Background: an optimization exercise with open tools, aiming at small area, a short achievable clock period and few clock cycles. Do not read the settings as production practice. In this exercise RTL edits were held to simulation tests only and were not proved equivalent to the original. The series may have gaps, and a smaller design here may also do less where the tests do not look.

[design/flow/config.mk]
export PLATFORM = sky130hd
export DESIGN_NAME = mips16_core
export DESIGN_NICKNAME = mips16_core
export VERILOG_FILES = /design/flow/design.v
export SDC_FILE = /design/flow/constraint.sdc
export NUM_CORES = 4
export LEC_CHECK = 0
export CAP_MARGIN = 20
export CORE_MARGIN = 2
export CORE_UTILIZATION = 40
export SLEW_MARGIN = 20
[design/flow/constraint.sdc]
create_clock -name core_clock -period 44.0 [get_ports {clk}]
set_input_delay 8.8000 -clock core_clock [delete_from_list [all_inputs] [get_ports {clk}]]
set_output_delay 8.8000 -clock core_clock [all_outputs]
set_load 0.01 [all_outputs]
[design/flow/design.v]
module MUX2(
	input [15:0] Ain,  
	input [15:0] Bin,
	input Select,  
	output [15:0] Output  
	);
	assign Output = (Select == 1'b0)? Ain : Bin;
endmodule
module MUX3(
	input [15:0] Ain,  
	input [15:0] Bin,
	input [15:0] Cin,
	input [1:0] Select,  
	output reg [15:0] Output
	);
	always @(*)
	begin
		case (Select)
		2'b00: Output = Ain;
		2'b01: Output = Bin;
		2'b10: Output = Cin;
		2'b11: Output = 16'd0;  
		endcase
	end
endmodule
module MUX4(
	input [15:0] Ain,  
	input [15:0] Bin,
	input [15:0] Cin,
	input [15:0] Din,
	input [1:0] Select,  
	output reg [15:0] Output
	);
	always @(*)
	begin
		case (Select)
		2'b00: Output = Ain;
		2'b01: Output = Bin;
		2'b10: Output = Cin;
		2'b11: Output = Din;
		endcase
	end
endmodule
module ALU(
	input [15:0] Ain,  
	input [15:0] Bin,  
	input [3:0] MODE,  
	output reg [15:0] ALUout,  
	output FLAGzero  
	);
	always @(*)  
	begin
		case (MODE)  
			4'b0000: ALUout = 16'd0;		 
			4'b0001: ALUout = Ain + Bin;	 
			4'b0010: ALUout = Ain - Bin;	 
			4'b0011: ALUout = Ain & Bin;	 
			4'b0100: ALUout = Ain | Bin;	 
			4'b0101: ALUout = Ain ^ Bin;	 
			4'b0110: ALUout = ~Ain;			 
			4'b0111: ALUout = Ain * Bin;	 
			4'b1000: ALUout = (Bin == 16'd0) ? 16'hFFFF : Ain / Bin;	 
			4'b1001: ALUout = (Bin == 16'd0) ? Ain : Ain % Bin;	 
			4'b1010: ALUout = Ain<<Bin;	 
			4'b1011: ALUout = Ain>>Bin;	 
			4'b1100: ALUout = Ain;			 
			4'b1101: ALUout = Bin;			 
			4'b1110: begin if (Ain != Bin) ALUout = 16'd1;	 
							else ALUout = 16'd0;
							end
			4'b1111: begin if (Ain < Bin) ALUout = 16'd1;		 
							else ALUout = 16'd0;
							end
		endcase
	end
	assign FLAGzero = (ALUout == 16'd0) ? 1'b1: 1'b0;	 
endmodule
module CTRLUNIT(
	input [15:0] Instruction,  
	input ZFlag,  
	output reg JFlag,  
	output reg RamWriteEN,  
	output reg [9:0] RamAddr,
	output reg [3:0] ALUCtrl,  
	output reg RegWriteEN,
	output reg [4:0] RegWriteAddr,
	output reg [4:0] RegAddrA,  
	output reg [4:0] RegAddrB,
	output reg [9:0] Immediate,  
	output reg [1:0] MuxA,  
	output reg [1:0] MuxB,
	output reg [1:0] MuxC
	);
	wire [5:0] Opcode;
	wire [9:0] Address;
	wire [4:0] AddressA, AddressB;
	assign Opcode = Instruction[15:10];  
	assign Address = Instruction[9:0];  
	assign AddressA = Address[9:5];  
	assign AddressB = Address[4:0];  
	always @(*)
	begin
		case (Opcode)
		6'b000000: begin  
					RamWriteEN 		= 1'b0;
					RegWriteEN 		= 1'b0;
					MuxA 				= 1'b00;
					MuxB 				= 2'b00;
					MuxC				= 2'b00;
					RamAddr 			= 10'b0000000000;
					RegWriteAddr 	= 5'b00000;
					RegAddrA 		= 5'b00000;
					RegAddrB 		= 5'b00000;
					JFlag				= 1'b0;
					ALUCtrl			= 4'b0000;
					Immediate		= 10'b0000000000;
					end
		6'b000001: begin  
					RamWriteEN 		= 1'b0;
					RegWriteEN 		= 1'b1;
					MuxA 				= 1'b00;
					MuxB 				= 2'b01;
					MuxC				= 2'b01;
					RamAddr 			= Address;
					RegWriteAddr 	= 5'b00001;
					RegAddrA 		= 5'b00000;
					RegAddrB 		= 5'b00000;
					JFlag				= 1'b0;
					ALUCtrl			= 4'b1101;
					Immediate		= 10'b0000000000;
					end
		6'b000010: begin  
					RamWriteEN 		= 1'b1;
					RegWriteEN 		= 1'b0;
					MuxA 				= 1'b00;
					MuxB 				= 2'b00;
					MuxC				= 2'b01;
					RamAddr 			= Address;
					RegWriteAddr 	= 5'b00000;
					RegAddrA 		= 5'b00000;
					RegAddrB 		= 5'b00001;
					JFlag				= 1'b0;
					ALUCtrl			= 4'b0000;
					Immediate		= 10'b0000000000;
					end
		6'b000011: begin  
					RamWriteEN 		= 1'b0;
					RegWriteEN 		= 1'b1;
					MuxA 				= 1'b00;
					MuxB 				= 2'b00;
					MuxC				= 2'b00;
					RamAddr 			= 10'b0000000000;
					RegWriteAddr 	= AddressB;
					RegAddrA 		= AddressA;
					RegAddrB 		= 5'b00000;
					JFlag				= 1'b0;
					ALUCtrl			= 4'b1100;
					Immediate		= 10'b0000000000;
					end
		6'b000100: begin  
					RamWriteEN 		= 1'b0;
					RegWriteEN 		= 1'b0;
					MuxA 				= 1'b00;
					MuxB 				= 2'b10;  
					MuxC				= 2'b00;
					RamAddr 			= 10'b0000000000;
					RegWriteAddr 	= 5'b00000;
					RegAddrA 		= 5'b00001;  
					RegAddrB 		= 5'b00000;
					JFlag				= ~ZFlag;  
					ALUCtrl			= 4'b1100;  
					Immediate		= Address;  
					end
		6'b000101: begin  
					RamWriteEN 		= 1'b0;
					RegWriteEN 		= 1'b0;
					MuxA 				= 1'b00;
					MuxB 				= 2'b10;
					MuxC				= 2'b00;
					RamAddr 			= 10'b0000000000;
					RegWriteAddr 	= 5'b00000;
					RegAddrA 		= 5'b00001;
					RegAddrB 		= 5'b00000;
					JFlag				= ZFlag;
					ALUCtrl			= 4'b1100;
					Immediate		= Address;
					end
		6'b000110: begin  
					RamWriteEN 		= 1'b0;
					RegWriteEN 		= 1'b0;
					MuxA 				= 1'b00;
					MuxB 				= 2'b10;
					MuxC				= 2'b00;
					RamAddr 			= 10'b0000000000;
					RegWriteAddr 	= 5'b00000;
					RegAddrA 		= 5'b00000;
					RegAddrB 		= 5'b00000;
					JFlag				= 1'b1;
					ALUCtrl			= 4'b0000;
					Immediate		= Address;
					end
		6'b000111: begin  
					RamWriteEN 		= 1'b0;
					RegWriteEN 		= 1'b1;	 
					MuxA 				= 1'b01;	 
					MuxB 				= 2'b10;  
					MuxC				= 2'b00;
					RamAddr 			= 10'b0000000000;
					RegWriteAddr 	= AddressA;
					RegAddrA 		= 5'b00000;
					RegAddrB 		= 5'b00000;
					JFlag				= 1'b0;  
					ALUCtrl			= 4'b1100;	 
					Immediate		= 10'b0000000000;
					end
		6'b001000: begin  
					RamWriteEN 		= 1'b0;
					RegWriteEN 		= 1'b0;
					MuxA 				= 1'b00;
					MuxB 				= 2'b00;  
					MuxC				= 2'b00;
					RamAddr 			= 10'b0000000000;
					RegWriteAddr 	= 5'b00000;
					RegAddrA 		= 5'b00000;
					RegAddrB 		= AddressA;  
					JFlag				= 1'b1;  
					ALUCtrl			= 4'b0000;
					Immediate		= 10'b0000000000;
					end
		6'b001001: begin  
					RamWriteEN 		= 1'b0;
					RegWriteEN 		= 1'b1;  
					MuxA 				= 1'b00;
					MuxB 				= 2'b00;
					MuxC				= 2'b00;
					RamAddr 			= 10'b0000000000;
					RegWriteAddr 	= 5'b00001;  
					RegAddrA 		= AddressA;  
					RegAddrB 		= AddressB;  
					JFlag				= 1'b0;
					ALUCtrl			= 4'b1111;  
					Immediate		= 10'b0000000000;
					end
		6'b001010: begin  
					RamWriteEN 		= 1'b0;
					RegWriteEN 		= 1'b1;  
					MuxA 				= 1'b00;
					MuxB 				= 2'b10;  
					MuxC				= 2'b00;
					RamAddr 			= 10'b0000000000;
					RegWriteAddr 	= 5'b00001;  
					RegAddrA 		= AddressA;  
					RegAddrB 		= 5'b00000;
					JFlag				= 1'b0;
					ALUCtrl			= 4'b1111;  
					Immediate		= {5'b00000, AddressB};
					end
		6'b001011: begin  
					RamWriteEN 		= 1'b0;
					RegWriteEN 		= 1'b1;  
					MuxA 				= 1'b00;
					MuxB 				= 2'b00;
					MuxC				= 2'b00;
					RamAddr 			= 10'b0000000000;
					RegWriteAddr 	= 5'b00001;  
					RegAddrA 		= AddressA;  
					RegAddrB 		= AddressB;  
					JFlag				= 1'b0;
					ALUCtrl			= 4'b1110;  
					Immediate		= 10'b0000000000;
					end
		6'b001100: begin  
					RamWriteEN 		= 1'b0;
					RegWriteEN 		= 1'b1;  
					MuxA 				= 1'b00;
					MuxB 				= 2'b10;  
					MuxC				= 2'b00;
					RamAddr 			= 10'b0000000000;
					RegWriteAddr 	= 5'b00001;  
					RegAddrA 		= AddressA;  
					RegAddrB 		= 5'b00000;
					JFlag				= 1'b0;
					ALUCtrl			= 4'b1110;  
					Immediate		= {5'b00000, AddressB};
					end
		6'b001101: begin  
					RamWriteEN 		= 1'b0;
					RegWriteEN 		= 1'b1;  
					MuxA 				= 1'b00;
					MuxB 				= 2'b10;  
					MuxC				= 2'b00;
					RamAddr 			= 10'b0000000000;
					RegWriteAddr 	= 5'b00001;  
					RegAddrA 		= 5'b00000;
					RegAddrB 		= 5'b00000;
					JFlag				= 1'b0;
					ALUCtrl			= 4'b1101;
					Immediate		= Address;  
					end
		6'b001110: begin  
					RamWriteEN 		= 1'b0;
					RegWriteEN 		= 1'b1;
					MuxA 				= 1'b00;
					MuxB 				= 2'b00;
					MuxC				= 2'b00;
					RamAddr 			= 10'b0000000000;
					RegWriteAddr 	= 5'b00001;
					RegAddrA 		= AddressA;
					RegAddrB 		= AddressB;
					JFlag				= 1'b0;
					ALUCtrl			= 4'b1010;  
					Immediate		= 10'b0000000000;
					end
		6'b001111: begin  
					RamWriteEN 		= 1'b0;
					RegWriteEN 		= 1'b1;
					MuxA 				= 1'b00;
					MuxB 				= 2'b00;
					MuxC				= 2'b00;
					RamAddr 			= 10'b0000000000;
					RegWriteAddr 	= 5'b00001;
					RegAddrA 		= AddressA;
					RegAddrB 		= AddressB;
					JFlag				= 1'b0;
					ALUCtrl			= 4'b1011;  
					Immediate		= 10'b0000000000;
					end
		6'b010000: begin  
					RamWriteEN 		= 1'b0;
					RegWriteEN 		= 1'b1;
					MuxA 				= 1'b00;
					MuxB 				= 2'b00;
					MuxC				= 2'b00;
					RamAddr 			= 10'b0000000000;
					RegWriteAddr 	= 5'b00001;
					RegAddrA 		= AddressA;
					RegAddrB 		= AddressB;
					JFlag				= 1'b0;
					ALUCtrl			= 4'b0001;
					Immediate		= 10'b0000000000;
					end
		6'b010001: begin  
					RamWriteEN 		= 1'b0;
					RegWriteEN 		= 1'b1;
					MuxA 				= 1'b00;
					MuxB 				= 2'b00;
					MuxC				= 2'b00;
					RamAddr 			= 10'b0000000000;
					RegWriteAddr 	= 5'b00001;
					RegAddrA 		= AddressA;
					RegAddrB 		= AddressB;
					JFlag				= 1'b0;
					ALUCtrl			= 4'b0010;
					Immediate		= 10'b0000000000;
					end
		6'b010010: begin  
					RamWriteEN 		= 1'b0;
					RegWriteEN 		= 1'b1;
					MuxA 				= 1'b00;
					MuxB 				= 2'b00;
					MuxC				= 2'b00;
					RamAddr 			= 10'b0000000000;
					RegWriteAddr 	= 5'b00001;
					RegAddrA 		= AddressA;
					RegAddrB 		= AddressB;
					JFlag				= 1'b0;
					ALUCtrl			= 4'b0111;
					Immediate		= 10'b0000000000;
					end
		6'b010011: begin  
					RamWriteEN 		= 1'b0;
					RegWriteEN 		= 1'b1;
					MuxA 				= 1'b00;
					MuxB 				= 2'b00;
					MuxC				= 2'b00;
					RamAddr 			= 10'b0000000000;
					RegWriteAddr 	= 5'b00001;
					RegAddrA 		= AddressA;
					RegAddrB 		= AddressB;
					JFlag				= 1'b0;
					ALUCtrl			= 4'b1000;
					Immediate		= 10'b0000000000;
					end
		6'b010100: begin  
					RamWriteEN 		= 1'b0;
					RegWriteEN 		= 1'b1;
					MuxA 				= 1'b00;
					MuxB 				= 2'b00;
					MuxC				= 2'b00;
					RamAddr 			= 10'b0000000000;
					RegWriteAddr 	= 5'b00001;
					RegAddrA 		= AddressA;
					RegAddrB 		= AddressB;
					JFlag				= 1'b0;
					ALUCtrl			= 4'b1001;
					Immediate		= 10'b0000000000;
					end
		6'b010101: begin  
					RamWriteEN 		= 1'b0;
					RegWriteEN 		= 1'b1;
					MuxA 				= 1'b00;
					MuxB 				= 2'b10;
					MuxC				= 2'b00;
					RamAddr 			= 10'b0000000000;
					RegWriteAddr 	= 5'b00001;
					RegAddrA 		= AddressA;
					RegAddrB 		= 5'b00000;
					JFlag				= 1'b0;
					ALUCtrl			= 4'b0001;
					Immediate		= {5'b00000, AddressB};
					end
		6'b010110: begin  
					RamWriteEN 		= 1'b0;
					RegWriteEN 		= 1'b1;
					MuxA 				= 1'b00;
					MuxB 				= 2'b10;
					MuxC				= 2'b00;
					RamAddr 			= 10'b0000000000;
					RegWriteAddr 	= 5'b00001;
					RegAddrA 		= AddressA;
					RegAddrB 		= 5'b00000;
					JFlag				= 1'b0;
					ALUCtrl			= 4'b0010;
					Immediate		= {5'b00000, AddressB};
					end
		6'b010111: begin  
					RamWriteEN 		= 1'b0;
					RegWriteEN 		= 1'b1;
					MuxA 				= 1'b00;
					MuxB 				= 2'b10;
					MuxC				= 2'b00;
					RamAddr 			= 10'b0000000000;
					RegWriteAddr 	= 5'b00001;
					RegAddrA 		= AddressA;
					RegAddrB 		= 5'b00000;
					JFlag				= 1'b0;
					ALUCtrl			= 4'b0111;
					Immediate		= {5'b00000, AddressB};
					end
		6'b011000: begin  
					RamWriteEN 		= 1'b0;
					RegWriteEN 		= 1'b1;
					MuxA 				= 1'b00;
					MuxB 				= 2'b10;
					MuxC				= 2'b00;
					RamAddr 			= 10'b0000000000;
					RegWriteAddr 	= 5'b00001;
					RegAddrA 		= AddressA;
					RegAddrB 		= 5'b00000;
					JFlag				= 1'b0;
					ALUCtrl			= 4'b1000;
					Immediate		= {5'b00000, AddressB};
					end
		6'b011001: begin  
					RamWriteEN 		= 1'b0;
					RegWriteEN 		= 1'b1;
					MuxA 				= 1'b00;
					MuxB 				= 2'b10;
					MuxC				= 2'b00;
					RamAddr 			= 10'b0000000000;
					RegWriteAddr 	= 5'b00001;
					RegAddrA 		= AddressA;
					RegAddrB 		= 5'b00000;
					JFlag				= 1'b0;
					ALUCtrl			= 4'b1001;
					Immediate		= {5'b00000, AddressB};
					end
		6'b011010: begin  
					RamWriteEN 		= 1'b0;
					RegWriteEN 		= 1'b1;
					MuxA 				= 1'b00;
					MuxB 				= 2'b00;
					MuxC				= 2'b00;
					RamAddr 			= 10'b0000000000;
					RegWriteAddr 	= AddressB;
					RegAddrA 		= AddressA;
					RegAddrB 		= 5'b00000;
					JFlag				= 1'b0;
					ALUCtrl			= 4'b0110;
					Immediate		= 10'b0000000000;
					end
		6'b011011: begin  
					RamWriteEN 		= 1'b0;
					RegWriteEN 		= 1'b1;
					MuxA 				= 1'b00;
					MuxB 				= 2'b00;
					MuxC				= 2'b00;
					RamAddr 			= 10'b0000000000;
					RegWriteAddr 	= 5'b00001;
					RegAddrA 		= AddressA;
					RegAddrB 		= AddressB;
					JFlag				= 1'b0;
					ALUCtrl			= 4'b0101;
					Immediate		= 10'b0000000000;
					end
		6'b011100: begin  
					RamWriteEN 		= 1'b0;
					RegWriteEN 		= 1'b1;
					MuxA 				= 1'b00;
					MuxB 				= 2'b00;
					MuxC				= 2'b00;
					RamAddr 			= 10'b0000000000;
					RegWriteAddr 	= 5'b00001;
					RegAddrA 		= AddressA;
					RegAddrB 		= AddressB;
					JFlag				= 1'b0;
					ALUCtrl			= 4'b0100;
					Immediate		= 10'b0000000000;
					end
		6'b011101: begin  
					RamWriteEN 		= 1'b0;
					RegWriteEN 		= 1'b1;
					MuxA 				= 1'b00;
					MuxB 				= 2'b00;
					MuxC				= 2'b00;
					RamAddr 			= 10'b0000000000;
					RegWriteAddr 	= 5'b00001;
					RegAddrA 		= AddressA;
					RegAddrB 		= AddressB;
					JFlag				= 1'b0;
					ALUCtrl			= 4'b0011;
					Immediate		= 10'b0000000000;
					end
		6'b011110: begin  
					RamWriteEN 		= 1'b0;
					RegWriteEN 		= 1'b1;
					MuxA 				= 1'b00;
					MuxB 				= 2'b01;  
					MuxC				= 2'b10;  
					RamAddr 			= 10'b0000000000;
					RegWriteAddr 	= AddressB;
					RegAddrA 		= AddressA;  
					RegAddrB 		= 5'b00000;
					JFlag				= 1'b0;
					ALUCtrl			= 4'b1101;  
					Immediate		= 10'b0000000000;
					end
		6'b011111: begin  
					RamWriteEN 		= 1'b1;  
					RegWriteEN 		= 1'b0;
					MuxA 				= 1'b00;  
					MuxB 				= 2'b00;
					MuxC				= 2'b10;  
					RamAddr 			= 10'b0000000000;
					RegWriteAddr 	= 5'b00000;
					RegAddrA 		= AddressB;  
					RegAddrB 		= AddressA;  
					JFlag				= 1'b0;
					ALUCtrl			= 4'b0000;
					Immediate		= 10'b0000000000;
					end
		6'b100000: begin  
					RamWriteEN 		= 1'b0;  
					RegWriteEN 		= 1'b1;
					MuxA 				= 2'b10;  
					MuxB 				= 2'b00;
					MuxC				= 2'b10;  
					RamAddr 			= 10'b0000000000;
					RegWriteAddr 	= AddressA;
					RegAddrA 		= 5'b00000;  
					RegAddrB 		= 5'b00000;  
					JFlag				= 1'b0;
					ALUCtrl			= 4'b1100;
					Immediate		= 10'b0000000000;
					end
		6'b100001: begin  
					RamWriteEN 		= 1'b0;
					RegWriteEN 		= 1'b1;
					MuxA 				= 1'b00;
					MuxB 				= 2'b10;
					MuxC				= 2'b00;
					RamAddr 			= 10'b0000000000;
					RegWriteAddr 	= 5'b00001;
					RegAddrA 		= AddressA;
					RegAddrB 		= 5'b00000;
					JFlag				= 1'b0;
					ALUCtrl			= 4'b1010;  
					Immediate		= AddressB;
				end
		6'b100010: begin  
					RamWriteEN 		= 1'b0;
					RegWriteEN 		= 1'b1;
					MuxA 				= 1'b00;
					MuxB 				= 2'b10;
					MuxC				= 2'b00;
					RamAddr 			= 10'b0000000000;
					RegWriteAddr 	= 5'b00001;
					RegAddrA 		= AddressA;
					RegAddrB 		= 5'b00000;
					JFlag				= 1'b0;
					ALUCtrl			= 4'b1011;  
					Immediate		= AddressB;
				end
		default: begin  
					RamWriteEN 		= 1'b0;
					RegWriteEN 		= 1'b0;
					MuxA 				= 1'b00;
					MuxB 				= 2'b00;
					MuxC				= 2'b00;
					RamAddr 			= 10'b0000000000;
					RegWriteAddr 	= 5'b00000;
					RegAddrA 		= 5'b00000;
					RegAddrB 		= 5'b00000;
					JFlag				= 1'b0;
					ALUCtrl			= 4'b0000;
					Immediate		= 10'b0000000000;
					end
		endcase
	end
endmodule
module REGFILE(
	input clk,  
	input En,  
	input Reset,  
	input Write,  
	input [4:0] Waddr,  
	input [15:0] Wdata,  
	input [4:0] Aaddr,  
	output [15:0] Adata,  
	input [4:0] Baddr,
	output [15:0] Bdata
	);
	integer i;
	reg [15:0] register[31:0];
	always @(posedge clk)
	begin
		if (Reset == 1'b1) begin
			for(i = 0; i < 32; i = i + 1) begin  
				register[i] <= 16'd0;
			end
		end
		else if (En == 1'b1 && Write == 1'b1) begin
			register[Waddr] <= Wdata;  
		end
	end
	assign Adata = (Aaddr == 0)? 16'd0 : register[Aaddr];
	assign Bdata = (Baddr == 0)? 16'd0 : register[Baddr];
endmodule
module PCOUNTER(
	input clk,  
	input En,  
	input [9:0] Jaddr,  
	input Jflag,  
	output reg [9:0] Caddr,  
	input Clear  
	);
	always @(posedge clk)
	begin
		if (Clear == 1'b1) begin  
			Caddr <= 10'd0;
		end
		else if (En == 1'b1) begin
			if(Jflag == 1'b1) begin  
				Caddr <= Jaddr;
			end
			else begin
				Caddr <= Caddr + 1'b1;  
			end
		end
	end
endmodule
module microcounter(
	input clk,  
	input Clear,  
	output reg [1:0] count  
	);
	always @(posedge clk)
	begin
		if (Clear == 1'b1) begin
			count <= 2'b00;
		end
		else if (count == 2'b11) begin
			count <= 2'b00;
		end
		else begin
			count <= count + 1'b1;
		end
	end
endmodule
module mips16_core(
	input clk,
	input rst,  
	output [9:0] imem_addr,
	input [15:0] imem_rdata,
	output [9:0] dmem_addr,
	output dmem_we,
	output [15:0] dmem_wdata,
	input [15:0] dmem_rdata,
	input [15:0] in_data,
	output rf_we,
	output [4:0] rf_waddr,
	output [15:0] rf_wdata
	);
	wire ramWriteEN, regWriteEN, ZFlag, JFlag;
	wire [1:0] selA, selB, selC;
	wire [15:0] muxAout, muxBout, muxCout;
	wire [9:0] Caddr, ramAddress;
	wire [15:0] Instruction;
	wire [15:0] regAdata, regBdata;
	wire [3:0] ALUop;
	wire [15:0] ALUout;
	wire [9:0] Immediate;
	wire [15:0] ramBdata;
	wire [4:0] regAread, regBread, regwrite;
	wire [1:0] microcount;
	microcounter micro(.clk(clk), .Clear(rst), .count(microcount));
	wire ramclk = (microcount == 2'b00);  
	wire regclk = (microcount == 2'b01);  
	wire instrclk = (microcount == 2'b10);  
	PCOUNTER programcounter(
		.clk(clk),
		.En(instrclk),
		.Jaddr(muxBout[9:0]),  
		.Jflag(JFlag),
		.Caddr(Caddr),
		.Clear(rst)
		);
	assign imem_addr = Caddr;
	assign Instruction = imem_rdata;
	CTRLUNIT controlunit(
		.Instruction(Instruction),  
		.ZFlag(ZFlag),  
		.JFlag(JFlag),
		.RamWriteEN(ramWriteEN),
		.RamAddr(ramAddress),
		.ALUCtrl(ALUop),
		.RegWriteEN(regWriteEN),
		.RegWriteAddr(regwrite),
		.RegAddrA(regAread),
		.RegAddrB(regBread),
		.Immediate(Immediate),
		.MuxA(selA),
		.MuxB(selB),
		.MuxC(selC)
		);
	MUX3 muxA(
		.Ain(regAdata),
		.Bin({6'd0, Caddr}),
		.Cin(in_data),
		.Select(selA),
		.Output(muxAout)
		);
	MUX3 muxB(
		.Ain(regBdata),
		.Bin(ramBdata),
		.Cin({6'd0, Immediate}),
		.Select(selB),
		.Output(muxBout)
		);
	MUX3 muxC(
		.Ain({6'd0, Caddr}),
		.Bin({6'd0, ramAddress}),
		.Cin(muxAout),
		.Select(selC),
		.Output(muxCout)
		);
	ALU arithmaticlogic(
		.Ain(muxAout),  
		.Bin(muxBout),  
		.MODE(ALUop),  
		.ALUout(ALUout),
		.FLAGzero(ZFlag)
		);
	REGFILE registers(
		.clk(clk),
		.En(regclk),
		.Reset(rst),
		.Write(regWriteEN),
		.Waddr(regwrite),
		.Wdata(ALUout),
		.Aaddr(regAread),
		.Adata(regAdata),  
		.Baddr(regBread),
		.Bdata(regBdata)  
		);
	assign dmem_addr = muxCout[9:0];
	assign dmem_we = ramclk & ramWriteEN;
	assign dmem_wdata = regBdata;
	assign ramBdata = dmem_rdata;
	reg rf_we_q;
	reg [4:0] rf_waddr_q;
	reg [15:0] rf_wdata_q;
	always @(posedge clk)
	begin
		if (rst == 1'b1) begin
			rf_we_q <= 1'b0;
		end
		else begin
			rf_we_q <= regclk & regWriteEN;
		end
		if (regclk == 1'b1) begin
			rf_waddr_q <= regwrite;
			rf_wdata_q <= ALUout;
		end
	end
	assign rf_we = rf_we_q;
	assign rf_waddr = rf_waddr_q;
	assign rf_wdata = rf_wdata_q;
endmodule
[design/flow/run.sh]
#!/bin/bash
# synth_recipe.tcl (not shown) runs the flow's synth.tcl, then flattens the netlist and writes it again
# the make line also repeats each setting of config.mk as NAME=value (left out here)
make -C /OpenROAD-flow-scripts/flow DESIGN_CONFIG=/design/flow/config.mk WORK_HOME=/design/flow/orfs CLKGATE_MAP_FILE= SYNTH_SCRIPT=/design/flow/synth_recipe.tcl finish
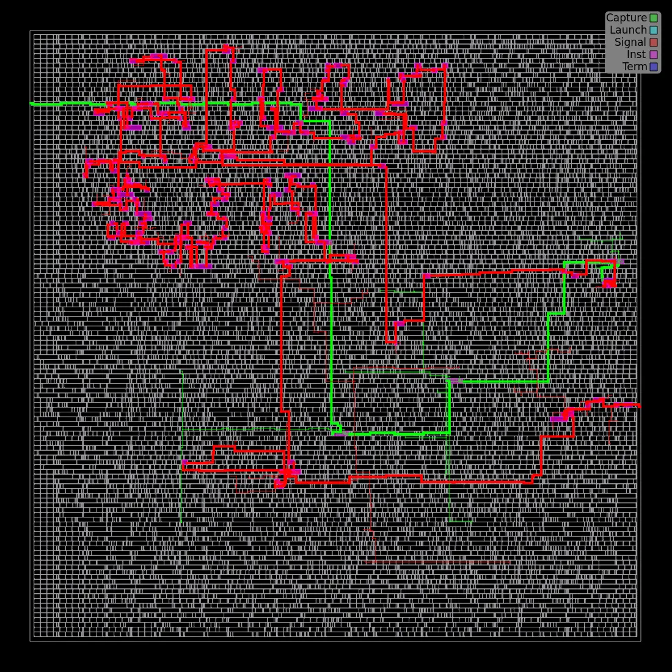
(run_1/final_worst_path.png)
minimum clock period: 42.79 ns
final core utilization: 51.6%
final non-filler cell total: 7997

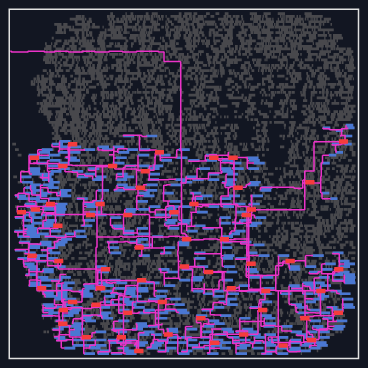
(run_1/clock_map.png)
(1 px per um)
legend:
  red:
    item: cells driving clock nets
    count: 58
  blue:
    item: flip-flops
    count: 546
  magenta:
    item: clock wires
    length: 7900 um
routed clock nets: 59

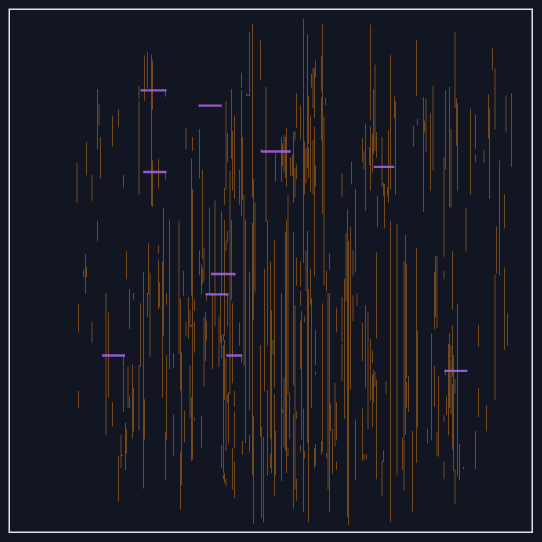
(run_1/metal_stack.png)
(1.5 px per um) Two of the layers only.
legend:
  purple:
    layer: met5
    wire_length: 139 um
  orange:
    layer: met4
    wire_length: 15000 um

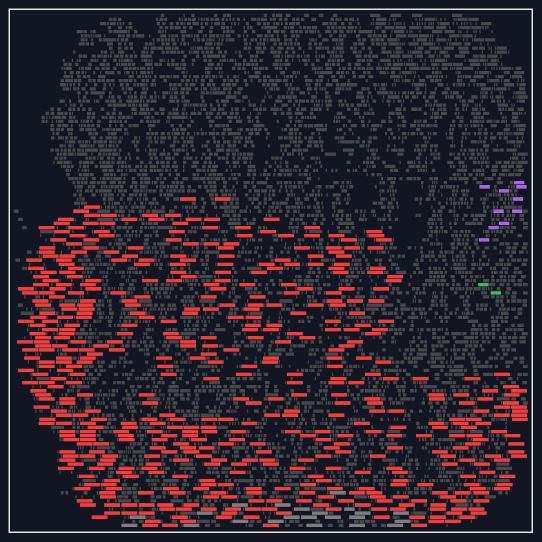
(run_1/hierarchy.png)
(1.5 px per um) Other sequential cells in the stronger grey, the rest of the logic in the fainter grey.
legend:
  red:
    scope: registers
    sequential_cells: 512
  green:
    scope: micro
    sequential_cells: 2
  purple:
    scope: programcounter
    sequential_cells: 10

==> out/results.ini, run 1 <==
[sta]
worstMarginPinSlew_ns = 1.30
fin_tns_setup_ns = 0
finalSetupViolCount = 0
hold_viol_final = 0
relSlewSlack_pct = 13.3
fin_skew_ns = 0.0452
fmax_ghz = 0.0234
period_share_pct = 97.3
slew_viol_final = 0

[synth]
async_flop_share_pct = 0
synthSimpleGateAreaFrac_pct = 21.8
synth_edf_count = 533
ys.flop_type = edfxtp_1
synth_warnings = 7
synth.area.mux_share_pct = 5.57
synth_top_area_share_pct = 33.9
synth.net_count = 5919
synth_area_leaders = edfxtp_1 34%, nor2_1 6.7%, ha_1 6.4%
seq_area_frac_synth_pct = 34.4
ys_seq_elements = 546
synth_xor_area_share_pct = 2.10

[floorplanning]
core.rowCount = 126
die_h_um = 348
dieArea_um2 = 121000

[critical_path]
crit_slowest_cell = or4b_2
regToRegEndpoint = programcounter.Caddr[3]
startpoint = imem_rdata[14]
endpoint_kind = flip-flop
crit_fanout = 16
cpPeakStageDelay_ns = 0.60
critPathArrivalTime_ns = 43.36
critPathCapture = programcounter.Caddr[3]

[grt]
met3_usage_pct = 18.3
top_usage_layer = met1
grt_pass1_wl_um = 366000
use_met2_pct = 56.9

[run_status]
status = finished clean

[place]
numPortBuffers = 108
hpwl_um = 197000

[run]
timing.max_cap.violations = 0

[cells_and_area]
drive_gt1_share_pct = 23.8

[clock_network]
cts-root-buf = clkbuf_16
cts_buffers = 58
htreeDepth = 2
cts_num_sinks = 546
clk_latency_ns = 0.68

[min_path]
min_to = micro.count[0]
min_path_cells = 1

[detailed_routing]
ant_nets = 0
dr.pass1.iters = 7
via_count = 52100
drtIter0Drc = 8943
drc_errors = 0
routedWlPerCell_um = 33.1

Testbench counts for the RTL of run 1, summed over its fixed seeds: cycles 89,440.
[run 1: per-stage QoR]
step	area, um^2	cells	worst slack [ns]	hold slack (ns)
after floorplan	47400	5544	0.0188	0.457
after global placement	57000	7827	-0.751	0.476
after detailed placement	57000	7828	-1.69	0.485
after CTS	59300	7938	0.0114	0.498
after global routing	60700	7995	-0.261	0.514
final	60700	7997	1.21	0.502
[run 1: critical path, delay by kind of cell]
| kind | cells | cell delay, ns |
|---|---|---|
| compound gates | 87 | 15.87 |
| mux | 3 | 0.62 |
| fa+ha+maj | 15 | 4.07 |
| buf+inv | 28 | 3.90 |
| simple gates | 54 | 9.97 |
[run 1: per-layer routing]
layer	vias to the layer above	part of all wire, %	routed length, um
li1	22000	-	-
met1	25200	39	104000
met2	4060	38	102000
met3	755	16	43300
met4	20	5.7	15000
met5	-	0.052	138
[run 1: layout by cell type, fill, tap and decap left out, types with 83 or more instances in the layout]
| master | count |
|---|---|
| ha_1 | 230 |
| nand3_1 | 147 |
| a211oi_1 | 86 |
| nand2_1 | 695 |
| clkdlybuf4s50_1 | 101 |
| nor2_1 | 821 |
| edfxtp_1 | 533 |
| o21ai_0 | 175 |
| a21oi_1 | 270 |
| fa_1 | 83 |
| buf_4 | 1055 |
| nor3_1 | 116 |
| mux2i_1 | 223 |
| inv_1 | 227 |
[run 1: final cells by class]
type / instances / area (um^2)
multi-input combinational: 4337 / 29600
clock inverter: 38 / 564
antenna: 2 / 5.00
fill: 11100 / 56900
timing repair buffer: 1220 / 9940
tap: 1536 / 1920
sequential: 546 / 16300
inverter: 250 / 938
clock buffer: 68 / 1510
[run 1: flip-flops by register name, summed over array words and instances, names as in the netlist]
register	flops
rf_we_q	1
registers.register	512
rf_wdata_q	16
programcounter.Caddr	10
micro.count	2
rf_waddr_q	5
[run 1: timing repair]
action | 4_1_cts | 5_1_grt
setup buffers | 4 | 53
pin swaps | 8 | 110
resized for setup | 39 | 217
setup endpoints to repair | 236 | 538
hold endpoints to repair | 0 | 0
hold buffers | 0 | 0
cloned | 0 | 4
==> run 2: a larger rewrite; changed files in full <==
==> design/flow/design.v <==
module ALU(
	input [15:0] a,
	input [15:0] b,
	input [15:0] shl_x,   
	input [15:0] shl_n,   
	output [15:0] sum,
	output [15:0] diff,
	output lt,            
	output [15:0] shl,
	output [15:0] shr,
	output [15:0] mul,
	output [3:0] dshift   
	);
	wire [16:0] d17 = {1'b0, a} - {1'b0, b};
	assign sum = a + b;
	assign diff = d17[15:0];
	assign lt = d17[16];
	assign shl = (shl_n[15:4] != 12'd0) ? 16'd0 : (shl_x << shl_n[3:0]);
	assign shr = (b[15:4] != 12'd0) ? 16'd0 : (a >> b[3:0]);
	assign mul = a * b;
	function [3:0] msb;
		input [15:0] x;
		integer k;
		begin
			msb = 4'd0;
			for (k = 0; k < 16; k = k + 1)
				if (x[k]) msb = k;
		end
	endfunction
	assign dshift = msb(a) - msb(b);
endmodule
module REGFILE(
	input clk,
	input rst,
	input we,
	input [4:0] waddr,
	input [15:0] wdata,
	input [4:0] aaddr,
	output [15:0] adata,
	input [4:0] baddr,
	output [15:0] bdata,
	output r1nz  
	);
	reg [15:0] r [1:31];
	integer i;
	always @(posedge clk) begin
		for (i = 1; i < 32; i = i + 1) begin
			if (rst) r[i] <= 16'd0;
			else if (we && waddr == i) r[i] <= wdata;
		end
	end
	assign adata = (aaddr == 5'd0) ? 16'd0 : r[aaddr];
	assign bdata = (baddr == 5'd0) ? 16'd0 : r[baddr];
	assign r1nz = |r[1];
endmodule
module mips16_core(
	input clk,
	input rst,  
	output [9:0] imem_addr,
	input [15:0] imem_rdata,
	output [9:0] dmem_addr,
	output dmem_we,
	output [15:0] dmem_wdata,
	input [15:0] dmem_rdata,
	input [15:0] in_data,
	output rf_we,
	output [4:0] rf_waddr,
	output [15:0] rf_wdata
	);
	localparam [5:0] OP_NOP = 6'h00, OP_LW = 6'h01, OP_SW = 6'h02, OP_MV = 6'h03,
		OP_BGZ = 6'h04, OP_BEZ = 6'h05, OP_JMP = 6'h06, OP_JAL = 6'h07, OP_JR = 6'h08,
		OP_SLT = 6'h09, OP_SLTI = 6'h0A, OP_SEQ = 6'h0B, OP_SEQI = 6'h0C, OP_LIM = 6'h0D,
		OP_SL = 6'h0E, OP_SR = 6'h0F, OP_ADD = 6'h10, OP_SUB = 6'h11, OP_MULT = 6'h12,
		OP_DIV = 6'h13, OP_MOD = 6'h14, OP_ADDI = 6'h15, OP_SUBI = 6'h16, OP_MULTI = 6'h17,
		OP_DIVI = 6'h18, OP_MODI = 6'h19, OP_NOT = 6'h1A, OP_XOR = 6'h1B, OP_OR = 6'h1C,
		OP_AND = 6'h1D, OP_LWR = 6'h1E, OP_SWR = 6'h1F, OP_SI = 6'h20, OP_SLI = 6'h21,
		OP_SRI = 6'h22;
	reg [9:0] fpc, dpc, npc;
	reg [15:0] ir;
	reg ev;             
	reg e_wr1;          
	reg e_sw;           
	reg [1:0] ph;       
	reg [3:0] cnt;      
	reg ld_iss;         
	reg [9:0] dm_addr;
	reg dm_we;
	reg [15:0] dm_wdata;  
	reg rfw_we;
	reg [4:0] rfw_addr;
	reg [15:0] rfw_data;  
	assign imem_addr = fpc;
	assign dmem_addr = dm_addr;
	assign dmem_we = dm_we;
	assign dmem_wdata = dm_wdata;
	assign rf_we = rfw_we;
	assign rf_waddr = rfw_addr;
	assign rf_wdata = rfw_data;
	wire [5:0] op = ir[15:10];
	wire [4:0] fa = ir[9:5];
	wire [4:0] fb = ir[4:0];
	wire [4:0] ra = e_sw ? 5'd1 : fa;
	wire [15:0] rA, rB;
	wire r1nz;
	reg wen;
	reg [4:0] waddr;
	reg [15:0] wdata;
	REGFILE regs(.clk(clk), .rst(rst), .we(wen), .waddr(waddr), .wdata(wdata),
		.aaddr(ra), .adata(rA), .baddr(fb), .bdata(rB), .r1nz(r1nz));
	wire use_imm = (op == OP_SLTI) | (op == OP_SEQI) | (op == OP_ADDI) | (op == OP_SUBI) |
		(op == OP_MULTI) | (op == OP_DIVI) | (op == OP_MODI) | (op == OP_SLI) | (op == OP_SRI);
	wire [15:0] opA = rA;
	wire [15:0] opB = use_imm ? {11'd0, fb} : rB;
	wire is_div = (op == OP_DIV) | (op == OP_DIVI);
	wire is_mod = (op == OP_MOD) | (op == OP_MODI);
	wire is_dm = is_div | is_mod;
	wire div_it = is_dm & (ph != 2'd0);    
	wire [15:0] alu_sum, alu_diff, alu_shl, alu_shr, alu_mul;
	wire alu_lt;
	wire [3:0] div_s;
	ALU alu(.a(opA), .b(opB), .shl_x(div_it ? opB : opA), .shl_n(div_it ? {12'd0, cnt} : opB),
		.sum(alu_sum), .diff(alu_diff), .lt(alu_lt), .shl(alu_shl), .shr(alu_shr),
		.mul(alu_mul), .dshift(div_s));
	wire [16:0] dsub = {1'b0, rfw_data} - {1'b0, alu_shl};
	wire dge = ~dsub[16];
	wire [15:0] rem_n = dge ? dsub[15:0] : rfw_data;
	wire [15:0] quo_n = {dm_wdata[14:0], dge};
	wire b_zero = (opB == 16'd0);
	wire div_triv = b_zero | alu_lt;
	wire [15:0] div_triv_res = is_div ? (b_zero ? 16'hFFFF : 16'd0) : opA;
	wire is_lw = (op == OP_LW), is_lwr = (op == OP_LWR);
	reg e_last;
	always @(*) begin
		if (!ev) e_last = 1'b1;
		else if (is_lw) e_last = ld_iss ? (ph == 2'd1) : (ph == 2'd2);
		else if (is_lwr) e_last = (ph == 2'd2);
		else if (is_dm) e_last = (ph == 2'd0) ? div_triv : (cnt == 4'd0);
		else e_last = 1'b1;
	end
	reg e_last_next;
	always @(*) begin
		if (is_lw) e_last_next = ld_iss ? 1'b1 : (ph == 2'd1);
		else if (is_lwr) e_last_next = (ph == 2'd1);
		else if (is_dm) e_last_next = (ph == 2'd0) ? (div_s == 4'd0) : (cnt == 4'd1);
		else e_last_next = 1'b1;
	end
	wire [9:0] epc = npc - 10'd1;  
	always @(*) begin
		wen = 1'b0;
		waddr = 5'd1;
		wdata = 16'd0;
		if (ev) begin
			case (op)
			OP_LW: begin wen = e_last; wdata = dmem_rdata; end
			OP_MV: begin wen = 1'b1; waddr = fb; wdata = opA; end
			OP_JAL: begin wen = 1'b1; waddr = fa; wdata = {6'd0, epc}; end
			OP_SLT, OP_SLTI: begin wen = 1'b1; wdata = {15'd0, alu_lt}; end
			OP_SEQ, OP_SEQI: begin wen = 1'b1; wdata = {15'd0, opA != opB}; end
			OP_LIM: begin wen = 1'b1; wdata = {6'd0, ir[9:0]}; end
			OP_SL, OP_SLI: begin wen = 1'b1; wdata = alu_shl; end
			OP_SR, OP_SRI: begin wen = 1'b1; wdata = alu_shr; end
			OP_ADD, OP_ADDI: begin wen = 1'b1; wdata = alu_sum; end
			OP_SUB, OP_SUBI: begin wen = 1'b1; wdata = alu_diff; end
			OP_MULT, OP_MULTI: begin wen = 1'b1; wdata = alu_mul; end
			OP_DIV, OP_DIVI, OP_MOD, OP_MODI: begin
				wen = e_last;
				wdata = (ph == 2'd0) ? div_triv_res : (is_div ? quo_n : rem_n);
			end
			OP_NOT: begin wen = 1'b1; waddr = fb; wdata = ~opA; end
			OP_XOR: begin wen = 1'b1; wdata = opA ^ opB; end
			OP_OR: begin wen = 1'b1; wdata = opA | opB; end
			OP_AND: begin wen = 1'b1; wdata = opA & opB; end
			OP_LWR: begin wen = e_last; waddr = fb; wdata = dmem_rdata; end
			OP_SI: begin wen = 1'b1; waddr = fa; wdata = in_data; end
			default: ;
			endcase
		end
	end
	wire e_br = ev & ((op == OP_JR) | ((op == OP_BGZ) & r1nz) | ((op == OP_BEZ) & ~r1nz));
	wire [9:0] e_tgt = (op == OP_JR) ? rA[9:0] : ir[9:0];
	wire [5:0] dop = imem_rdata[15:10];
	wire ir_free = e_last;
	wire acc = (dpc == npc) & ir_free & ~e_br;
	wire r1_known = ~(ev & e_wr1);
	wire d_jmp = (dop == OP_JMP);
	wire d_cbr = ((dop == OP_BGZ) | (dop == OP_BEZ)) & r1_known;
	wire d_taken = d_jmp | ((dop == OP_BGZ) & r1_known & r1nz) | ((dop == OP_BEZ) & r1_known & ~r1nz);
	wire d_drop = d_jmp | d_cbr;  
	wire d_multi = (dop == OP_LW) | (dop == OP_LWR);
	wire [4:0] dfa = imem_rdata[9:5], dfb = imem_rdata[4:0];
	wire d_wr1 = (dop == OP_LW) | (dop == OP_SLT) | (dop == OP_SLTI) | (dop == OP_SEQ) |
		(dop == OP_SEQI) | (dop == OP_LIM) | (dop == OP_SL) | (dop == OP_SR) |
		((dop >= OP_ADD) & (dop <= OP_MODI)) | (dop == OP_XOR) | (dop == OP_OR) |
		(dop == OP_AND) | (dop == OP_SLI) | (dop == OP_SRI) |
		(((dop == OP_MV) | (dop == OP_NOT) | (dop == OP_LWR)) & (dfb == 5'd1)) |
		(((dop == OP_JAL) | (dop == OP_SI)) & (dfa == 5'd1));
	wire e_store = ev & ((op == OP_SW) | (op == OP_SWR));
	wire e_lwr_iss = ev & is_lwr & (ph == 2'd0);
	wire e_lw_iss = ev & is_lw & ~ld_iss & (ph == 2'd0);
	wire d_lw_iss = acc & (dop == OP_LW) & ~e_store & ~e_lwr_iss;
	wire seq_ok = (fpc == npc + 10'd1);
	always @(posedge clk) begin
		dpc <= fpc;
		if (rst) begin
			fpc <= 10'd0;
			npc <= 10'd0;
			ev <= 1'b0;
			ph <= 2'd0;
			ld_iss <= 1'b0;
			dm_we <= 1'b0;
			rfw_we <= 1'b0;
		end else begin
			if (e_br) begin
				npc <= e_tgt;
				fpc <= e_tgt;
			end else if (acc) begin
				if (d_taken) begin
					npc <= imem_rdata[9:0];
					fpc <= imem_rdata[9:0];
				end else begin
					npc <= npc + 10'd1;
					if (!seq_ok) fpc <= npc + 10'd1;
					else if (d_multi & ~d_drop) fpc <= fpc;
					else fpc <= fpc + 10'd1;
				end
			end else begin
				if ((fpc == npc) & (e_last | e_last_next)) fpc <= fpc + 10'd1;
				else fpc <= npc;
			end
			if (acc) begin
				ir <= imem_rdata;
				ev <= ~d_drop;
				e_wr1 <= d_wr1;
				e_sw <= (dop == OP_SW);
				ld_iss <= d_lw_iss;
			end else if (e_last) begin
				ev <= 1'b0;
			end
			if (e_last) ph <= 2'd0;
			else if (div_it) ph <= 2'd1;
			else ph <= ph + 2'd1;
			if (ev & is_dm) begin
				if (ph == 2'd0) cnt <= div_s;
				else cnt <= cnt - 4'd1;
			end
			dm_we <= e_store;
			if (e_store) begin
				dm_addr <= (op == OP_SW) ? ir[9:0] : rB[9:0];
				dm_wdata <= rA;
			end else if (e_lwr_iss) begin
				dm_addr <= rA[9:0];
			end else if (e_lw_iss) begin
				dm_addr <= ir[9:0];
			end else if (d_lw_iss) begin
				dm_addr <= imem_rdata[9:0];
			end
			rfw_we <= wen;
			if (wen) begin
				rfw_addr <= waddr;
				rfw_data <= wdata;
			end else if (ev & is_dm) begin
				rfw_data <= (ph == 2'd0) ? opA : rem_n;
			end
			if (ev & is_dm & ~e_store) begin
				dm_wdata <= (ph == 2'd0) ? 16'd0 : quo_n;
			end
		end
	end
endmodule
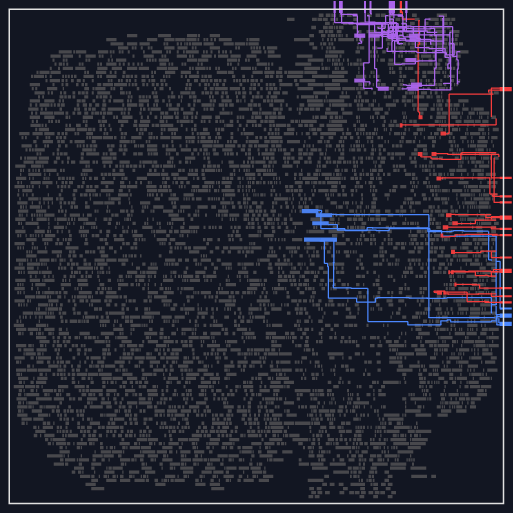
(run_2/port_nets.png)
(1.5 px per um)
legend:
  blue:
    port: rf_waddr
    bits: 5
    direction: output
    edge: east
    end_cells: 5
    buffers: 5
    wire: 913 um
  red:
    port: dmem_rdata
    bits: 16
    direction: input
    edge: 15 east, 1 north
    end_cells: 16
    buffers: 16
    wire: 894 um
  purple:
    port: imem_addr
    bits: 10
    direction: output
    edge: north
    end_cells: 10
    buffers: 10
    wire: 1250 um

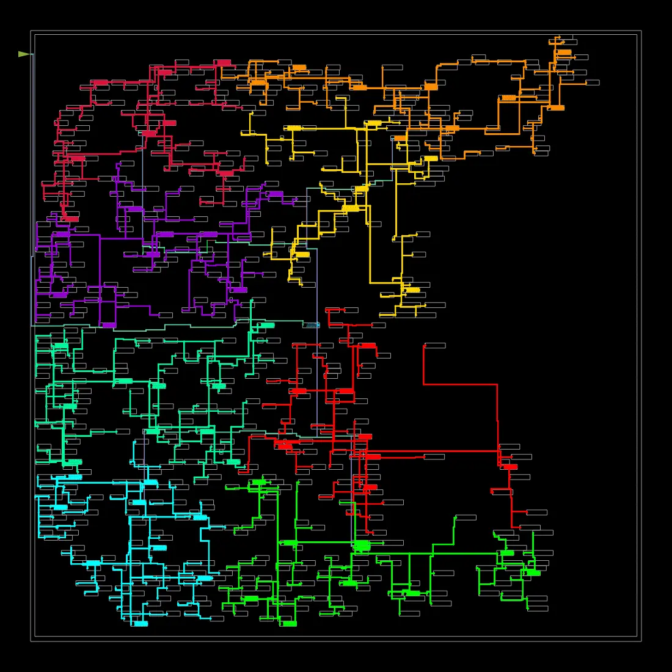
(run_2/cts_layout.png)
CTS Sinks: 601
Root Buffer: clkbuf_16

==> run 2 against run 1 <==
Sequential cell count increased by 55. Clock skew decreased by 0.016 ns. Synthesized cell count decreased by 0.56%. Critical endpoint is now regs.r[3][3].
==> out/results.ini, run 2 <==
[sta]
relSlewSlack_pct = 14.2  ; +0.87 points
worstMarginPinSlew_ns = 1.28  ; -0.0160 ns
fin_skew_ns = 0.0289  ; -0.0163 ns
slew_viol_final = 0  ; unchanged
whs_ns = 0.472  ; -0.0300 ns

[run_status]
status = finished clean

[run]
timing.max_cap.violations = 0  ; unchanged

[detailed_routing]
dr.pass1.iters = 8  ; +1
drtIter0Drc = 7959  ; -11%
drc_errors = 0  ; unchanged
routedWlPerCell_um = 35.2  ; +6.3%

[synth]
synth.net_count = 5771  ; -2.5%
synth_edf_count = 69  ; -87%
seq_area_frac_synth_pct = 30.2  ; -4.2 points
synth_area_leaders = dfxtp_1 25%, nor2_1 6.9%, and3_1 5.3%
synth_warnings = 20  ; +13
ys_seq_elements = 601  ; +10%
synth_top_area_share_pct = 25.3  ; -8.6 points

[cells_and_area]
final_common_cell = nor2_1
multi_input_area_um2 = 27000  ; -8.6%
largest_register_ff_count = 496  ; -3.1%
fill_cells = 10700  ; -3.5%
drive_gt1_share_pct = 8.87  ; -15 points

[clock_network]
cts_hold_buf = 0  ; unchanged
htreeDepth = 3  ; +1
clk_latency_ns = 0.68  ; about the same
cts_buffers = 71  ; +22%

[place]
hpwl_um = 157000  ; -20%
numPortBuffers = 108  ; unchanged

[critical_path]
crit_fanout = 30  ; +14
endpoint_kind = flip-flop

[grt]
grt_pass1_wl_um = 335000  ; -8.4%

[floorplanning]
core.rowCount = 119  ; -5.6%
die_h_um = 329  ; -5.5%

Testbench counts for the RTL of run 2, summed over its fixed seeds: cycles 27,874.
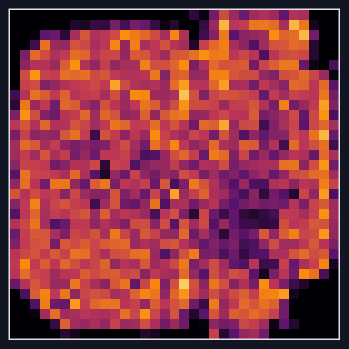
(run_2/density.png)
(1 px per um) The die is cut into 33 by 33 equal tiles; black is low, pale yellow is high, 0 to 100% covered.
tiles over 75% full: 2.8%
mean over tiles: 42%
fullest tile: 89%
emptiest ninth of the die: south-east
nearly empty tiles: 9.5%

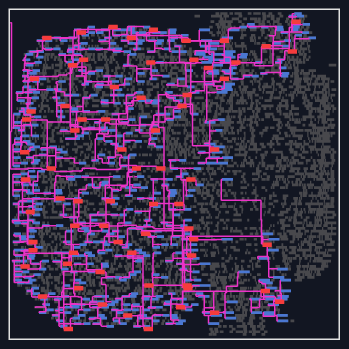
(run_2/clock_map.png)
(1 px per um)
legend:
  red:
    item: cells driving clock nets
    count: 71
  blue:
    item: flip-flops
    count: 601
  magenta:
    item: clock wires
    length: 9350 um
flops lie: spread over the die

[run 2: worst paths after layout]
check           startpoint            to  cells past startpoint
max          dmem_rdata[3]  regs.r[3][3]                      8
min                 fpc[6]        dpc[6]                      0
max reg2reg          ir[0]  regs.r[3][3]                     30
min reg2reg         fpc[6]        dpc[6]                      0
[run 2: metrics by stage]
stage | utilization, % | std cells | setup slack, ns
after global placement | 42.7 | 6717 | 31.03
after detailed placement | 42.8 | 6718 | 31.05
final | 45.2 | 6859 | 31.46
after floorplan | - | 5513 | 33.19
after global routing | 45.2 | 6850 | 31.45
after CTS | 45.1 | 6841 | 31.71
[run 2: final cells by class]
| class | instances | share of cell area [%] |
|---|---|---|
| antenna | 14 | 0.0739 |
| clock buffer | 105 | 4.58 |
| clock inverter | 18 | 0.562 |
| inverter | 210 | 1.67 |
| multi-input combinational | 4213 | 57.1 |
| sequential | 601 | 26.8 |
| tap | 1391 | 3.67 |
| timing repair buffer | 307 | 5.53 |
[run 2: kinds of logic (layout without fill, tap and decap cells)]
logic type,Yosys count,in the layout,share of synthesized area [%]
and+or+nand+nor,2497,2497,29.2
xor gates and xnor gates,102,102,2.25
AOI/OAI and AO/OA,1280,1280,21.0
buffers and inverters,699,640,6.61
DFF,601,601,30.2
adders and majority gates,208,208,7.67
muxes,126,126,3.06
other,0,14,0
[run 2: layer usage]
metal  track usage [%]  vias to the layer above  routed length [um]  share of wire [%]
met1              51.6                    22600               86000                 36
met3              16.7                     1250               34100                 14
li1                  -                    19900                   -                  -
met4              34.3                       18               23200                9.6
met5              1.02                        -                 307               0.13
met2              61.4                     3918               97600                 40
[run 2: worst max-delay path: stages]
cell and delay, ns:
clkdlybuf4s50_1 0.47, a222oi_1 0.45, o2111ai_1 0.19, a2111oi_0 0.85, o21ai_0 0.22, nor3b_1 0.88, nand2b_1 0.91, o21ai_0 0.23
--- run 3 (diff from run 2) ---
--- a/design/flow/design.v
+++ b/design/flow/design.v
@@ -33,3 +33,3 @@
 	input clk,
-	input rst,
+	input clr,
 	input we,
@@ -44,11 +44,20 @@
 	reg [15:0] r [1:31];
+	wire [15:0] wd = clr ? 16'd0 : wdata;
+	genvar g;
+	generate for (g = 1; g < 32; g = g + 1) begin : W
+		wire en = clr | (we & (waddr == g));
+		always @(posedge clk) if (en) r[g] <= wd;
+	end endgenerate
+	reg [15:0] a, b;
 	integer i;
-	always @(posedge clk) begin
+	always @(*) begin
+		a = 16'd0;
+		b = 16'd0;
 		for (i = 1; i < 32; i = i + 1) begin
-			if (rst) r[i] <= 16'd0;
-			else if (we && waddr == i) r[i] <= wdata;
-		end
-	end
-	assign adata = (aaddr == 5'd0) ? 16'd0 : r[aaddr];
-	assign bdata = (baddr == 5'd0) ? 16'd0 : r[baddr];
+			a = a | (r[i] & {16{aaddr == i}});
+			b = b | (r[i] & {16{baddr == i}});
+		end
+	end
+	assign adata = a;
+	assign bdata = b;
 	assign r1nz = |r[1];
@@ -101,2 +110,3 @@
 	wire [4:0] fb = ir[4:0];
+	wire is_lw = (op == OP_LW), is_lwr = (op == OP_LWR);
 	wire [4:0] ra = e_sw ? 5'd1 : fa;
@@ -106,4 +116,9 @@
 	reg [4:0] waddr;
-	reg [15:0] wdata;
-	REGFILE regs(.clk(clk), .rst(rst), .we(wen), .waddr(waddr), .wdata(wdata),
+	reg [15:0] wdata_alu;
+	wire sel_ld = is_lw | is_lwr;
+	wire sel_si = (op == OP_SI);
+	wire [15:0] wdata = sel_ld ? dmem_rdata : sel_si ? in_data : wdata_alu;
+	reg clr;  
+	always @(posedge clk) clr <= rst;
+	REGFILE regs(.clk(clk), .clr(clr), .we(wen), .waddr(waddr), .wdata(wdata),
 		.aaddr(ra), .adata(rA), .baddr(fb), .bdata(rB), .r1nz(r1nz));
@@ -130,3 +145,2 @@
 	wire [15:0] div_triv_res = is_div ? (b_zero ? 16'hFFFF : 16'd0) : opA;
-	wire is_lw = (op == OP_LW), is_lwr = (op == OP_LWR);
 	reg e_last;
@@ -150,26 +164,26 @@
 		waddr = 5'd1;
-		wdata = 16'd0;
+		wdata_alu = 16'd0;
 		if (ev) begin
 			case (op)
-			OP_LW: begin wen = e_last; wdata = dmem_rdata; end
-			OP_MV: begin wen = 1'b1; waddr = fb; wdata = opA; end
-			OP_JAL: begin wen = 1'b1; waddr = fa; wdata = {6'd0, epc}; end
-			OP_SLT, OP_SLTI: begin wen = 1'b1; wdata = {15'd0, alu_lt}; end
-			OP_SEQ, OP_SEQI: begin wen = 1'b1; wdata = {15'd0, opA != opB}; end
-			OP_LIM: begin wen = 1'b1; wdata = {6'd0, ir[9:0]}; end
-			OP_SL, OP_SLI: begin wen = 1'b1; wdata = alu_shl; end
-			OP_SR, OP_SRI: begin wen = 1'b1; wdata = alu_shr; end
-			OP_ADD, OP_ADDI: begin wen = 1'b1; wdata = alu_sum; end
-			OP_SUB, OP_SUBI: begin wen = 1'b1; wdata = alu_diff; end
-			OP_MULT, OP_MULTI: begin wen = 1'b1; wdata = alu_mul; end
+			OP_LW: begin wen = e_last; end
+			OP_MV: begin wen = 1'b1; waddr = fb; wdata_alu = opA; end
+			OP_JAL: begin wen = 1'b1; waddr = fa; wdata_alu = {6'd0, epc}; end
+			OP_SLT, OP_SLTI: begin wen = 1'b1; wdata_alu = {15'd0, alu_lt}; end
+			OP_SEQ, OP_SEQI: begin wen = 1'b1; wdata_alu = {15'd0, opA != opB}; end
+			OP_LIM: begin wen = 1'b1; wdata_alu = {6'd0, ir[9:0]}; end
+			OP_SL, OP_SLI: begin wen = 1'b1; wdata_alu = alu_shl; end
+			OP_SR, OP_SRI: begin wen = 1'b1; wdata_alu = alu_shr; end
+			OP_ADD, OP_ADDI: begin wen = 1'b1; wdata_alu = alu_sum; end
+			OP_SUB, OP_SUBI: begin wen = 1'b1; wdata_alu = alu_diff; end
+			OP_MULT, OP_MULTI: begin wen = 1'b1; wdata_alu = alu_mul; end
 			OP_DIV, OP_DIVI, OP_MOD, OP_MODI: begin
 				wen = e_last;
-				wdata = (ph == 2'd0) ? div_triv_res : (is_div ? quo_n : rem_n);
-			end
-			OP_NOT: begin wen = 1'b1; waddr = fb; wdata = ~opA; end
-			OP_XOR: begin wen = 1'b1; wdata = opA ^ opB; end
-			OP_OR: begin wen = 1'b1; wdata = opA | opB; end
-			OP_AND: begin wen = 1'b1; wdata = opA & opB; end
-			OP_LWR: begin wen = e_last; waddr = fb; wdata = dmem_rdata; end
-			OP_SI: begin wen = 1'b1; waddr = fa; wdata = in_data; end
+				wdata_alu = (ph == 2'd0) ? div_triv_res : (is_div ? quo_n : rem_n);
+			end
+			OP_NOT: begin wen = 1'b1; waddr = fb; wdata_alu = ~opA; end
+			OP_XOR: begin wen = 1'b1; wdata_alu = opA ^ opB; end
+			OP_OR: begin wen = 1'b1; wdata_alu = opA | opB; end
+			OP_AND: begin wen = 1'b1; wdata_alu = opA & opB; end
+			OP_LWR: begin wen = e_last; waddr = fb; end
+			OP_SI: begin wen = 1'b1; waddr = fa; end
 			default: ;
==> design/flow/flow/run.sh (new file) <==
#!/bin/bash
set -euo pipefail
MARGIN=33.5
bash standard.sh SETUP_SLACK_MARGIN=$MARGIN finish > standard_flow.log 2>&1
==> design/flow/standard.sh (new file) <==
#!/bin/bash
# synth_recipe.tcl (not shown) runs the flow's synth.tcl, then flattens the netlist and writes it again
# the make line also repeats each setting of config.mk as NAME=value (left out here)
make -C /OpenROAD-flow-scripts/flow DESIGN_CONFIG=/design/flow/config.mk WORK_HOME=/design/flow/orfs CLKGATE_MAP_FILE= SYNTH_SCRIPT=/design/flow/synth_recipe.tcl "${@:-finish}"
removed: design/flow/run.sh
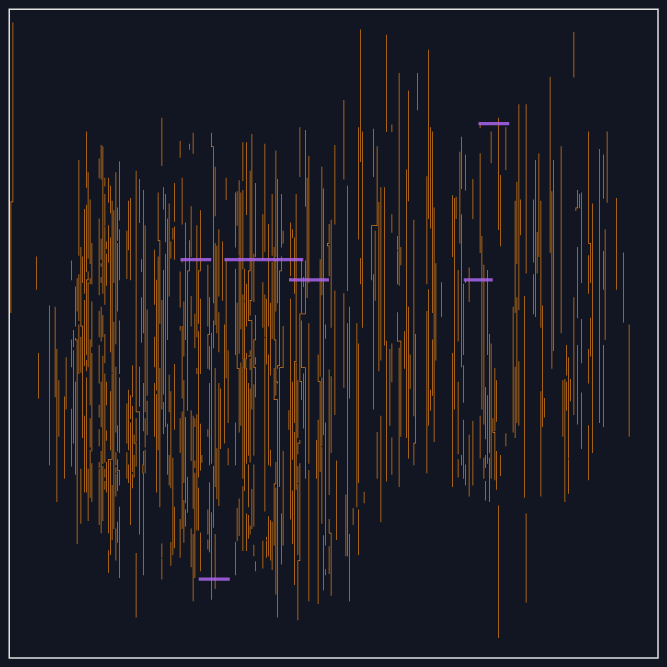
(run_3/metal_stack.png)
(2 px per um) Two of the layers only.
legend:
  purple:
    layer: met5
    wire_length: 110 um
  orange:
    layer: met4
    wire_length: 19000 um

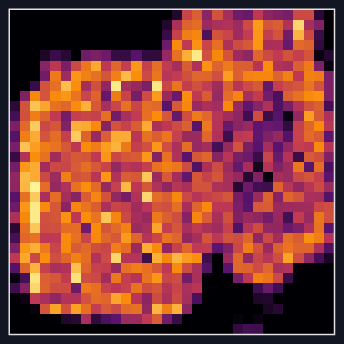
(run_3/density.png)
(1 px per um) The die is cut into 32 by 32 equal tiles; black is low, pale yellow is high, 0 to 100% covered.
fullest tile: 98%
nearly empty tiles: 17%
densest ninth of the die: west
tiles over 75% full: 8.7%

==> run 3 against run 2 <==
Fmax up 19%. Sequential cell count up 1. Cell count down 18%. Largest cell class unchanged. Die area down 2.9%. Highest routed layer unchanged.
==> out/results.ini, run 3 <==
[run_status]
status = finished clean

[critical_path]
cp_num_buf_inv = 1  ; unchanged
critPathTopFamily = compound AO/OA/AOI/OAI gates
rr_worst_depth = 33  ; +10%
worstPathCellList = clkdlybuf4s50_1, a2111oi_2, o211ai_1, a221oi_2, o221ai_2, a21oi_1, a21o_2, nor2_4
crit_fanout = 31  ; +3.3%
endpoint_kind = flip-flop
crit_slowest_cell = clkdlybuf4s50_1

[detailed_routing]
drtIter0Drc = 7727  ; -2.9%
drc_errors = 0  ; unchanged
met1_length_um = 71600  ; -17%
dr.pass1.iters = 8  ; unchanged
wl_met2_um = 85400  ; -13%
routedWlPerCell_um = 36.5  ; +4.0%

[clock_network]
htreeDepth = 3  ; unchanged
cts-root-buf = clkbuf_16
cts_buffers = 70  ; -1.4%
cts_num_sinks = 602  ; +0.17%
clk_latency_ns = 0.68  ; about the same

[sta]
relSlewSlack_pct = 18.5  ; +4.3 points
worstMarginPinSlew_ns = 1.21  ; -0.0730 ns
slew_viol_final = 0  ; unchanged
fin_skew_ns = 0.0478  ; +0.0189 ns

[floorplanning]
core.rowCount = 117  ; -1.7%

[synth]
seq_area_frac_synth_pct = 43.3  ; +13 points
synth_warnings = 4  ; -80%
synth_top_area_share_pct = 41.5  ; +16 points
synth_area_leaders = edfxtp_1 42%, nand3_1 4.8%, fa_1 4.1%
synth.net_count = 4458  ; -23%
synth_edf_count = 565  ; +720%

[min_path]
min_path_cells = 0  ; unchanged

[grt]
met1_usage_pct = 46.8  ; -4.8 points
use_met2_pct = 55.6  ; -5.9 points
grt_pass1_wl_um = 283000  ; -15%
met3_usage_pct = 12.9  ; -3.7 points

[cells_and_area]
largest_register_ff_count = 496  ; unchanged
fill_cells = 9626  ; -10%

[place]
hpwl_um = 134000  ; -14%

[run]
timing.max_cap.violations = 0  ; unchanged

Testbench counts for the RTL of run 3, summed over its fixed seeds: cycles 27,874.
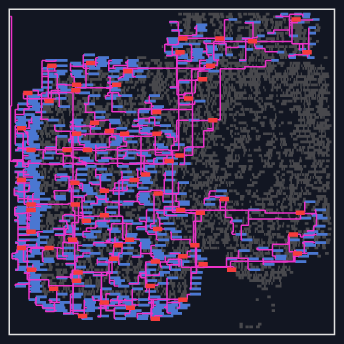
(run_3/clock_map.png)
(1 px per um)
legend:
  red:
    item: cells driving clock nets
    count: 70
  blue:
    item: flip-flops
    count: 602
  magenta:
    item: clock wires
    length: 8630 um
routed clock nets: 71
flops lie: spread over the die

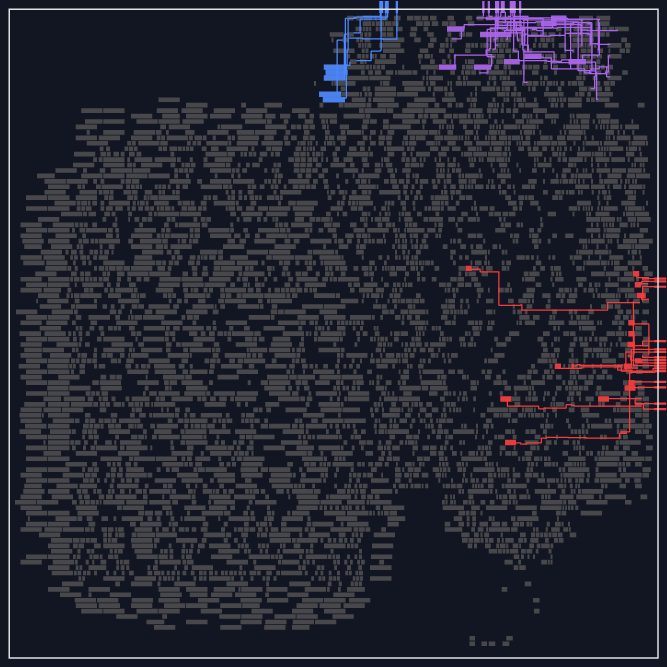
(run_3/port_nets.png)
(2 px per um)
legend:
  blue:
    port: rf_waddr
    bits: 5
    direction: output
    edge: north
    end_cells: 5
    buffers: 5
    wire: 268 um
  purple:
    port: imem_addr
    bits: 10
    direction: output
    edge: north
    end_cells: 10
    buffers: 10
    wire: 1120 um
  red:
    port: dmem_rdata
    bits: 16
    direction: input
    edge: east
    end_cells: 16
    buffers: 16
    wire: 697 um

-- run 3: cell count changes after synthesis, moves of 25 or more --
| cell | delta |
|---|---|
| edfxtp_1 | +496 |
| dfxtp_1 | -495 |
| nor2_1 | -475 |
| a211oi_1 | -194 |
| and3_1 | -173 |
| o21ai_0 | -145 |
| nor3_1 | -126 |
| nand2_1 | -120 |
| clkbuf_1 | -116 |
| a2111oi_0 | -47 |
| a32oi_1 | +33 |
| nand4_1 | +26 |
| a21o_1 | +25 |
-- run 3: path summary, 6_finish.rpt --
path | from | endpoint | slack, ns
max | in_data[8] | regs.r[12][8] | 33.44
min | fpc[3] | dpc[3] | 0.43
max reg2reg | ir[1] | regs.r[5][15] | 33.67
min reg2reg | fpc[3] | dpc[3] | 0.43
-- run 3: metrics by stage --
stage          area [um^2]  instances  worst slack (ns)  util (%)
3_3_place_gp         43700       5479             32.06      43.0
2_1_floorplan        40900       4199             33.51         -
4_1_cts              46500       5621             33.35      45.7
6_report             46900       5652             33.44      46.2
3_5_place_dp         43700       5480             31.98      43.1
5_1_grt              46900       5643             33.42      46.2
-- run 3: cell families (layout without fill, tap and decap cells) --
group / Yosys count / in the layout / synth area share, %
adder cells (fa/ha/maj): 209 / 209 / 7.92
other: 0 / 12 / 0
flip-flops: 602 / 602 / 43.3
AO/OA/AOI/OAI: 977 / 977 / 16.9
buffers and inverters: 559 / 629 / 5.43
XOR/XNOR: 108 / 108 / 2.49
AND/OR/NAND/NOR: 1604 / 1607 / 20.4
multiplexers: 140 / 140 / 3.59
-- run 3: cell type report --
cell class / instances / area share, %
clock buffers: 73 / 3.82
inverters: 202 / 1.66
multi-input cells: 3041 / 46.1
well taps: 1368 / 3.65
clock inverters: 55 / 1.35
flip-flops and latches: 602 / 37.8
repair inverters: 1 / 0.0107
repair buffers: 298 / 5.61
diodes: 12 / 0.0640
-- run 3: worst register-to-register path, delay by kind of cell (launching register included) --
family                   cells  cell delay [ns]
AO/OA/AOI/OAI                4             0.86
XOR/XNOR                     7             1.59
adder cells (fa/ha/maj)      7             3.15
buffers and inverters        9             2.08
flip-flops                   1             0.38
AND/OR/NAND/NOR              6             1.95
-- run 3: repair_timing --
item	in CTS	in global routing
buffers inserted	11	13
gates resized for setup	65	80
pin swaps	6	5
endpoints found under the hold margin	0	0
setup endpoints to repair	518	618
cloned	2	5
--- run 4 (diff from run 3) ---
--- a/design/flow/design.v
+++ b/design/flow/design.v
@@ -86,3 +86,5 @@
 		OP_SRI = 6'h22;
-	reg [9:0] fpc, dpc, npc;
+	reg [9:0] fpc, npc;
+	reg ahead;          
+	reg dv;             
 	reg [15:0] ir;
@@ -196,3 +198,3 @@
 	wire ir_free = e_last;
-	wire acc = (dpc == npc) & ir_free & ~e_br;
+	wire acc = dv & ir_free & ~e_br;
 	wire r1_known = ~(ev & e_wr1);
@@ -214,5 +216,3 @@
 	wire d_lw_iss = acc & (dop == OP_LW) & ~e_store & ~e_lwr_iss;
-	wire seq_ok = (fpc == npc + 10'd1);
 	always @(posedge clk) begin
-		dpc <= fpc;
 		if (rst) begin
@@ -220,2 +220,4 @@
 			npc <= 10'd0;
+			ahead <= 1'b0;
+			dv <= (fpc == 10'd0);
 			ev <= 1'b0;
@@ -229,2 +231,4 @@
 				fpc <= e_tgt;
+				ahead <= 1'b0;
+				dv <= 1'b0;
 			end else if (acc) begin
@@ -233,11 +237,26 @@
 					fpc <= imem_rdata[9:0];
+					ahead <= 1'b0;
+					dv <= 1'b0;
 				end else begin
 					npc <= npc + 10'd1;
-					if (!seq_ok) fpc <= npc + 10'd1;
-					else if (d_multi & ~d_drop) fpc <= fpc;
-					else fpc <= fpc + 10'd1;
+					dv <= ahead;
+					if (!ahead) begin
+						fpc <= npc + 10'd1;
+						ahead <= 1'b0;
+					end else if (d_multi & ~d_drop) begin
+						ahead <= 1'b0;
+					end else begin
+						fpc <= fpc + 10'd1;
+						ahead <= 1'b1;
+					end
 				end
 			end else begin
-				if ((fpc == npc) & (e_last | e_last_next)) fpc <= fpc + 10'd1;
-				else fpc <= npc;
+				dv <= ~ahead;
+				if (!ahead & (e_last | e_last_next)) begin
+					fpc <= fpc + 10'd1;
+					ahead <= 1'b1;
+				end else begin
+					fpc <= npc;
+					ahead <= 1'b0;
+				end
 			end
==> design/flow/flow/run.sh (replaced) <==
#!/bin/bash
set -euo pipefail
MARGIN=34.2
bash standard.sh SETUP_SLACK_MARGIN=$MARGIN "BUFFER_PORTS_ARGS=-buffer_cell sky130_fd_sc_hd__buf_4" finish > standard_flow.log 2>&1
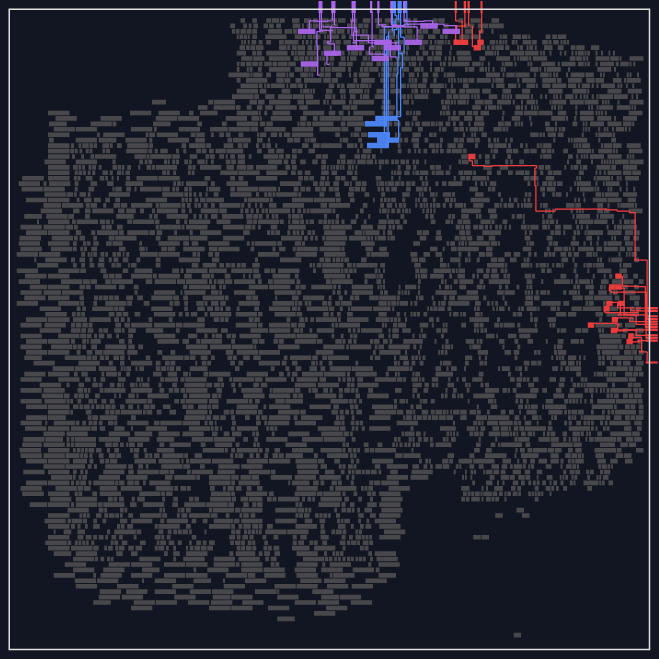
(run_4/port_nets.png)
(2 px per um)
legend:
  red:
    port: dmem_rdata
    bits: 16
    direction: input
    edge: 12 east, 4 north
    end_cells: 16
    buffers: 16
    wire: 562 um
  blue:
    port: rf_waddr
    bits: 5
    direction: output
    edge: north
    end_cells: 5
    buffers: 5
    wire: 332 um
  purple:
    port: imem_addr
    bits: 10
    direction: output
    edge: north
    end_cells: 10
    buffers: 10
    wire: 375 um

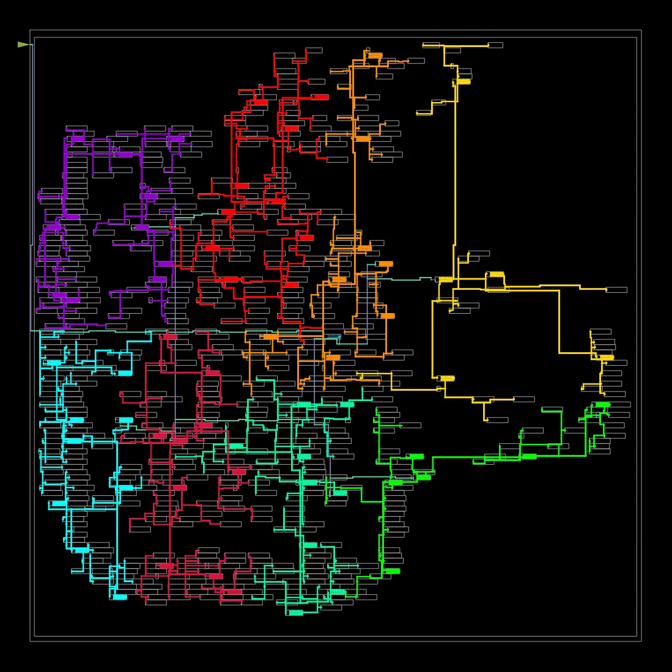
(run_4/cts_layout.png)
FFs & Latches: 594
CTS Sinks: 594
H-tree Lvls: 3
cts bufs inserted: 69

==> run 4 against run 3 <==
Count of clock-buffer cells in the layout up 6. Non-clock buffer count up 125. Clock skew down 0.012 ns.
==> out/results.ini, run 4 <==
[critical_path]
r2r_slack_ns = 34.15  ; +0.48 ns
endpoint_kind = flip-flop
crit_fanout = 6  ; -81%

[cells_and_area]
largest_register_ff_count = 496  ; unchanged
final_area_um2 = 47800  ; +1.8%
fill_cells = 8994  ; -6.6%

[place]
hpwl_um = 126000  ; -5.9%
dpl-instance-area_um2 = 42600  ; -2.5%

[run_status]
status = finished clean

[synth]
synth_area_leaders = edfxtp_1 43%, nand3_1 4.6%, fa_1 4.2%
synth_warnings = 4  ; unchanged
seq_area_frac_synth_pct = 44.1  ; +0.78 points
synth.net_count = 4295  ; -3.7%
synth_top_area_share_pct = 42.6  ; +1.1 points

[detailed_routing]
dr.pass1.iters = 12  ; +4
drtIter0Drc = 8252  ; +6.8%
routedWlPerCell_um = 36.0  ; -1.6%

[grt]
grt_pass1_wl_um = 275000  ; -3.0%

[sta]
relSlewSlack_pct = 19.0  ; +0.48 points
fin_skew_ns = 0.0356  ; -0.0122 ns
worstMarginPinSlew_ns = 1.22  ; +0.00405 ns

[clock_network]
cts-root-buf = clkbuf_16
clk_latency_ns = 0.66  ; -0.02 ns

[run]
timing.max_cap.violations = 0  ; unchanged

Testbench counts for the RTL of run 4, summed over its fixed seeds: cycles 27,902.
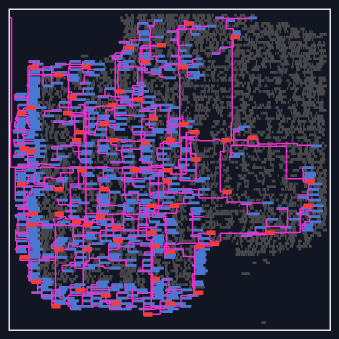
(run_4/clock_map.png)
(1 px per um)
legend:
  red:
    item: cells driving clock nets
    count: 69
  magenta:
    item: clock wires
    length: 8240 um
  blue:
    item: flip-flops
    count: 594
routed clock nets: 70

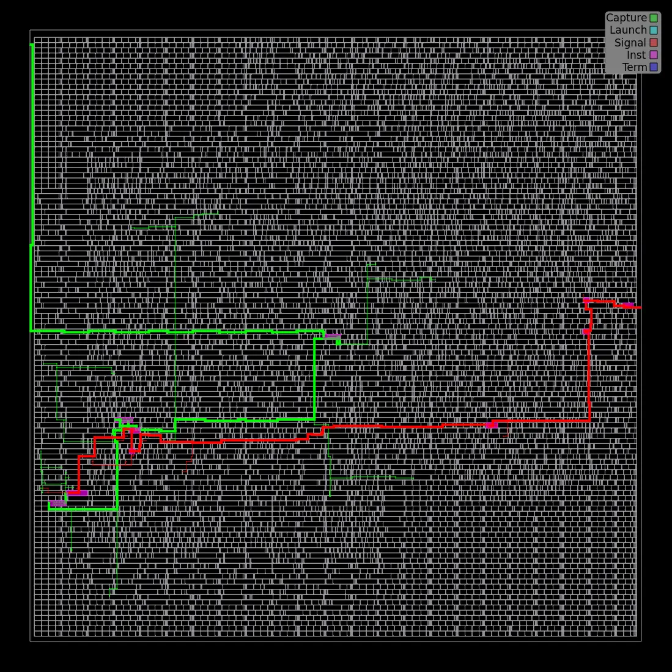
(run_4/final_worst_path.png)
setup ws final: 33.68 ns
final core utilization: 48.6%
minimum clock period: 10.32 ns
final non-filler cell total: 5556

[run 4: metrics by stage]
stage	worst slack, ns
global route	33.72
detailed placement	32.83
CTS	33.80
finish	33.68
global placement	32.76
floorplan	33.65
[run 4: worst paths after layout]
path | depth (start not counted) | to | startpoint
max reg2reg | 31 | regs.r[14][14] | ir[5]
max | 6 | regs.r[31][6] | in_data[6]
min | 1 | ph[0] | ph[0]
min reg2reg | 1 | ph[0] | ph[0]
[run 4: logic make-up (layout without fill, tap and decap cells)]
group	after synthesis	in the layout	share of synthesized area, %
compound gates	987	987	17.8
buf+inv	544	755	5.54
simple gates	1491	1511	19.1
xor+xnor	81	81	1.92
fa+ha+maj	211	211	8.20
other cells	0	4	0
mux	126	126	3.31
flops	594	594	44.1
[run 4: critical path, cell delays in order]
cell      delay (ns)
buf_8           0.10
buf_4           0.12
a221oi_1        1.00
nor3_4          0.31
buf_4           0.25
buf_8           0.12
[run 4: cell type report]
| class | instances | area, um^2 | share of cell area, % |
|---|---|---|---|
| multi-input combinational | 2916 | 21500 | 45.1 |
| antenna | 4 | 10.0 | 0.0209 |
| tap | 1287 | 1610 | 3.37 |
| timing repair buffer | 423 | 3910 | 8.18 |
| clock buffer | 79 | 1820 | 3.80 |
| inverter | 206 | 810 | 1.69 |
| clock inverter | 47 | 512 | 1.07 |
| sequential | 594 | 17600 | 36.8 |
[run 4: repair_timing]
| item | in CTS | in global routing |
|---|---|---|
| pin swaps | 35 | 53 |
| gates resized for setup | 206 | 136 |
| setup endpoints to repair | 595 | 588 |
| cloned | 20 | 7 |
| buffers inserted | 84 | 61 |
| hold endpoints to repair | 0 | 0 |
[run 4: layer usage]
layer / track usage [%] / routed length (um) / vias to the layer above
li1: - / - / 15800
met1: 46.4 / 69400 / 19100
met2: 54.6 / 83400 / 3880
met3: 12.8 / 29700 / 1031
met4: 26.1 / 17200 / 10
met5: 0 / 191 / -
## Run 5: large edit since run 4, in outline
design/flow/design.v: 302 -> 519 lines; modules unchanged: 0
  ALU: edited, 31 -> 39 lines
  MUL16: new, 201 lines
  REGFILE: edited, 33 -> 39 lines
  mips16_core: edited, 238 -> 240 lines
==> module ALU as of run 5 <==
module ALU(
	input [15:0] a,
	input [15:0] b,
	input sub,            
	input [15:0] sh_x,    
	input [3:0] sh_n,     
	input sh_zero,        
	input sh_right,       
	output [15:0] addsub,
	output lt,            
	output [15:0] sh,
	output [15:0] mul,
	output [3:0] dshift   
	);
	wire [16:0] s17 = {1'b0, a} + {1'b0, b ^ {16{sub}}} + {16'd0, sub};
	assign addsub = s17[15:0];
	assign lt = ~s17[16];
	function [15:0] rev;
		input [15:0] x;
		integer k;
		begin
			for (k = 0; k < 16; k = k + 1) rev[k] = x[15 - k];
		end
	endfunction
	wire [15:0] shi = sh_right ? rev(sh_x) : sh_x;
	wire [15:0] sho = shi << sh_n;
	assign sh = sh_zero ? 16'd0 : (sh_right ? rev(sho) : sho);
	MUL16 m(.a(a), .b(b), .p(mul));
	function [3:0] msb;
		input [15:0] x;
		integer k;
		begin
			msb = 4'd0;
			for (k = 0; k < 16; k = k + 1)
				if (x[k]) msb = k;
		end
	endfunction
	assign dshift = msb(a) - msb(b);
endmodule
==> module REGFILE as of run 5 <==
module REGFILE(
	input clk,
	input clr,
	input we,
	input [4:0] waddr,
	input [15:0] wdata,   
	input ld,             
	input [15:0] ldata,
	input si,             
	input [15:0] sdata,
	output [15:0] wd_o,   
	input [4:0] aaddr,
	output [15:0] adata,
	input [4:0] baddr,
	output [15:0] bdata,
	output r1nz  
	);
	reg [15:0] r [1:31];
	assign wd_o = ld ? ldata : si ? sdata : wdata;
	wire [15:0] wd = clr ? 16'd0 : wd_o;
	genvar g;
	generate for (g = 1; g < 32; g = g + 1) begin : W
		wire en = clr | (we & (waddr == g));
		always @(posedge clk) if (en) r[g] <= wd;
	end endgenerate
	reg [15:0] a, b;
	integer i;
	always @(*) begin
		a = 16'd0;
		b = 16'd0;
		for (i = 1; i < 32; i = i + 1) begin
			a = a | (r[i] & {16{aaddr == i}});
			b = b | (r[i] & {16{baddr == i}});
		end
	end
	assign adata = a;
	assign bdata = b;
	assign r1nz = |r[1];
endmodule
==> module mips16_core as of run 5 <==
module mips16_core(
	input clk,
	input rst,  
	output [9:0] imem_addr,
	input [15:0] imem_rdata,
	output [9:0] dmem_addr,
	output dmem_we,
	output [15:0] dmem_wdata,
	input [15:0] dmem_rdata,
	input [15:0] in_data,
	output rf_we,
	output [4:0] rf_waddr,
	output [15:0] rf_wdata
	);
	localparam [5:0] OP_NOP = 6'h00, OP_LW = 6'h01, OP_SW = 6'h02, OP_MV = 6'h03,
		OP_BGZ = 6'h04, OP_BEZ = 6'h05, OP_JMP = 6'h06, OP_JAL = 6'h07, OP_JR = 6'h08,
		OP_SLT = 6'h09, OP_SLTI = 6'h0A, OP_SEQ = 6'h0B, OP_SEQI = 6'h0C, OP_LIM = 6'h0D,
		OP_SL = 6'h0E, OP_SR = 6'h0F, OP_ADD = 6'h10, OP_SUB = 6'h11, OP_MULT = 6'h12,
		OP_DIV = 6'h13, OP_MOD = 6'h14, OP_ADDI = 6'h15, OP_SUBI = 6'h16, OP_MULTI = 6'h17,
		OP_DIVI = 6'h18, OP_MODI = 6'h19, OP_NOT = 6'h1A, OP_XOR = 6'h1B, OP_OR = 6'h1C,
		OP_AND = 6'h1D, OP_LWR = 6'h1E, OP_SWR = 6'h1F, OP_SI = 6'h20, OP_SLI = 6'h21,
		OP_SRI = 6'h22;
	reg [9:0] fpc, npc;
	reg ahead;          
	reg dv;             
	reg [15:0] ir;
	reg ev;             
	reg e_wr1;          
	reg e_sw;           
	reg [1:0] ph;       
	reg [3:0] cnt;      
	reg ld_iss;         
	reg [9:0] dm_addr;
	reg dm_we;
	reg [15:0] dm_wdata;  
	reg rfw_we;
	reg [4:0] rfw_addr;
	reg [15:0] rfw_data;  
	assign imem_addr = fpc;
	assign dmem_addr = dm_addr;
	assign dmem_we = dm_we;
	assign dmem_wdata = dm_wdata;
	assign rf_we = rfw_we;
	assign rf_waddr = rfw_addr;
	assign rf_wdata = rfw_data;
	wire [5:0] op = ir[15:10];
	wire [4:0] fa = ir[9:5];
	wire [4:0] fb = ir[4:0];
	wire is_lw = (op == OP_LW), is_lwr = (op == OP_LWR);
	wire [4:0] ra = e_sw ? 5'd1 : fa;
	wire [15:0] rA, rB;
	wire r1nz;
	reg wen;
	reg [4:0] waddr;
	reg [15:0] wdata_alu;
	wire sel_ld = is_lw | is_lwr;
	wire sel_si = (op == OP_SI);
	wire [15:0] wdata;
	reg clr;  
	always @(posedge clk) clr <= rst;
	REGFILE regs(.clk(clk), .clr(clr), .we(wen), .waddr(waddr), .wdata(wdata_alu),
		.ld(sel_ld), .ldata(dmem_rdata), .si(sel_si), .sdata(in_data), .wd_o(wdata),
		.aaddr(ra), .adata(rA), .baddr(fb), .bdata(rB), .r1nz(r1nz));
	wire use_imm = (op == OP_SLTI) | (op == OP_SEQI) | (op == OP_ADDI) | (op == OP_SUBI) |
		(op == OP_MULTI) | (op == OP_DIVI) | (op == OP_MODI) | (op == OP_SLI) | (op == OP_SRI);
	wire [15:0] opA = rA;
	wire [15:0] opB = use_imm ? {11'd0, fb} : rB;
	wire is_div = (op == OP_DIV) | (op == OP_DIVI);
	wire is_mod = (op == OP_MOD) | (op == OP_MODI);
	wire is_dm = is_div | is_mod;
	wire div_it = is_dm & (ph != 2'd0);    
	wire is_add = (op == OP_ADD) | (op == OP_ADDI);
	wire is_shr = (op == OP_SR) | (op == OP_SRI);
	wire [15:0] alu_as, alu_sh, alu_mul;
	wire alu_lt;
	wire [3:0] div_s;
	ALU alu(.a(opA), .b(opB), .sub(~is_add),
		.sh_x(div_it ? opB : opA), .sh_n(div_it ? cnt : opB[3:0]),
		.sh_zero(~div_it & (opB[15:4] != 12'd0)), .sh_right(~div_it & is_shr),
		.addsub(alu_as), .lt(alu_lt), .sh(alu_sh), .mul(alu_mul), .dshift(div_s));
	wire [16:0] dsub = {1'b0, rfw_data} - {1'b0, alu_sh};
	wire dge = ~dsub[16];
	wire [15:0] rem_n = dge ? dsub[15:0] : rfw_data;
	wire [15:0] quo_n = {dm_wdata[14:0], dge};
	wire b_zero = (opB == 16'd0);
	wire div_triv = b_zero | alu_lt;
	wire [15:0] div_triv_res = is_div ? (b_zero ? 16'hFFFF : 16'd0) : opA;
	reg e_last;
	always @(*) begin
		if (!ev) e_last = 1'b1;
		else if (is_lw) e_last = ld_iss ? (ph == 2'd1) : (ph == 2'd2);
		else if (is_lwr) e_last = (ph == 2'd2);
		else if (is_dm) e_last = (ph == 2'd0) ? div_triv : (cnt == 4'd0);
		else e_last = 1'b1;
	end
	reg e_last_next;
	always @(*) begin
		if (is_lw) e_last_next = ld_iss ? 1'b1 : (ph == 2'd1);
		else if (is_lwr) e_last_next = (ph == 2'd1);
		else if (is_dm) e_last_next = (ph == 2'd0) ? (div_s == 4'd0) : (cnt == 4'd1);
		else e_last_next = 1'b1;
	end
	wire [9:0] epc = npc - 10'd1;  
	always @(*) begin
		wen = 1'b0;
		waddr = 5'd1;
		wdata_alu = 16'd0;
		if (ev) begin
			case (op)
			OP_LW: begin wen = e_last; end
			OP_MV: begin wen = 1'b1; waddr = fb; wdata_alu = opA; end
			OP_JAL: begin wen = 1'b1; waddr = fa; wdata_alu = {6'd0, epc}; end
			OP_SLT, OP_SLTI: begin wen = 1'b1; wdata_alu = {15'd0, alu_lt}; end
			OP_SEQ, OP_SEQI: begin wen = 1'b1; wdata_alu = {15'd0, alu_as != 16'd0}; end
			OP_LIM: begin wen = 1'b1; wdata_alu = {6'd0, ir[9:0]}; end
			OP_SL, OP_SLI, OP_SR, OP_SRI: begin wen = 1'b1; wdata_alu = alu_sh; end
			OP_ADD, OP_ADDI, OP_SUB, OP_SUBI: begin wen = 1'b1; wdata_alu = alu_as; end
			OP_MULT, OP_MULTI: begin wen = 1'b1; wdata_alu = alu_mul; end
			OP_DIV, OP_DIVI, OP_MOD, OP_MODI: begin
				wen = e_last;
				wdata_alu = (ph == 2'd0) ? div_triv_res : (is_div ? quo_n : rem_n);
			end
			OP_NOT: begin wen = 1'b1; waddr = fb; wdata_alu = ~opA; end
			OP_XOR: begin wen = 1'b1; wdata_alu = opA ^ opB; end
			OP_OR: begin wen = 1'b1; wdata_alu = opA | opB; end
			OP_AND: begin wen = 1'b1; wdata_alu = opA & opB; end
			OP_LWR: begin wen = e_last; waddr = fb; end
			OP_SI: begin wen = 1'b1; waddr = fa; end
			default: ;
			endcase
		end
	end
	wire e_br = ev & ((op == OP_JR) | ((op == OP_BGZ) & r1nz) | ((op == OP_BEZ) & ~r1nz));
	wire [9:0] e_tgt = (op == OP_JR) ? rA[9:0] : ir[9:0];
	wire [5:0] dop = imem_rdata[15:10];
	wire ir_free = e_last;
	wire acc = dv & ir_free & ~e_br;
	wire r1_known = ~(ev & e_wr1);
	wire d_jmp = (dop == OP_JMP);
	wire d_cbr = ((dop == OP_BGZ) | (dop == OP_BEZ)) & r1_known;
	wire d_taken = d_jmp | ((dop == OP_BGZ) & r1_known & r1nz) | ((dop == OP_BEZ) & r1_known & ~r1nz);
	wire d_drop = d_jmp | d_cbr;  
	wire d_multi = (dop == OP_LW) | (dop == OP_LWR);
	wire [4:0] dfa = imem_rdata[9:5], dfb = imem_rdata[4:0];
	wire d_wr1 = (dop == OP_LW) | (dop == OP_SLT) | (dop == OP_SLTI) | (dop == OP_SEQ) |
		(dop == OP_SEQI) | (dop == OP_LIM) | (dop == OP_SL) | (dop == OP_SR) |
		((dop >= OP_ADD) & (dop <= OP_MODI)) | (dop == OP_XOR) | (dop == OP_OR) |
		(dop == OP_AND) | (dop == OP_SLI) | (dop == OP_SRI) |
		(((dop == OP_MV) | (dop == OP_NOT) | (dop == OP_LWR)) & (dfb == 5'd1)) |
		(((dop == OP_JAL) | (dop == OP_SI)) & (dfa == 5'd1));
	wire e_store = ev & ((op == OP_SW) | (op == OP_SWR));
	wire e_lwr_iss = ev & is_lwr & (ph == 2'd0);
	wire e_lw_iss = ev & is_lw & ~ld_iss & (ph == 2'd0);
	wire d_lw_iss = acc & (dop == OP_LW) & ~e_store & ~e_lwr_iss;
	always @(posedge clk) begin
		if (rst) begin
			fpc <= 10'd0;
			npc <= 10'd0;
			ahead <= 1'b0;
			dv <= (fpc == 10'd0);
			ev <= 1'b0;
			ph <= 2'd0;
			ld_iss <= 1'b0;
			dm_we <= 1'b0;
			rfw_we <= 1'b0;
		end else begin
			if (e_br) begin
				npc <= e_tgt;
				fpc <= e_tgt;
				ahead <= 1'b0;
				dv <= 1'b0;
			end else if (acc) begin
				if (d_taken) begin
					npc <= imem_rdata[9:0];
					fpc <= imem_rdata[9:0];
					ahead <= 1'b0;
					dv <= 1'b0;
				end else begin
					npc <= npc + 10'd1;
					dv <= ahead;
					if (!ahead) begin
						fpc <= npc + 10'd1;
						ahead <= 1'b0;
					end else if (d_multi & ~d_drop) begin
						ahead <= 1'b0;
					end else begin
						fpc <= fpc + 10'd1;
						ahead <= 1'b1;
					end
				end
			end else begin
				dv <= ~ahead;
				if (!ahead & (e_last | e_last_next)) begin
					fpc <= fpc + 10'd1;
					ahead <= 1'b1;
				end else begin
					fpc <= npc;
					ahead <= 1'b0;
				end
			end
			if (acc) begin
				ir <= imem_rdata;
				ev <= ~d_drop;
				e_wr1 <= d_wr1;
				e_sw <= (dop == OP_SW);
				ld_iss <= d_lw_iss;
			end else if (e_last) begin
				ev <= 1'b0;
			end
			if (e_last) ph <= 2'd0;
			else if (div_it) ph <= 2'd1;
			else ph <= ph + 2'd1;
			if (ev & is_dm) begin
				if (ph == 2'd0) cnt <= div_s;
				else cnt <= cnt - 4'd1;
			end
			dm_we <= e_store;
			if (e_store) begin
				dm_addr <= (op == OP_SW) ? ir[9:0] : rB[9:0];
				dm_wdata <= rA;
			end else if (e_lwr_iss) begin
				dm_addr <= rA[9:0];
			end else if (e_lw_iss) begin
				dm_addr <= ir[9:0];
			end else if (d_lw_iss) begin
				dm_addr <= imem_rdata[9:0];
			end
			rfw_we <= wen;
			if (wen) begin
				rfw_addr <= waddr;
				rfw_data <= wdata;
			end else if (ev & is_dm) begin
				rfw_data <= (ph == 2'd0) ? opA : rem_n;
			end
			if (ev & is_dm & ~e_store) begin
				dm_wdata <= (ph == 2'd0) ? 16'd0 : quo_n;
			end
		end
	end
endmodule
==> design/flow/flow/run.sh (replaced) <==
#!/bin/bash
set -euo pipefail
MARGIN=34.0
bash standard.sh SETUP_SLACK_MARGIN=$MARGIN "BUFFER_PORTS_ARGS=-buffer_cell sky130_fd_sc_hd__buf_4" finish > standard_flow.log 2>&1
--- a/design/flow/config.mk
+++ b/design/flow/config.mk
@@ -10,2 +10,4 @@
 export CORE_UTILIZATION = 40
 export SLEW_MARGIN = 20
+export SYNTH_HIERARCHICAL = 1
+export SYNTH_MINIMUM_KEEP_SIZE = 0
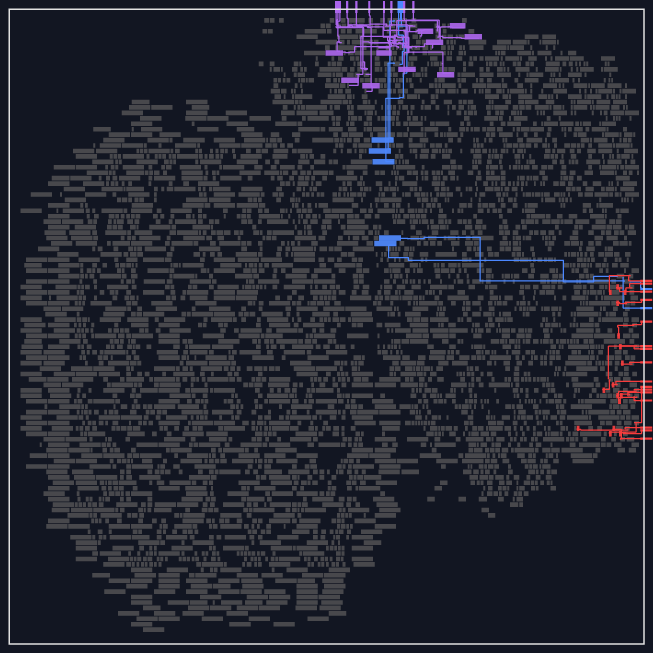
(run_5/port_nets.png)
(2 px per um)
legend:
  blue:
    port: rf_waddr
    bits: 5
    direction: output
    edge: 3 north, 2 east
    end_cells: 5
    buffers: 5
    wire: 551 um
  purple:
    port: imem_addr
    bits: 10
    direction: output
    edge: north
    end_cells: 10
    buffers: 10
    wire: 710 um
  red:
    port: dmem_rdata
    bits: 16
    direction: input
    edge: east
    end_cells: 16
    buffers: 16
    wire: 341 um

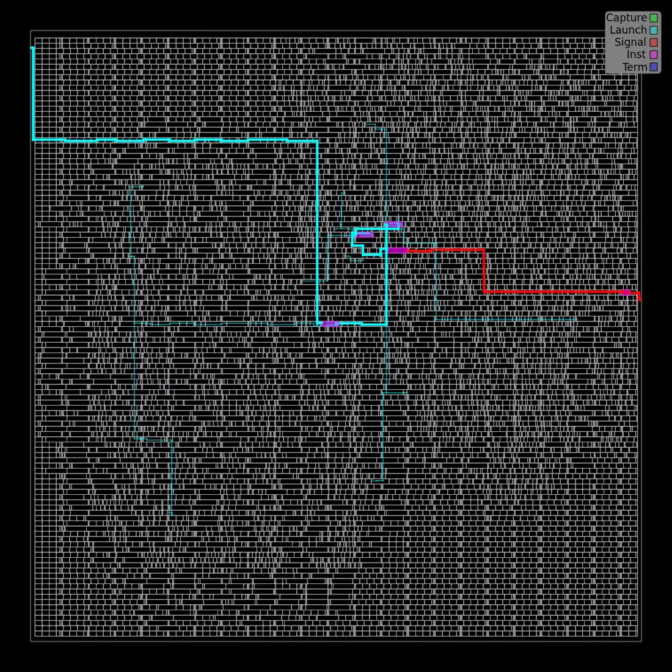
(run_5/final_worst_path.png)
minimum clock period: 10.15 ns
Post-Route Setup TNS: 0 ns
final non-filler cell total: 5294

==> run 5 against run 4 <==
Still clean. Synthesized cell count decreased by 4.5%. Sequential share of layout area rose by 2.3 points. Global-route usage is 3.4 points lower. Hold slack improved by 0.0041 ns. Critical endpoint is now rf_waddr[4].
==> out/results.ini, run 5 <==
[detailed_routing]
routedWlPerCell_um = 33.4  ; -7.2%
drtIter0Drc = 6985  ; -15%
via_count = 36700
vias_per_cell = 6.94
dr.pass1.iters = 10  ; -2

[critical_path]
rr_worst_depth = 28  ; -9.7%
crit_slowest_cell = edfxtp_1
cpPeakStageDelay_ns = 0.53  ; -0.47 ns
critPathTopFamily = flip-flops
worstPathCellList = buf_6
cp_num_buf_inv = 1  ; -3
endpoint_kind = output pin
crit_fanout = 1  ; -5
regToRegEndpoint = regs.r[17][9]
cp.depth = 1  ; -5
r2r_slack_ns = 34.15  ; about the same
rr_startpoint = ir[6]

[run]
timing.max_cap.violations = 0  ; unchanged

[sta]
hold_viol_final = 0
worstMarginPinSlew_ns = 1.31  ; +0.0969 ns
relSlewSlack_pct = 11.8  ; -7.1 points
fin_skew_ns = 0.0399  ; +0.00427 ns

[run_status]
status = finished clean

[grt]
grt_pass1_wl_um = 246000  ; -11%
track_usage_pct = 34.1

[cells_and_area]
syn2layout_area_growth_pct = 15.0
final-seq-area_um2 = 17600  ; about the same
final_area_um2 = 45000  ; -5.9%
largest_register_ff_count = 496  ; unchanged
drive_gt1_share_pct = 15.4
fill_cells = 8926  ; -0.76%
multi_input_area_um2 = 20100  ; -6.5%

[synth]
ys.flop_type = edfxtp_1
ys_seq_elements = 594
seq_area_frac_synth_pct = 44.9  ; +0.78 points
synth_area_um2 = 39100
synth.net_count = 4086  ; -4.9%
synth_area_leaders = edfxtp_1 43%, a22oi_1 4.9%, fa_1 4.2%
synth_warnings = 10  ; +6
syn_avg_cell_area_um2 = 10.2
async_flop_share_pct = 0
synth_top_area_share_pct = 43.4  ; +0.75 points

[place]
hpwl_um = 116000  ; -8.2%
dpl-instance-area_um2 = 41700  ; -2.2%

[clock_network]
cts-root-buf = clkbuf_16
cts_buffers = 69  ; unchanged
htreeDepth = 3  ; unchanged
cts_num_sinks = 594  ; unchanged
clk_latency_ns = 0.67  ; about the same

[min_path]
worstHoldStart = ph[0]
min_to = ph[0]
min_path_cells = 1  ; unchanged

Testbench counts for the RTL of run 5, summed over its fixed seeds: cycles 27,902.
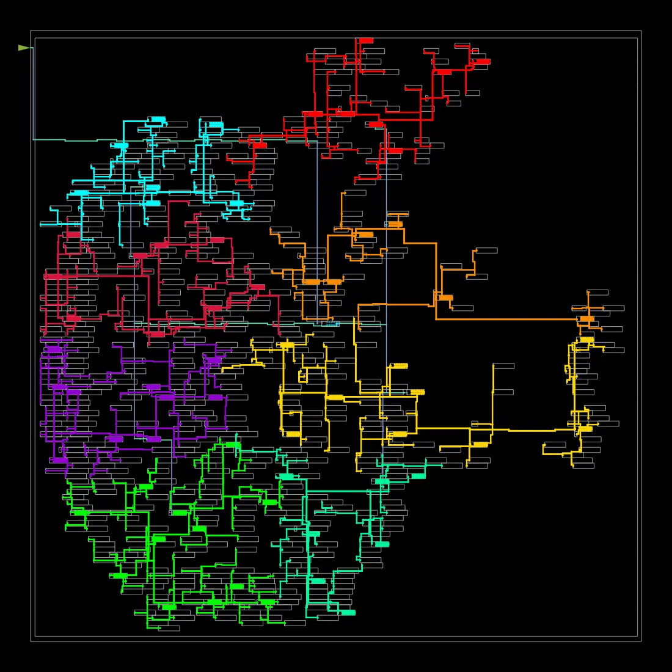
(run_5/cts_layout.png)

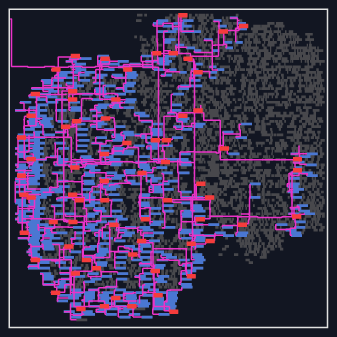
(run_5/clock_map.png)
(1 px per um)
legend:
  red:
    item: cells driving clock nets
    count: 69
  blue:
    item: flip-flops
    count: 594
  magenta:
    item: clock wires
    length: 7960 um
routed clock nets: 70

-- run 5: modules after synthesis (local to each module, per instance) --
module / area [um^2] / flops+latches
MUL16: 3590 / 0
ALU: 2680 / 0
mips16_core: 9860 / 98
REGFILE: 23000 / 496
-- run 5: metal layers --
metal  vias to the layer above  global-route usage [%]  share of wire (%)
met5                         -                       0              0.026
met4                         2                    22.1                7.9
met3                       838                    9.94                 15
met2                      3379                    51.1                 43
met1                     17600                    42.9                 35
li1                      14900                       -                  -
-- run 5: final cells by class --
type                            instances  area share [%]
Multi-Input combinational cell       2798            44.8
Antenna cell                            3          0.0167
Clock inverter                         48            1.47
Inverter                              177            1.53
Clock buffer                           79            3.92
Tap cell                             1276            3.55
Timing Repair Buffer                  319            5.66
Sequential cell                       594            39.1
-- run 5: timing repair --
action,4_1_cts,5_1_grt
hold buffers,0,0
pin swaps,2,1
resized for setup,69,63
gates cloned,1,4
buffers inserted,39,20
endpoints found under the setup margin,448,570
hold endpoints to repair,0,0
-- run 5: worst max path at each step --
stage,from,to,slack (ns)
floorplan,imem_rdata[15],npc[3],33.76
global placement,imem_rdata[10],fpc[2],33.03
detailed placement,imem_rdata[10],fpc[4],32.93
CTS,rfw_data[4],rf_wdata[4],33.86
global route,rfw_addr[4],rf_waddr[4],33.84
finish,rfw_addr[4],rf_waddr[4],33.85
-- run 5: cell families (layout without fill, tap and decap cells) --
logic type	count (synthesis)	after routing	synth area share, %
xor gates and xnor gates	110	110	2.50
muxes	133	133	4.19
and+or+nand+nor	1432	1437	19.0
adders and majority gates	186	186	7.52
other	0	3	0
AOI/OAI and AO/OA	932	932	17.0
DFF	594	594	44.9
buffers and inverters	464	623	4.97
-- run 5: stage by stage --
step	setup WS [ns]	hold WS (ns)	std cells	utilization, %
2_1_floorplan	33.76	0.449	3851	-
3_3_place_gp	33.03	0.468	5099	43.1
3_5_place_dp	32.93	0.476	5099	43.1
4_1_cts	33.86	0.488	5266	46.1
5_1_grt	33.84	0.505	5292	46.4
6_report	33.85	0.490	5294	46.4
--- run 6 (diff from run 5) ---
--- a/design/flow/config.mk
+++ b/design/flow/config.mk
@@ -7,6 +7,6 @@
 export LEC_CHECK = 0
-export CAP_MARGIN = 20
+export CAP_MARGIN = 10
 export CORE_MARGIN = 2
-export CORE_UTILIZATION = 40
-export SLEW_MARGIN = 20
+export CORE_UTILIZATION = 55
+export SLEW_MARGIN = 10
 export SYNTH_HIERARCHICAL = 1
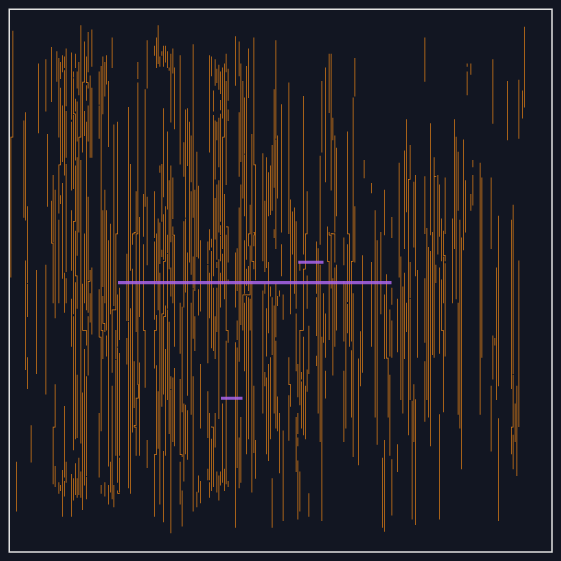
(run_6/metal_stack.png)
(2 px per um) Two of the layers only.
legend:
  orange:
    layer: met4
    wire_length: 18400 um
  purple:
    layer: met5
    wire_length: 156 um

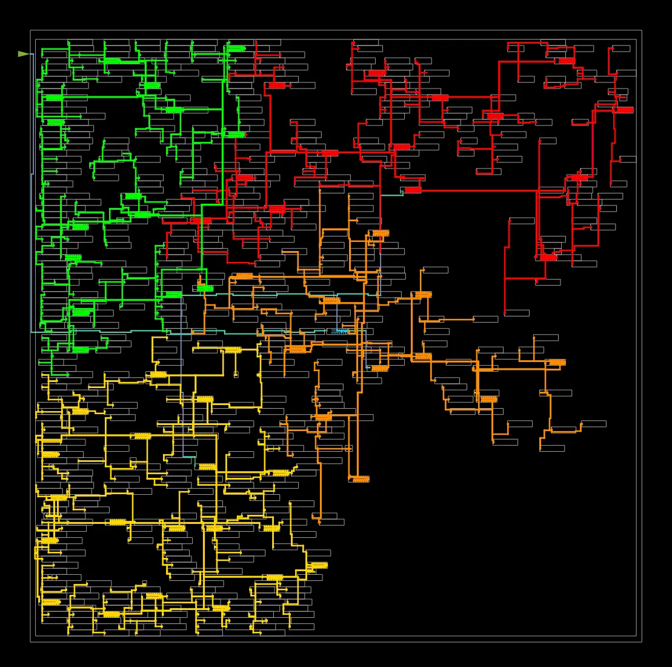
(run_6/cts_layout.png)
cts bufs inserted: 61
H-tree Lvls: 2

==> run 6 against run 5 <==
Hold slack better by 0.0081 ns. Design area is 0.74% lower. Register-to-register slack worse by 0.08 ns. Non-clock buffer count is 16 higher. Still clean on timing, DRC and antenna. Clock skew is 0.027 ns higher. Sequential cell count stayed put. Critical path depth stayed put. Fmax hardly changed. Synthesized cell count stayed put.
==> out/results.ini, run 6 <==
[critical_path]
worstPathCellList = buf_6
regToRegEndpoint = regs.r[12][15]
crit_slowest_cell = edfxtp_1
crit_fanout = 4  ; +3
r2r_slack_ns = 34.07  ; -0.08 ns
cp.depth = 1  ; unchanged

[cells_and_area]
largest_register_ff_count = 496  ; unchanged
final_util_pct = 63.6  ; +17 points
final_area_um2 = 44600  ; -0.74%
drive_gt1_share_pct = 16.0  ; +0.57 points
syn2layout_area_growth_pct = 14.2
stdcell_count = 4962  ; -6.3%

[sta]
fin_ws_ns = 33.85  ; -0.00340 ns
hold_viol_final = 0  ; unchanged
fin_skew_ns = 0.0665  ; +0.0266 ns
whs_ns = 0.498  ; +0.00814 ns

[detailed_routing]
routedWlPerCell_um = 37.0  ; +11%
vias_per_cell = 7.66  ; +10%
met3_length_um = 28100  ; +8.7%
top_layer = met5
met1_length_um = 59800  ; -3.3%
dr.pass1.iters = 17  ; +7
drtIter0Drc = 7704  ; +10%
wl_met2_um = 77000  ; +2.5%

[clock_network]
cts_num_sinks = 594  ; unchanged
clk_latency_ns = 0.70  ; +0.03 ns

[synth]
async_flop_share_pct = 0  ; unchanged
seq_area_frac_synth_pct = 44.9  ; unchanged

[min_path]
min_to = ph[0]
min_path_cells = 1  ; unchanged
worstHoldStart = ph[0]

[grt]
grt_pass1_wl_um = 256000  ; +4.1%

[place]
dpl-instance-area_um2 = 41300  ; -1.0%
dp_cells = 4762  ; -6.6%
dp_slack_ns = 32.78  ; -0.150 ns

[run]
timing.max_cap.violations = 0  ; unchanged

[run_status]
status = finished clean

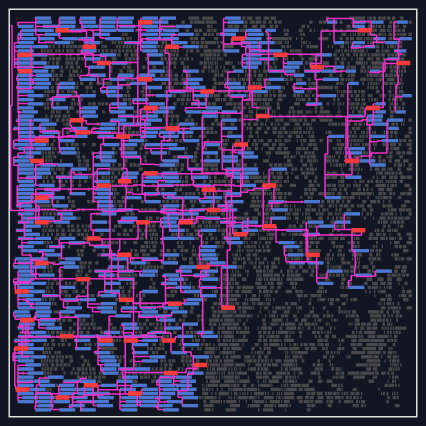
(run_6/clock_map.png)
(1.5 px per um)
legend:
  red:
    item: cells driving clock nets
    count: 61
  blue:
    item: flip-flops
    count: 594
  magenta:
    item: clock wires
    length: 7570 um
routed clock nets: 62

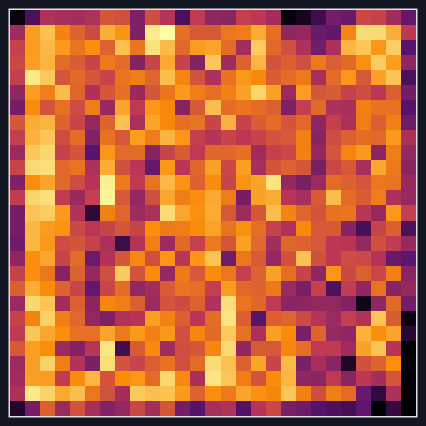
(run_6/density.png)
(1.5 px per um) The die is cut into 27 by 27 equal tiles; black is low, pale yellow is high, 0 to 100% covered.
tiles over 75% full: 24%
fullest tile: 100%
nearly empty tiles: 0.80%
emptiest ninth of the die: south-east
mean over tiles: 59%

## run 6: cell families after synthesis
| logic type | after synthesis | synth area share, % |
|---|---|---|
| xor gates and xnor gates | 110 | 2.50 |
| buffers and inverters | 464 | 4.97 |
| AOI/OAI and AO/OA | 932 | 17.0 |
| and+or+nand+nor | 1432 | 19.0 |
| adders and majority gates | 186 | 7.52 |
| DFF | 594 | 44.9 |
| muxes | 133 | 4.19 |
## run 6: per-module statistics from Yosys, one instance, submodules excluded
module       flip-flops and latches  copies in the design
REGFILE                         496                     1
MUL16                             0                     1
mips16_core                      98                     1
ALU                               0                     1
## run 6: worst register-to-register path: cells and delay by family (launching register included)
family	cells	cell delay (ns)
flip-flops	1	0.59
AND/OR/NAND/NOR	8	2.63
adder cells (fa/ha/maj)	1	0.38
AO/OA/AOI/OAI	15	4.70
multiplexers	2	0.52
buffers and inverters	3	0.82
## run 6: layout make-up
type                       instances  area [um^2]
clock buffer                      66         1550
inverter                         177          698
tap                              940         1180
antenna                            7         17.5
fill                            5612        25500
sequential                       594        17600
multi-input combinational       2794        20200
timing repair buffer             335         2750
clock inverter                    49          689
## run 6: layer usage
| layer | global-route usage (%) | up-vias |
|---|---|---|
| met5 | 1.32 | - |
| met2 | 71.6 | 3814 |
| li1 | - | 15000 |
| met4 | 37.4 | 6 |
| met3 | 17.0 | 1137 |
| met1 | 57.7 | 18100 |
## run 6: worst max-delay path by stage
stage | startpoint | to | slack (ns)
after floorplan | imem_rdata[15] | npc[3] | 33.76
after global placement | ir[4] | regs.r[1][15] | 32.92
after detailed placement | ir[4] | regs.r[31][14] | 32.78
after CTS | rfw_data[1] | rf_wdata[1] | 33.83
after global routing | rfw_data[1] | rf_wdata[1] | 33.82
final | rfw_data[1] | rf_wdata[1] | 33.85
## run 6: timing repair
action,in CTS,in global routing
cloned,1,2
buffers inserted,44,31
gates resized for setup,106,66
setup endpoints to repair,645,595
pin swaps,2,2
--- run 7 (diff from run 6) ---
--- a/design/flow/design.v
+++ b/design/flow/design.v
@@ -260,3 +260,3 @@
 	wire [15:0] wd = clr ? 16'd0 : wd_o;
-	genvar g;
+	genvar g, k;
 	generate for (g = 1; g < 32; g = g + 1) begin : W
@@ -265,16 +265,32 @@
 	end endgenerate
-	reg [15:0] a, b;
-	integer i;
-	always @(*) begin
-		a = 16'd0;
-		b = 16'd0;
-		for (i = 1; i < 32; i = i + 1) begin
-			a = a | (r[i] & {16{aaddr == i}});
-			b = b | (r[i] & {16{baddr == i}});
+	wire [31:1] sa, sb;
+	generate for (g = 1; g < 32; g = g + 1) begin : D
+		assign sa[g] = (aaddr == g);
+		assign sb[g] = (baddr == g);
+	end endgenerate
+	generate for (k = 0; k < 16; k = k + 1) begin : B
+		wire [9:0] ya, yb;
+		for (g = 0; g < 10; g = g + 1) begin : G
+			AOI222 ua(.d({r[3*g+3][k], r[3*g+2][k], r[3*g+1][k]}), .s(sa[3*g+3:3*g+1]), .y(ya[g]));
+			AOI222 ub(.d({r[3*g+3][k], r[3*g+2][k], r[3*g+1][k]}), .s(sb[3*g+3:3*g+1]), .y(yb[g]));
 		end
-	end
-	assign adata = a;
-	assign bdata = b;
+		assign adata[k] = ~(&ya) | (r[31][k] & sa[31]);
+		assign bdata[k] = ~(&yb) | (r[31][k] & sb[31]);
+	end endgenerate
 	assign r1nz = |r[1];
 endmodule
+module AOI222(
+	input [2:0] d,
+	input [2:0] s,
+	output y
+	);
+	assign y = ~(|(d & s));
+endmodule
+module AOI22(
+	input [1:0] d,
+	input [1:0] s,
+	output y
+	);
+	assign y = ~(|(d & s));
+endmodule
 module mips16_core(
@@ -333,3 +349,3 @@
 	reg [4:0] waddr;
-	reg [15:0] wdata_alu;
+	wire [15:0] wdata_alu;
 	wire sel_ld = is_lw | is_lwr;
@@ -382,2 +398,30 @@
 	wire [9:0] epc = npc - 10'd1;  
+	wire s_mv = (op == OP_MV), s_not = (op == OP_NOT), s_xor = (op == OP_XOR);
+	wire s_or = (op == OP_OR), s_and = (op == OP_AND);
+	wire s_sh = (op == OP_SL) | (op == OP_SLI) | (op == OP_SR) | (op == OP_SRI);
+	wire s_as = (op == OP_ADD) | (op == OP_ADDI) | (op == OP_SUB) | (op == OP_SUBI);
+	wire s_mul = (op == OP_MULT) | (op == OP_MULTI);
+	wire s_jal = (op == OP_JAL), s_lim = (op == OP_LIM);
+	wire s_lt = (op == OP_SLT) | (op == OP_SLTI), s_ne = (op == OP_SEQ) | (op == OP_SEQI);
+	wire [15:0] dres = (ph == 2'd0) ? div_triv_res : (is_div ? quo_n : rem_n);
+	wire alu_ne = (alu_as != 16'd0);
+	wire [15:0] lg_or = opA | opB, lg_and = opA & opB, lg_xor = opA ^ opB;
+	genvar k;
+	generate for (k = 0; k < 16; k = k + 1) begin : RES
+		wire y1, y2, y3, y4;
+		AOI222 g1(.d({lg_xor[k], ~opA[k], opA[k]}), .s({s_xor, s_not, s_mv}), .y(y1));
+		AOI222 g2(.d({alu_sh[k], lg_and[k], lg_or[k]}), .s({s_sh, s_and, s_or}), .y(y2));
+		AOI222 g3(.d({dres[k], alu_mul[k], alu_as[k]}), .s({is_dm, s_mul, s_as}), .y(y3));
+		if (k == 0) begin : B0
+			wire y5;
+			AOI222 g4(.d({alu_lt, ir[k], epc[k]}), .s({s_lt, s_lim, s_jal}), .y(y4));
+			assign y5 = ~(alu_ne & s_ne);
+			assign wdata_alu[k] = ~(y1 & y2 & y3 & y4 & y5);
+		end else if (k < 10) begin : BL
+			AOI22 g4(.d({ir[k], epc[k]}), .s({s_lim, s_jal}), .y(y4));
+			assign wdata_alu[k] = ~(y1 & y2 & y3 & y4);
+		end else begin : BH
+			assign wdata_alu[k] = ~(y1 & y2 & y3);
+		end
+	end endgenerate
 	always @(*) begin
@@ -385,3 +429,2 @@
 		waddr = 5'd1;
-		wdata_alu = 16'd0;
 		if (ev) begin
@@ -389,18 +432,17 @@
 			OP_LW: begin wen = e_last; end
-			OP_MV: begin wen = 1'b1; waddr = fb; wdata_alu = opA; end
-			OP_JAL: begin wen = 1'b1; waddr = fa; wdata_alu = {6'd0, epc}; end
-			OP_SLT, OP_SLTI: begin wen = 1'b1; wdata_alu = {15'd0, alu_lt}; end
-			OP_SEQ, OP_SEQI: begin wen = 1'b1; wdata_alu = {15'd0, alu_as != 16'd0}; end
-			OP_LIM: begin wen = 1'b1; wdata_alu = {6'd0, ir[9:0]}; end
-			OP_SL, OP_SLI, OP_SR, OP_SRI: begin wen = 1'b1; wdata_alu = alu_sh; end
-			OP_ADD, OP_ADDI, OP_SUB, OP_SUBI: begin wen = 1'b1; wdata_alu = alu_as; end
-			OP_MULT, OP_MULTI: begin wen = 1'b1; wdata_alu = alu_mul; end
+			OP_MV: begin wen = 1'b1; waddr = fb; end
+			OP_JAL: begin wen = 1'b1; waddr = fa; end
+			OP_SLT, OP_SLTI: begin wen = 1'b1; end
+			OP_SEQ, OP_SEQI: begin wen = 1'b1; end
+			OP_LIM: begin wen = 1'b1; end
+			OP_SL, OP_SLI, OP_SR, OP_SRI: begin wen = 1'b1; end
+			OP_ADD, OP_ADDI, OP_SUB, OP_SUBI: begin wen = 1'b1; end
+			OP_MULT, OP_MULTI: begin wen = 1'b1; end
 			OP_DIV, OP_DIVI, OP_MOD, OP_MODI: begin
 				wen = e_last;
-				wdata_alu = (ph == 2'd0) ? div_triv_res : (is_div ? quo_n : rem_n);
 			end
-			OP_NOT: begin wen = 1'b1; waddr = fb; wdata_alu = ~opA; end
-			OP_XOR: begin wen = 1'b1; wdata_alu = opA ^ opB; end
-			OP_OR: begin wen = 1'b1; wdata_alu = opA | opB; end
-			OP_AND: begin wen = 1'b1; wdata_alu = opA & opB; end
+			OP_NOT: begin wen = 1'b1; waddr = fb; end
+			OP_XOR: begin wen = 1'b1; end
+			OP_OR: begin wen = 1'b1; end
+			OP_AND: begin wen = 1'b1; end
 			OP_LWR: begin wen = e_last; waddr = fb; end
==> design/flow/flow/run.sh (replaced) <==
#!/bin/bash
set -euo pipefail
MARGIN=33.85
bash standard.sh SETUP_SLACK_MARGIN=$MARGIN "BUFFER_PORTS_ARGS=-buffer_cell sky130_fd_sc_hd__buf_4" finish > standard_flow.log 2>&1
--- a/design/flow/config.mk
+++ b/design/flow/config.mk
@@ -7,6 +7,6 @@
 export LEC_CHECK = 0
-export CAP_MARGIN = 10
+export CAP_MARGIN = 20
 export CORE_MARGIN = 2
-export CORE_UTILIZATION = 55
-export SLEW_MARGIN = 10
+export CORE_UTILIZATION = 40
+export SLEW_MARGIN = 20
 export SYNTH_HIERARCHICAL = 1
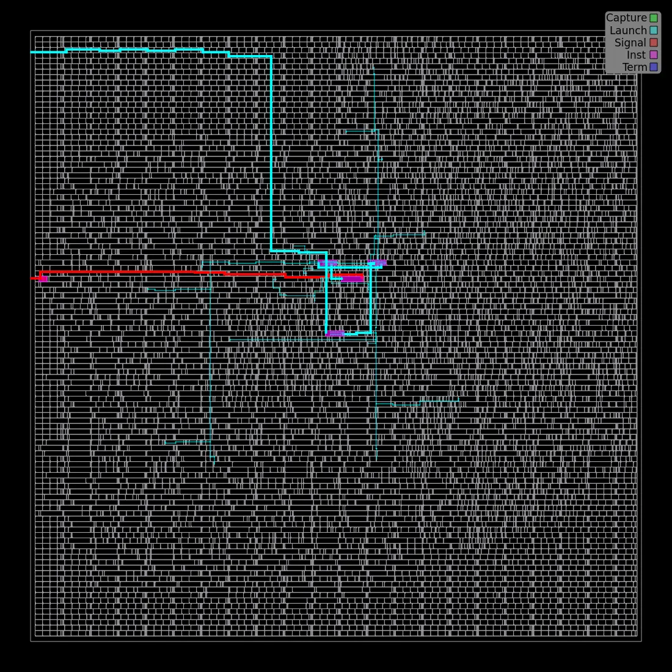
(run_7/final_worst_path.png)
minimum clock period: 10.17 ns
setup ws final: 33.83 ns
final core utilization: 46.2%
final non-filler cell total: 4518

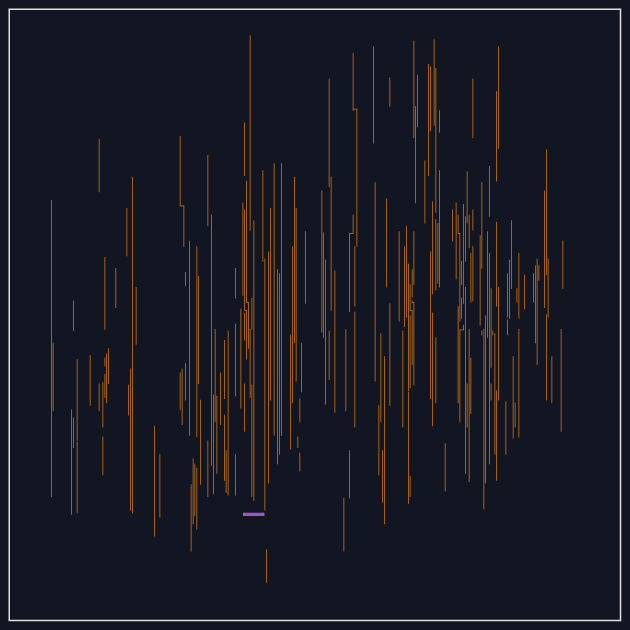
(run_7/metal_stack.png)
(2 px per um) Two of the layers only.
legend:
  purple:
    layer: met5
    wire_length: 9.20 um
  orange:
    layer: met4
    wire_length: 8500 um

==> run 7 against run 6 <==
Utilization shrank 17 points. Synthesized cell count shrank 20%. Count of clock-buffer cells in the layout grew 23. Non-clock buffer count shrank 88. Still clean on timing, DRC and antenna. Register-to-register slack lost 0.18 ns. Global-route usage shrank 19 points. Sequential cell count is the same. Area after synthesis shrank 7.4%. Cell count shrank 8.9%.
==> out/results.ini, run 7 <==
[synth]
synth_compound_area_share_pct = 19.7  ; +2.7 points
async_flop_share_pct = 0  ; unchanged
synth_area_leader_cell = edfxtp_1
syn_avg_cell_area_um2 = 11.7
synth_xor_area_share_pct = 2.72  ; +0.22 points
synth_top_family_by_area = compound AO/OA/AOI/OAI gates
synth_fa_ha_area_share_pct = 8.09  ; +0.57 points
synthSimpleGateAreaFrac_pct = 12.4  ; -6.5 points
synth.area.mux_share_pct = 4.82  ; +0.63 points
synth.net_count = 3334
synth_edf_count = 565
seq_area_frac_synth_pct = 48.5  ; +3.6 points

[floorplanning]
core.rowCount = 110
core_area_um2 = 89900
fp.dieW_um = 305
die_h_um = 305
start_util_pct = 40.3

[sta]
finalSetupViolCount = 0
relSlewSlack_pct = 18.3
fin_skew_ns = 0.0421  ; -0.0244 ns
whs_ns = 0.475  ; -0.0233 ns
period_share_pct = 23.1
fin_tns_setup_ns = 0
fmax_ghz = 0.0983
hold_viol_final = 0  ; unchanged

[min_path]
hold_class = reg2reg
min_to = ph[0]
min_path_cells = 1  ; unchanged
worstHoldStart = ph[0]

[cells_and_area]
top_register = regs.r
diodes = 0  ; -7
final_common_cell = edfxtp_1
syn2layout_area_growth_pct = 14.6
largest_register_ff_count = 496  ; unchanged
drive_gt1_share_pct = 16.5  ; +0.53 points

[critical_path]
critPathRequiredTime_ns = 35.20
startpoint = dm_addr[5]
crit_slowest_cell = edfxtp_1
crit_fanout = 1  ; -3
r2r_slack_ns = 33.89  ; -0.18 ns
regToRegEndpoint = regs.r[14][3]
worstPathCellList = buf_6

[detailed_routing]
routedWlPerCell_um = 31.0  ; -16%
vias_per_cell = 6.79  ; -11%
drtIter0Drc = 6190  ; -20%
dr.pass1.iters = 12  ; -5

[clock_network]
clk_latency_ns = 0.63  ; -0.07 ns
cts-root-buf = clkbuf_16
cts_buffers = 67  ; +9.8%
htreeDepth = 3  ; +1
cts_num_sinks = 594  ; unchanged

[grt]
grt_overflow = 0
grt_pass1_wl_um = 200000  ; -22%
grt_pass1_vias = 29200

[run_status]
status = finished clean

[run]
timing.max_cap.violations = 0  ; unchanged

Testbench counts for the RTL of run 7, summed over its fixed seeds: cycles 27,902.
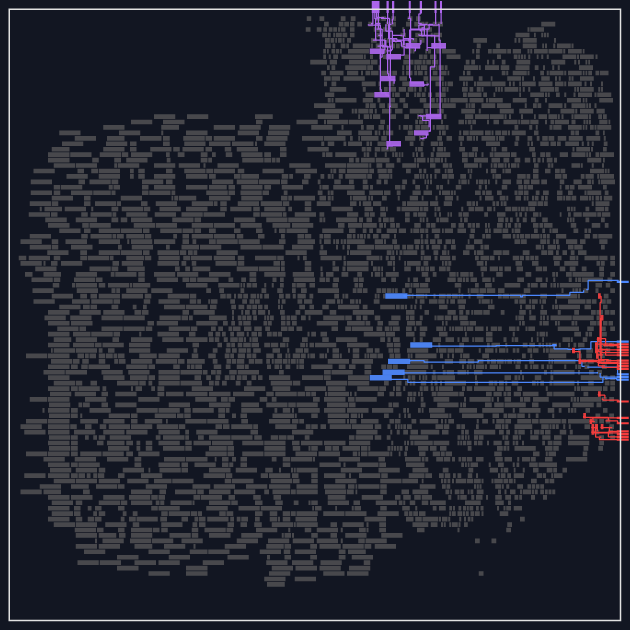
(run_7/port_nets.png)
(2 px per um)
legend:
  blue:
    port: rf_waddr
    bits: 5
    direction: output
    edge: east
    end_cells: 5
    buffers: 5
    wire: 558 um
  purple:
    port: imem_addr
    bits: 10
    direction: output
    edge: north
    end_cells: 10
    buffers: 10
    wire: 625 um
  red:
    port: dmem_rdata
    bits: 16
    direction: input
    edge: east
    end_cells: 16
    buffers: 16
    wire: 323 um

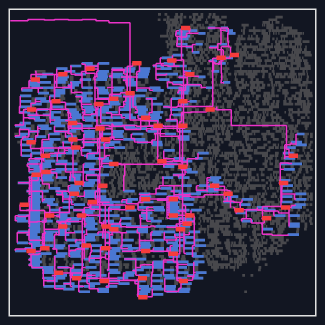
(run_7/clock_map.png)
(1 px per um)
legend:
  magenta:
    item: clock wires
    length: 7570 um
  red:
    item: cells driving clock nets
    count: 67
  blue:
    item: flip-flops
    count: 594
routed clock nets: 68

-- run 7: cell types whose count changed after synthesis, sizes merged, moves of 31 or more --
cell     before  now
a222oi       22  369
and2        128   66
and3        109    5
clkbuf      213   84
buf          74   43
nor2        172  205
or4          49   12
a21oi       144   88
a22oi       258   15
nand2       336  297
o21ai       152  115
a2111oi      38    1
a2111o        1   33
nand3       308   29
-- run 7: how the worst max path moves through the flow --
stage / end / cells after the start
global placement: fpc[9] / 8
finish: dmem_addr[5] / 1
CTS: dmem_addr[2] / 1
global route: dmem_addr[5] / 1
detailed placement: fpc[9] / 8
floorplan: fpc[9] / 10
-- run 7: metrics by stage --
step	instances	setup slack (ns)	cell area (um^2)
floorplan	3099	33.63	36400
global placement	4380	33.05	39100
detailed placement	4380	33.01	39100
CTS	4501	33.84	41200
global route	4518	33.83	41500
finish	4518	33.83	41500
-- run 7: cell type report --
type                    count  area [um^2]
fillers                  8222        48400
inverters                 197          739
repair buffers            247         1890
flip-flops and latches    594        17500
clock inverters            32          308
multi-input cells        2183        17800
clock buffers              89         1780
well taps                1176         1470
-- run 7: modules after synthesis, one instance, submodules excluded --
module       area, um^2  times used
MUL16              3590           1
ALU                2680           1
AOI22              12.5           9
AOI222             10.0         369
mips16_core        9020           1
REGFILE           17100           1
-- run 7: per-layer routing --
| layer | vias up | part of all wire [%] | track usage, % |
|---|---|---|---|
| met5 | - | 0.0064 | 0 |
| met4 | 2 | 6.1 | 16.0 |
| met3 | 432 | 13 | 6.92 |
| met2 | 2259 | 45 | 45.0 |
| met1 | 15000 | 37 | 37.5 |
| li1 | 13000 | - | - |
-- run 7: cell families after synthesis --
kind of cell / count (synthesis)
multiplexers: 137
flip-flops: 594
AO/OA/AOI/OAI: 844
AND/OR/NAND/NOR: 904
adder cells (fa/ha/maj): 185
buffers and inverters: 324
XOR/XNOR: 111
-- run 7: what timing repair did --
action                                  CTS  global route
endpoints found under the setup margin  146           497
hold buffers                              0             0
setup buffers                             0            14
gates cloned                              0             2
pin swaps                                 0             6
gates resized for setup                  12            32

## static timing again, ports no longer ideal
Ports are ideal in the flow. The routed layouts listed here were re-timed in OpenROAD.
Step 1 assumes that a clkbuf_16 drives the clock port and a buf_2 every other input.
Step 2, shift: input delay + t, output delay - t, t = (earliest + latest rising clock arrival at the registers) / 2. This alone moves slack from input paths to output paths.
Slacks: ideal / step 1 / step 2; pairs: ideal / step 1.
run	shift t [ns]	setup WS [ns]	worst slew at a driven data input, ns
run 1	0.746	1.207 / 1.276 / 0.530	0.06
run 2	0.736	31.464 / 31.495 / 30.779	0.05
run 3	0.728	33.440 / 33.462 / 32.754	0.06
run 4	0.715	33.677 / 33.705 / 32.990	0.07
run 5	0.717	33.849 / 33.783 / 33.438	0.05
run 6	0.737	33.845 / 33.778 / 33.341	0.06
run 7	0.678	33.832 / 33.767 / 33.282	0.04
After both steps setup and hold are still met in every run listed. The setup slack of run 4, which loses most, moves by +0.028 ns with the drivers and by -0.687 ns with both steps.
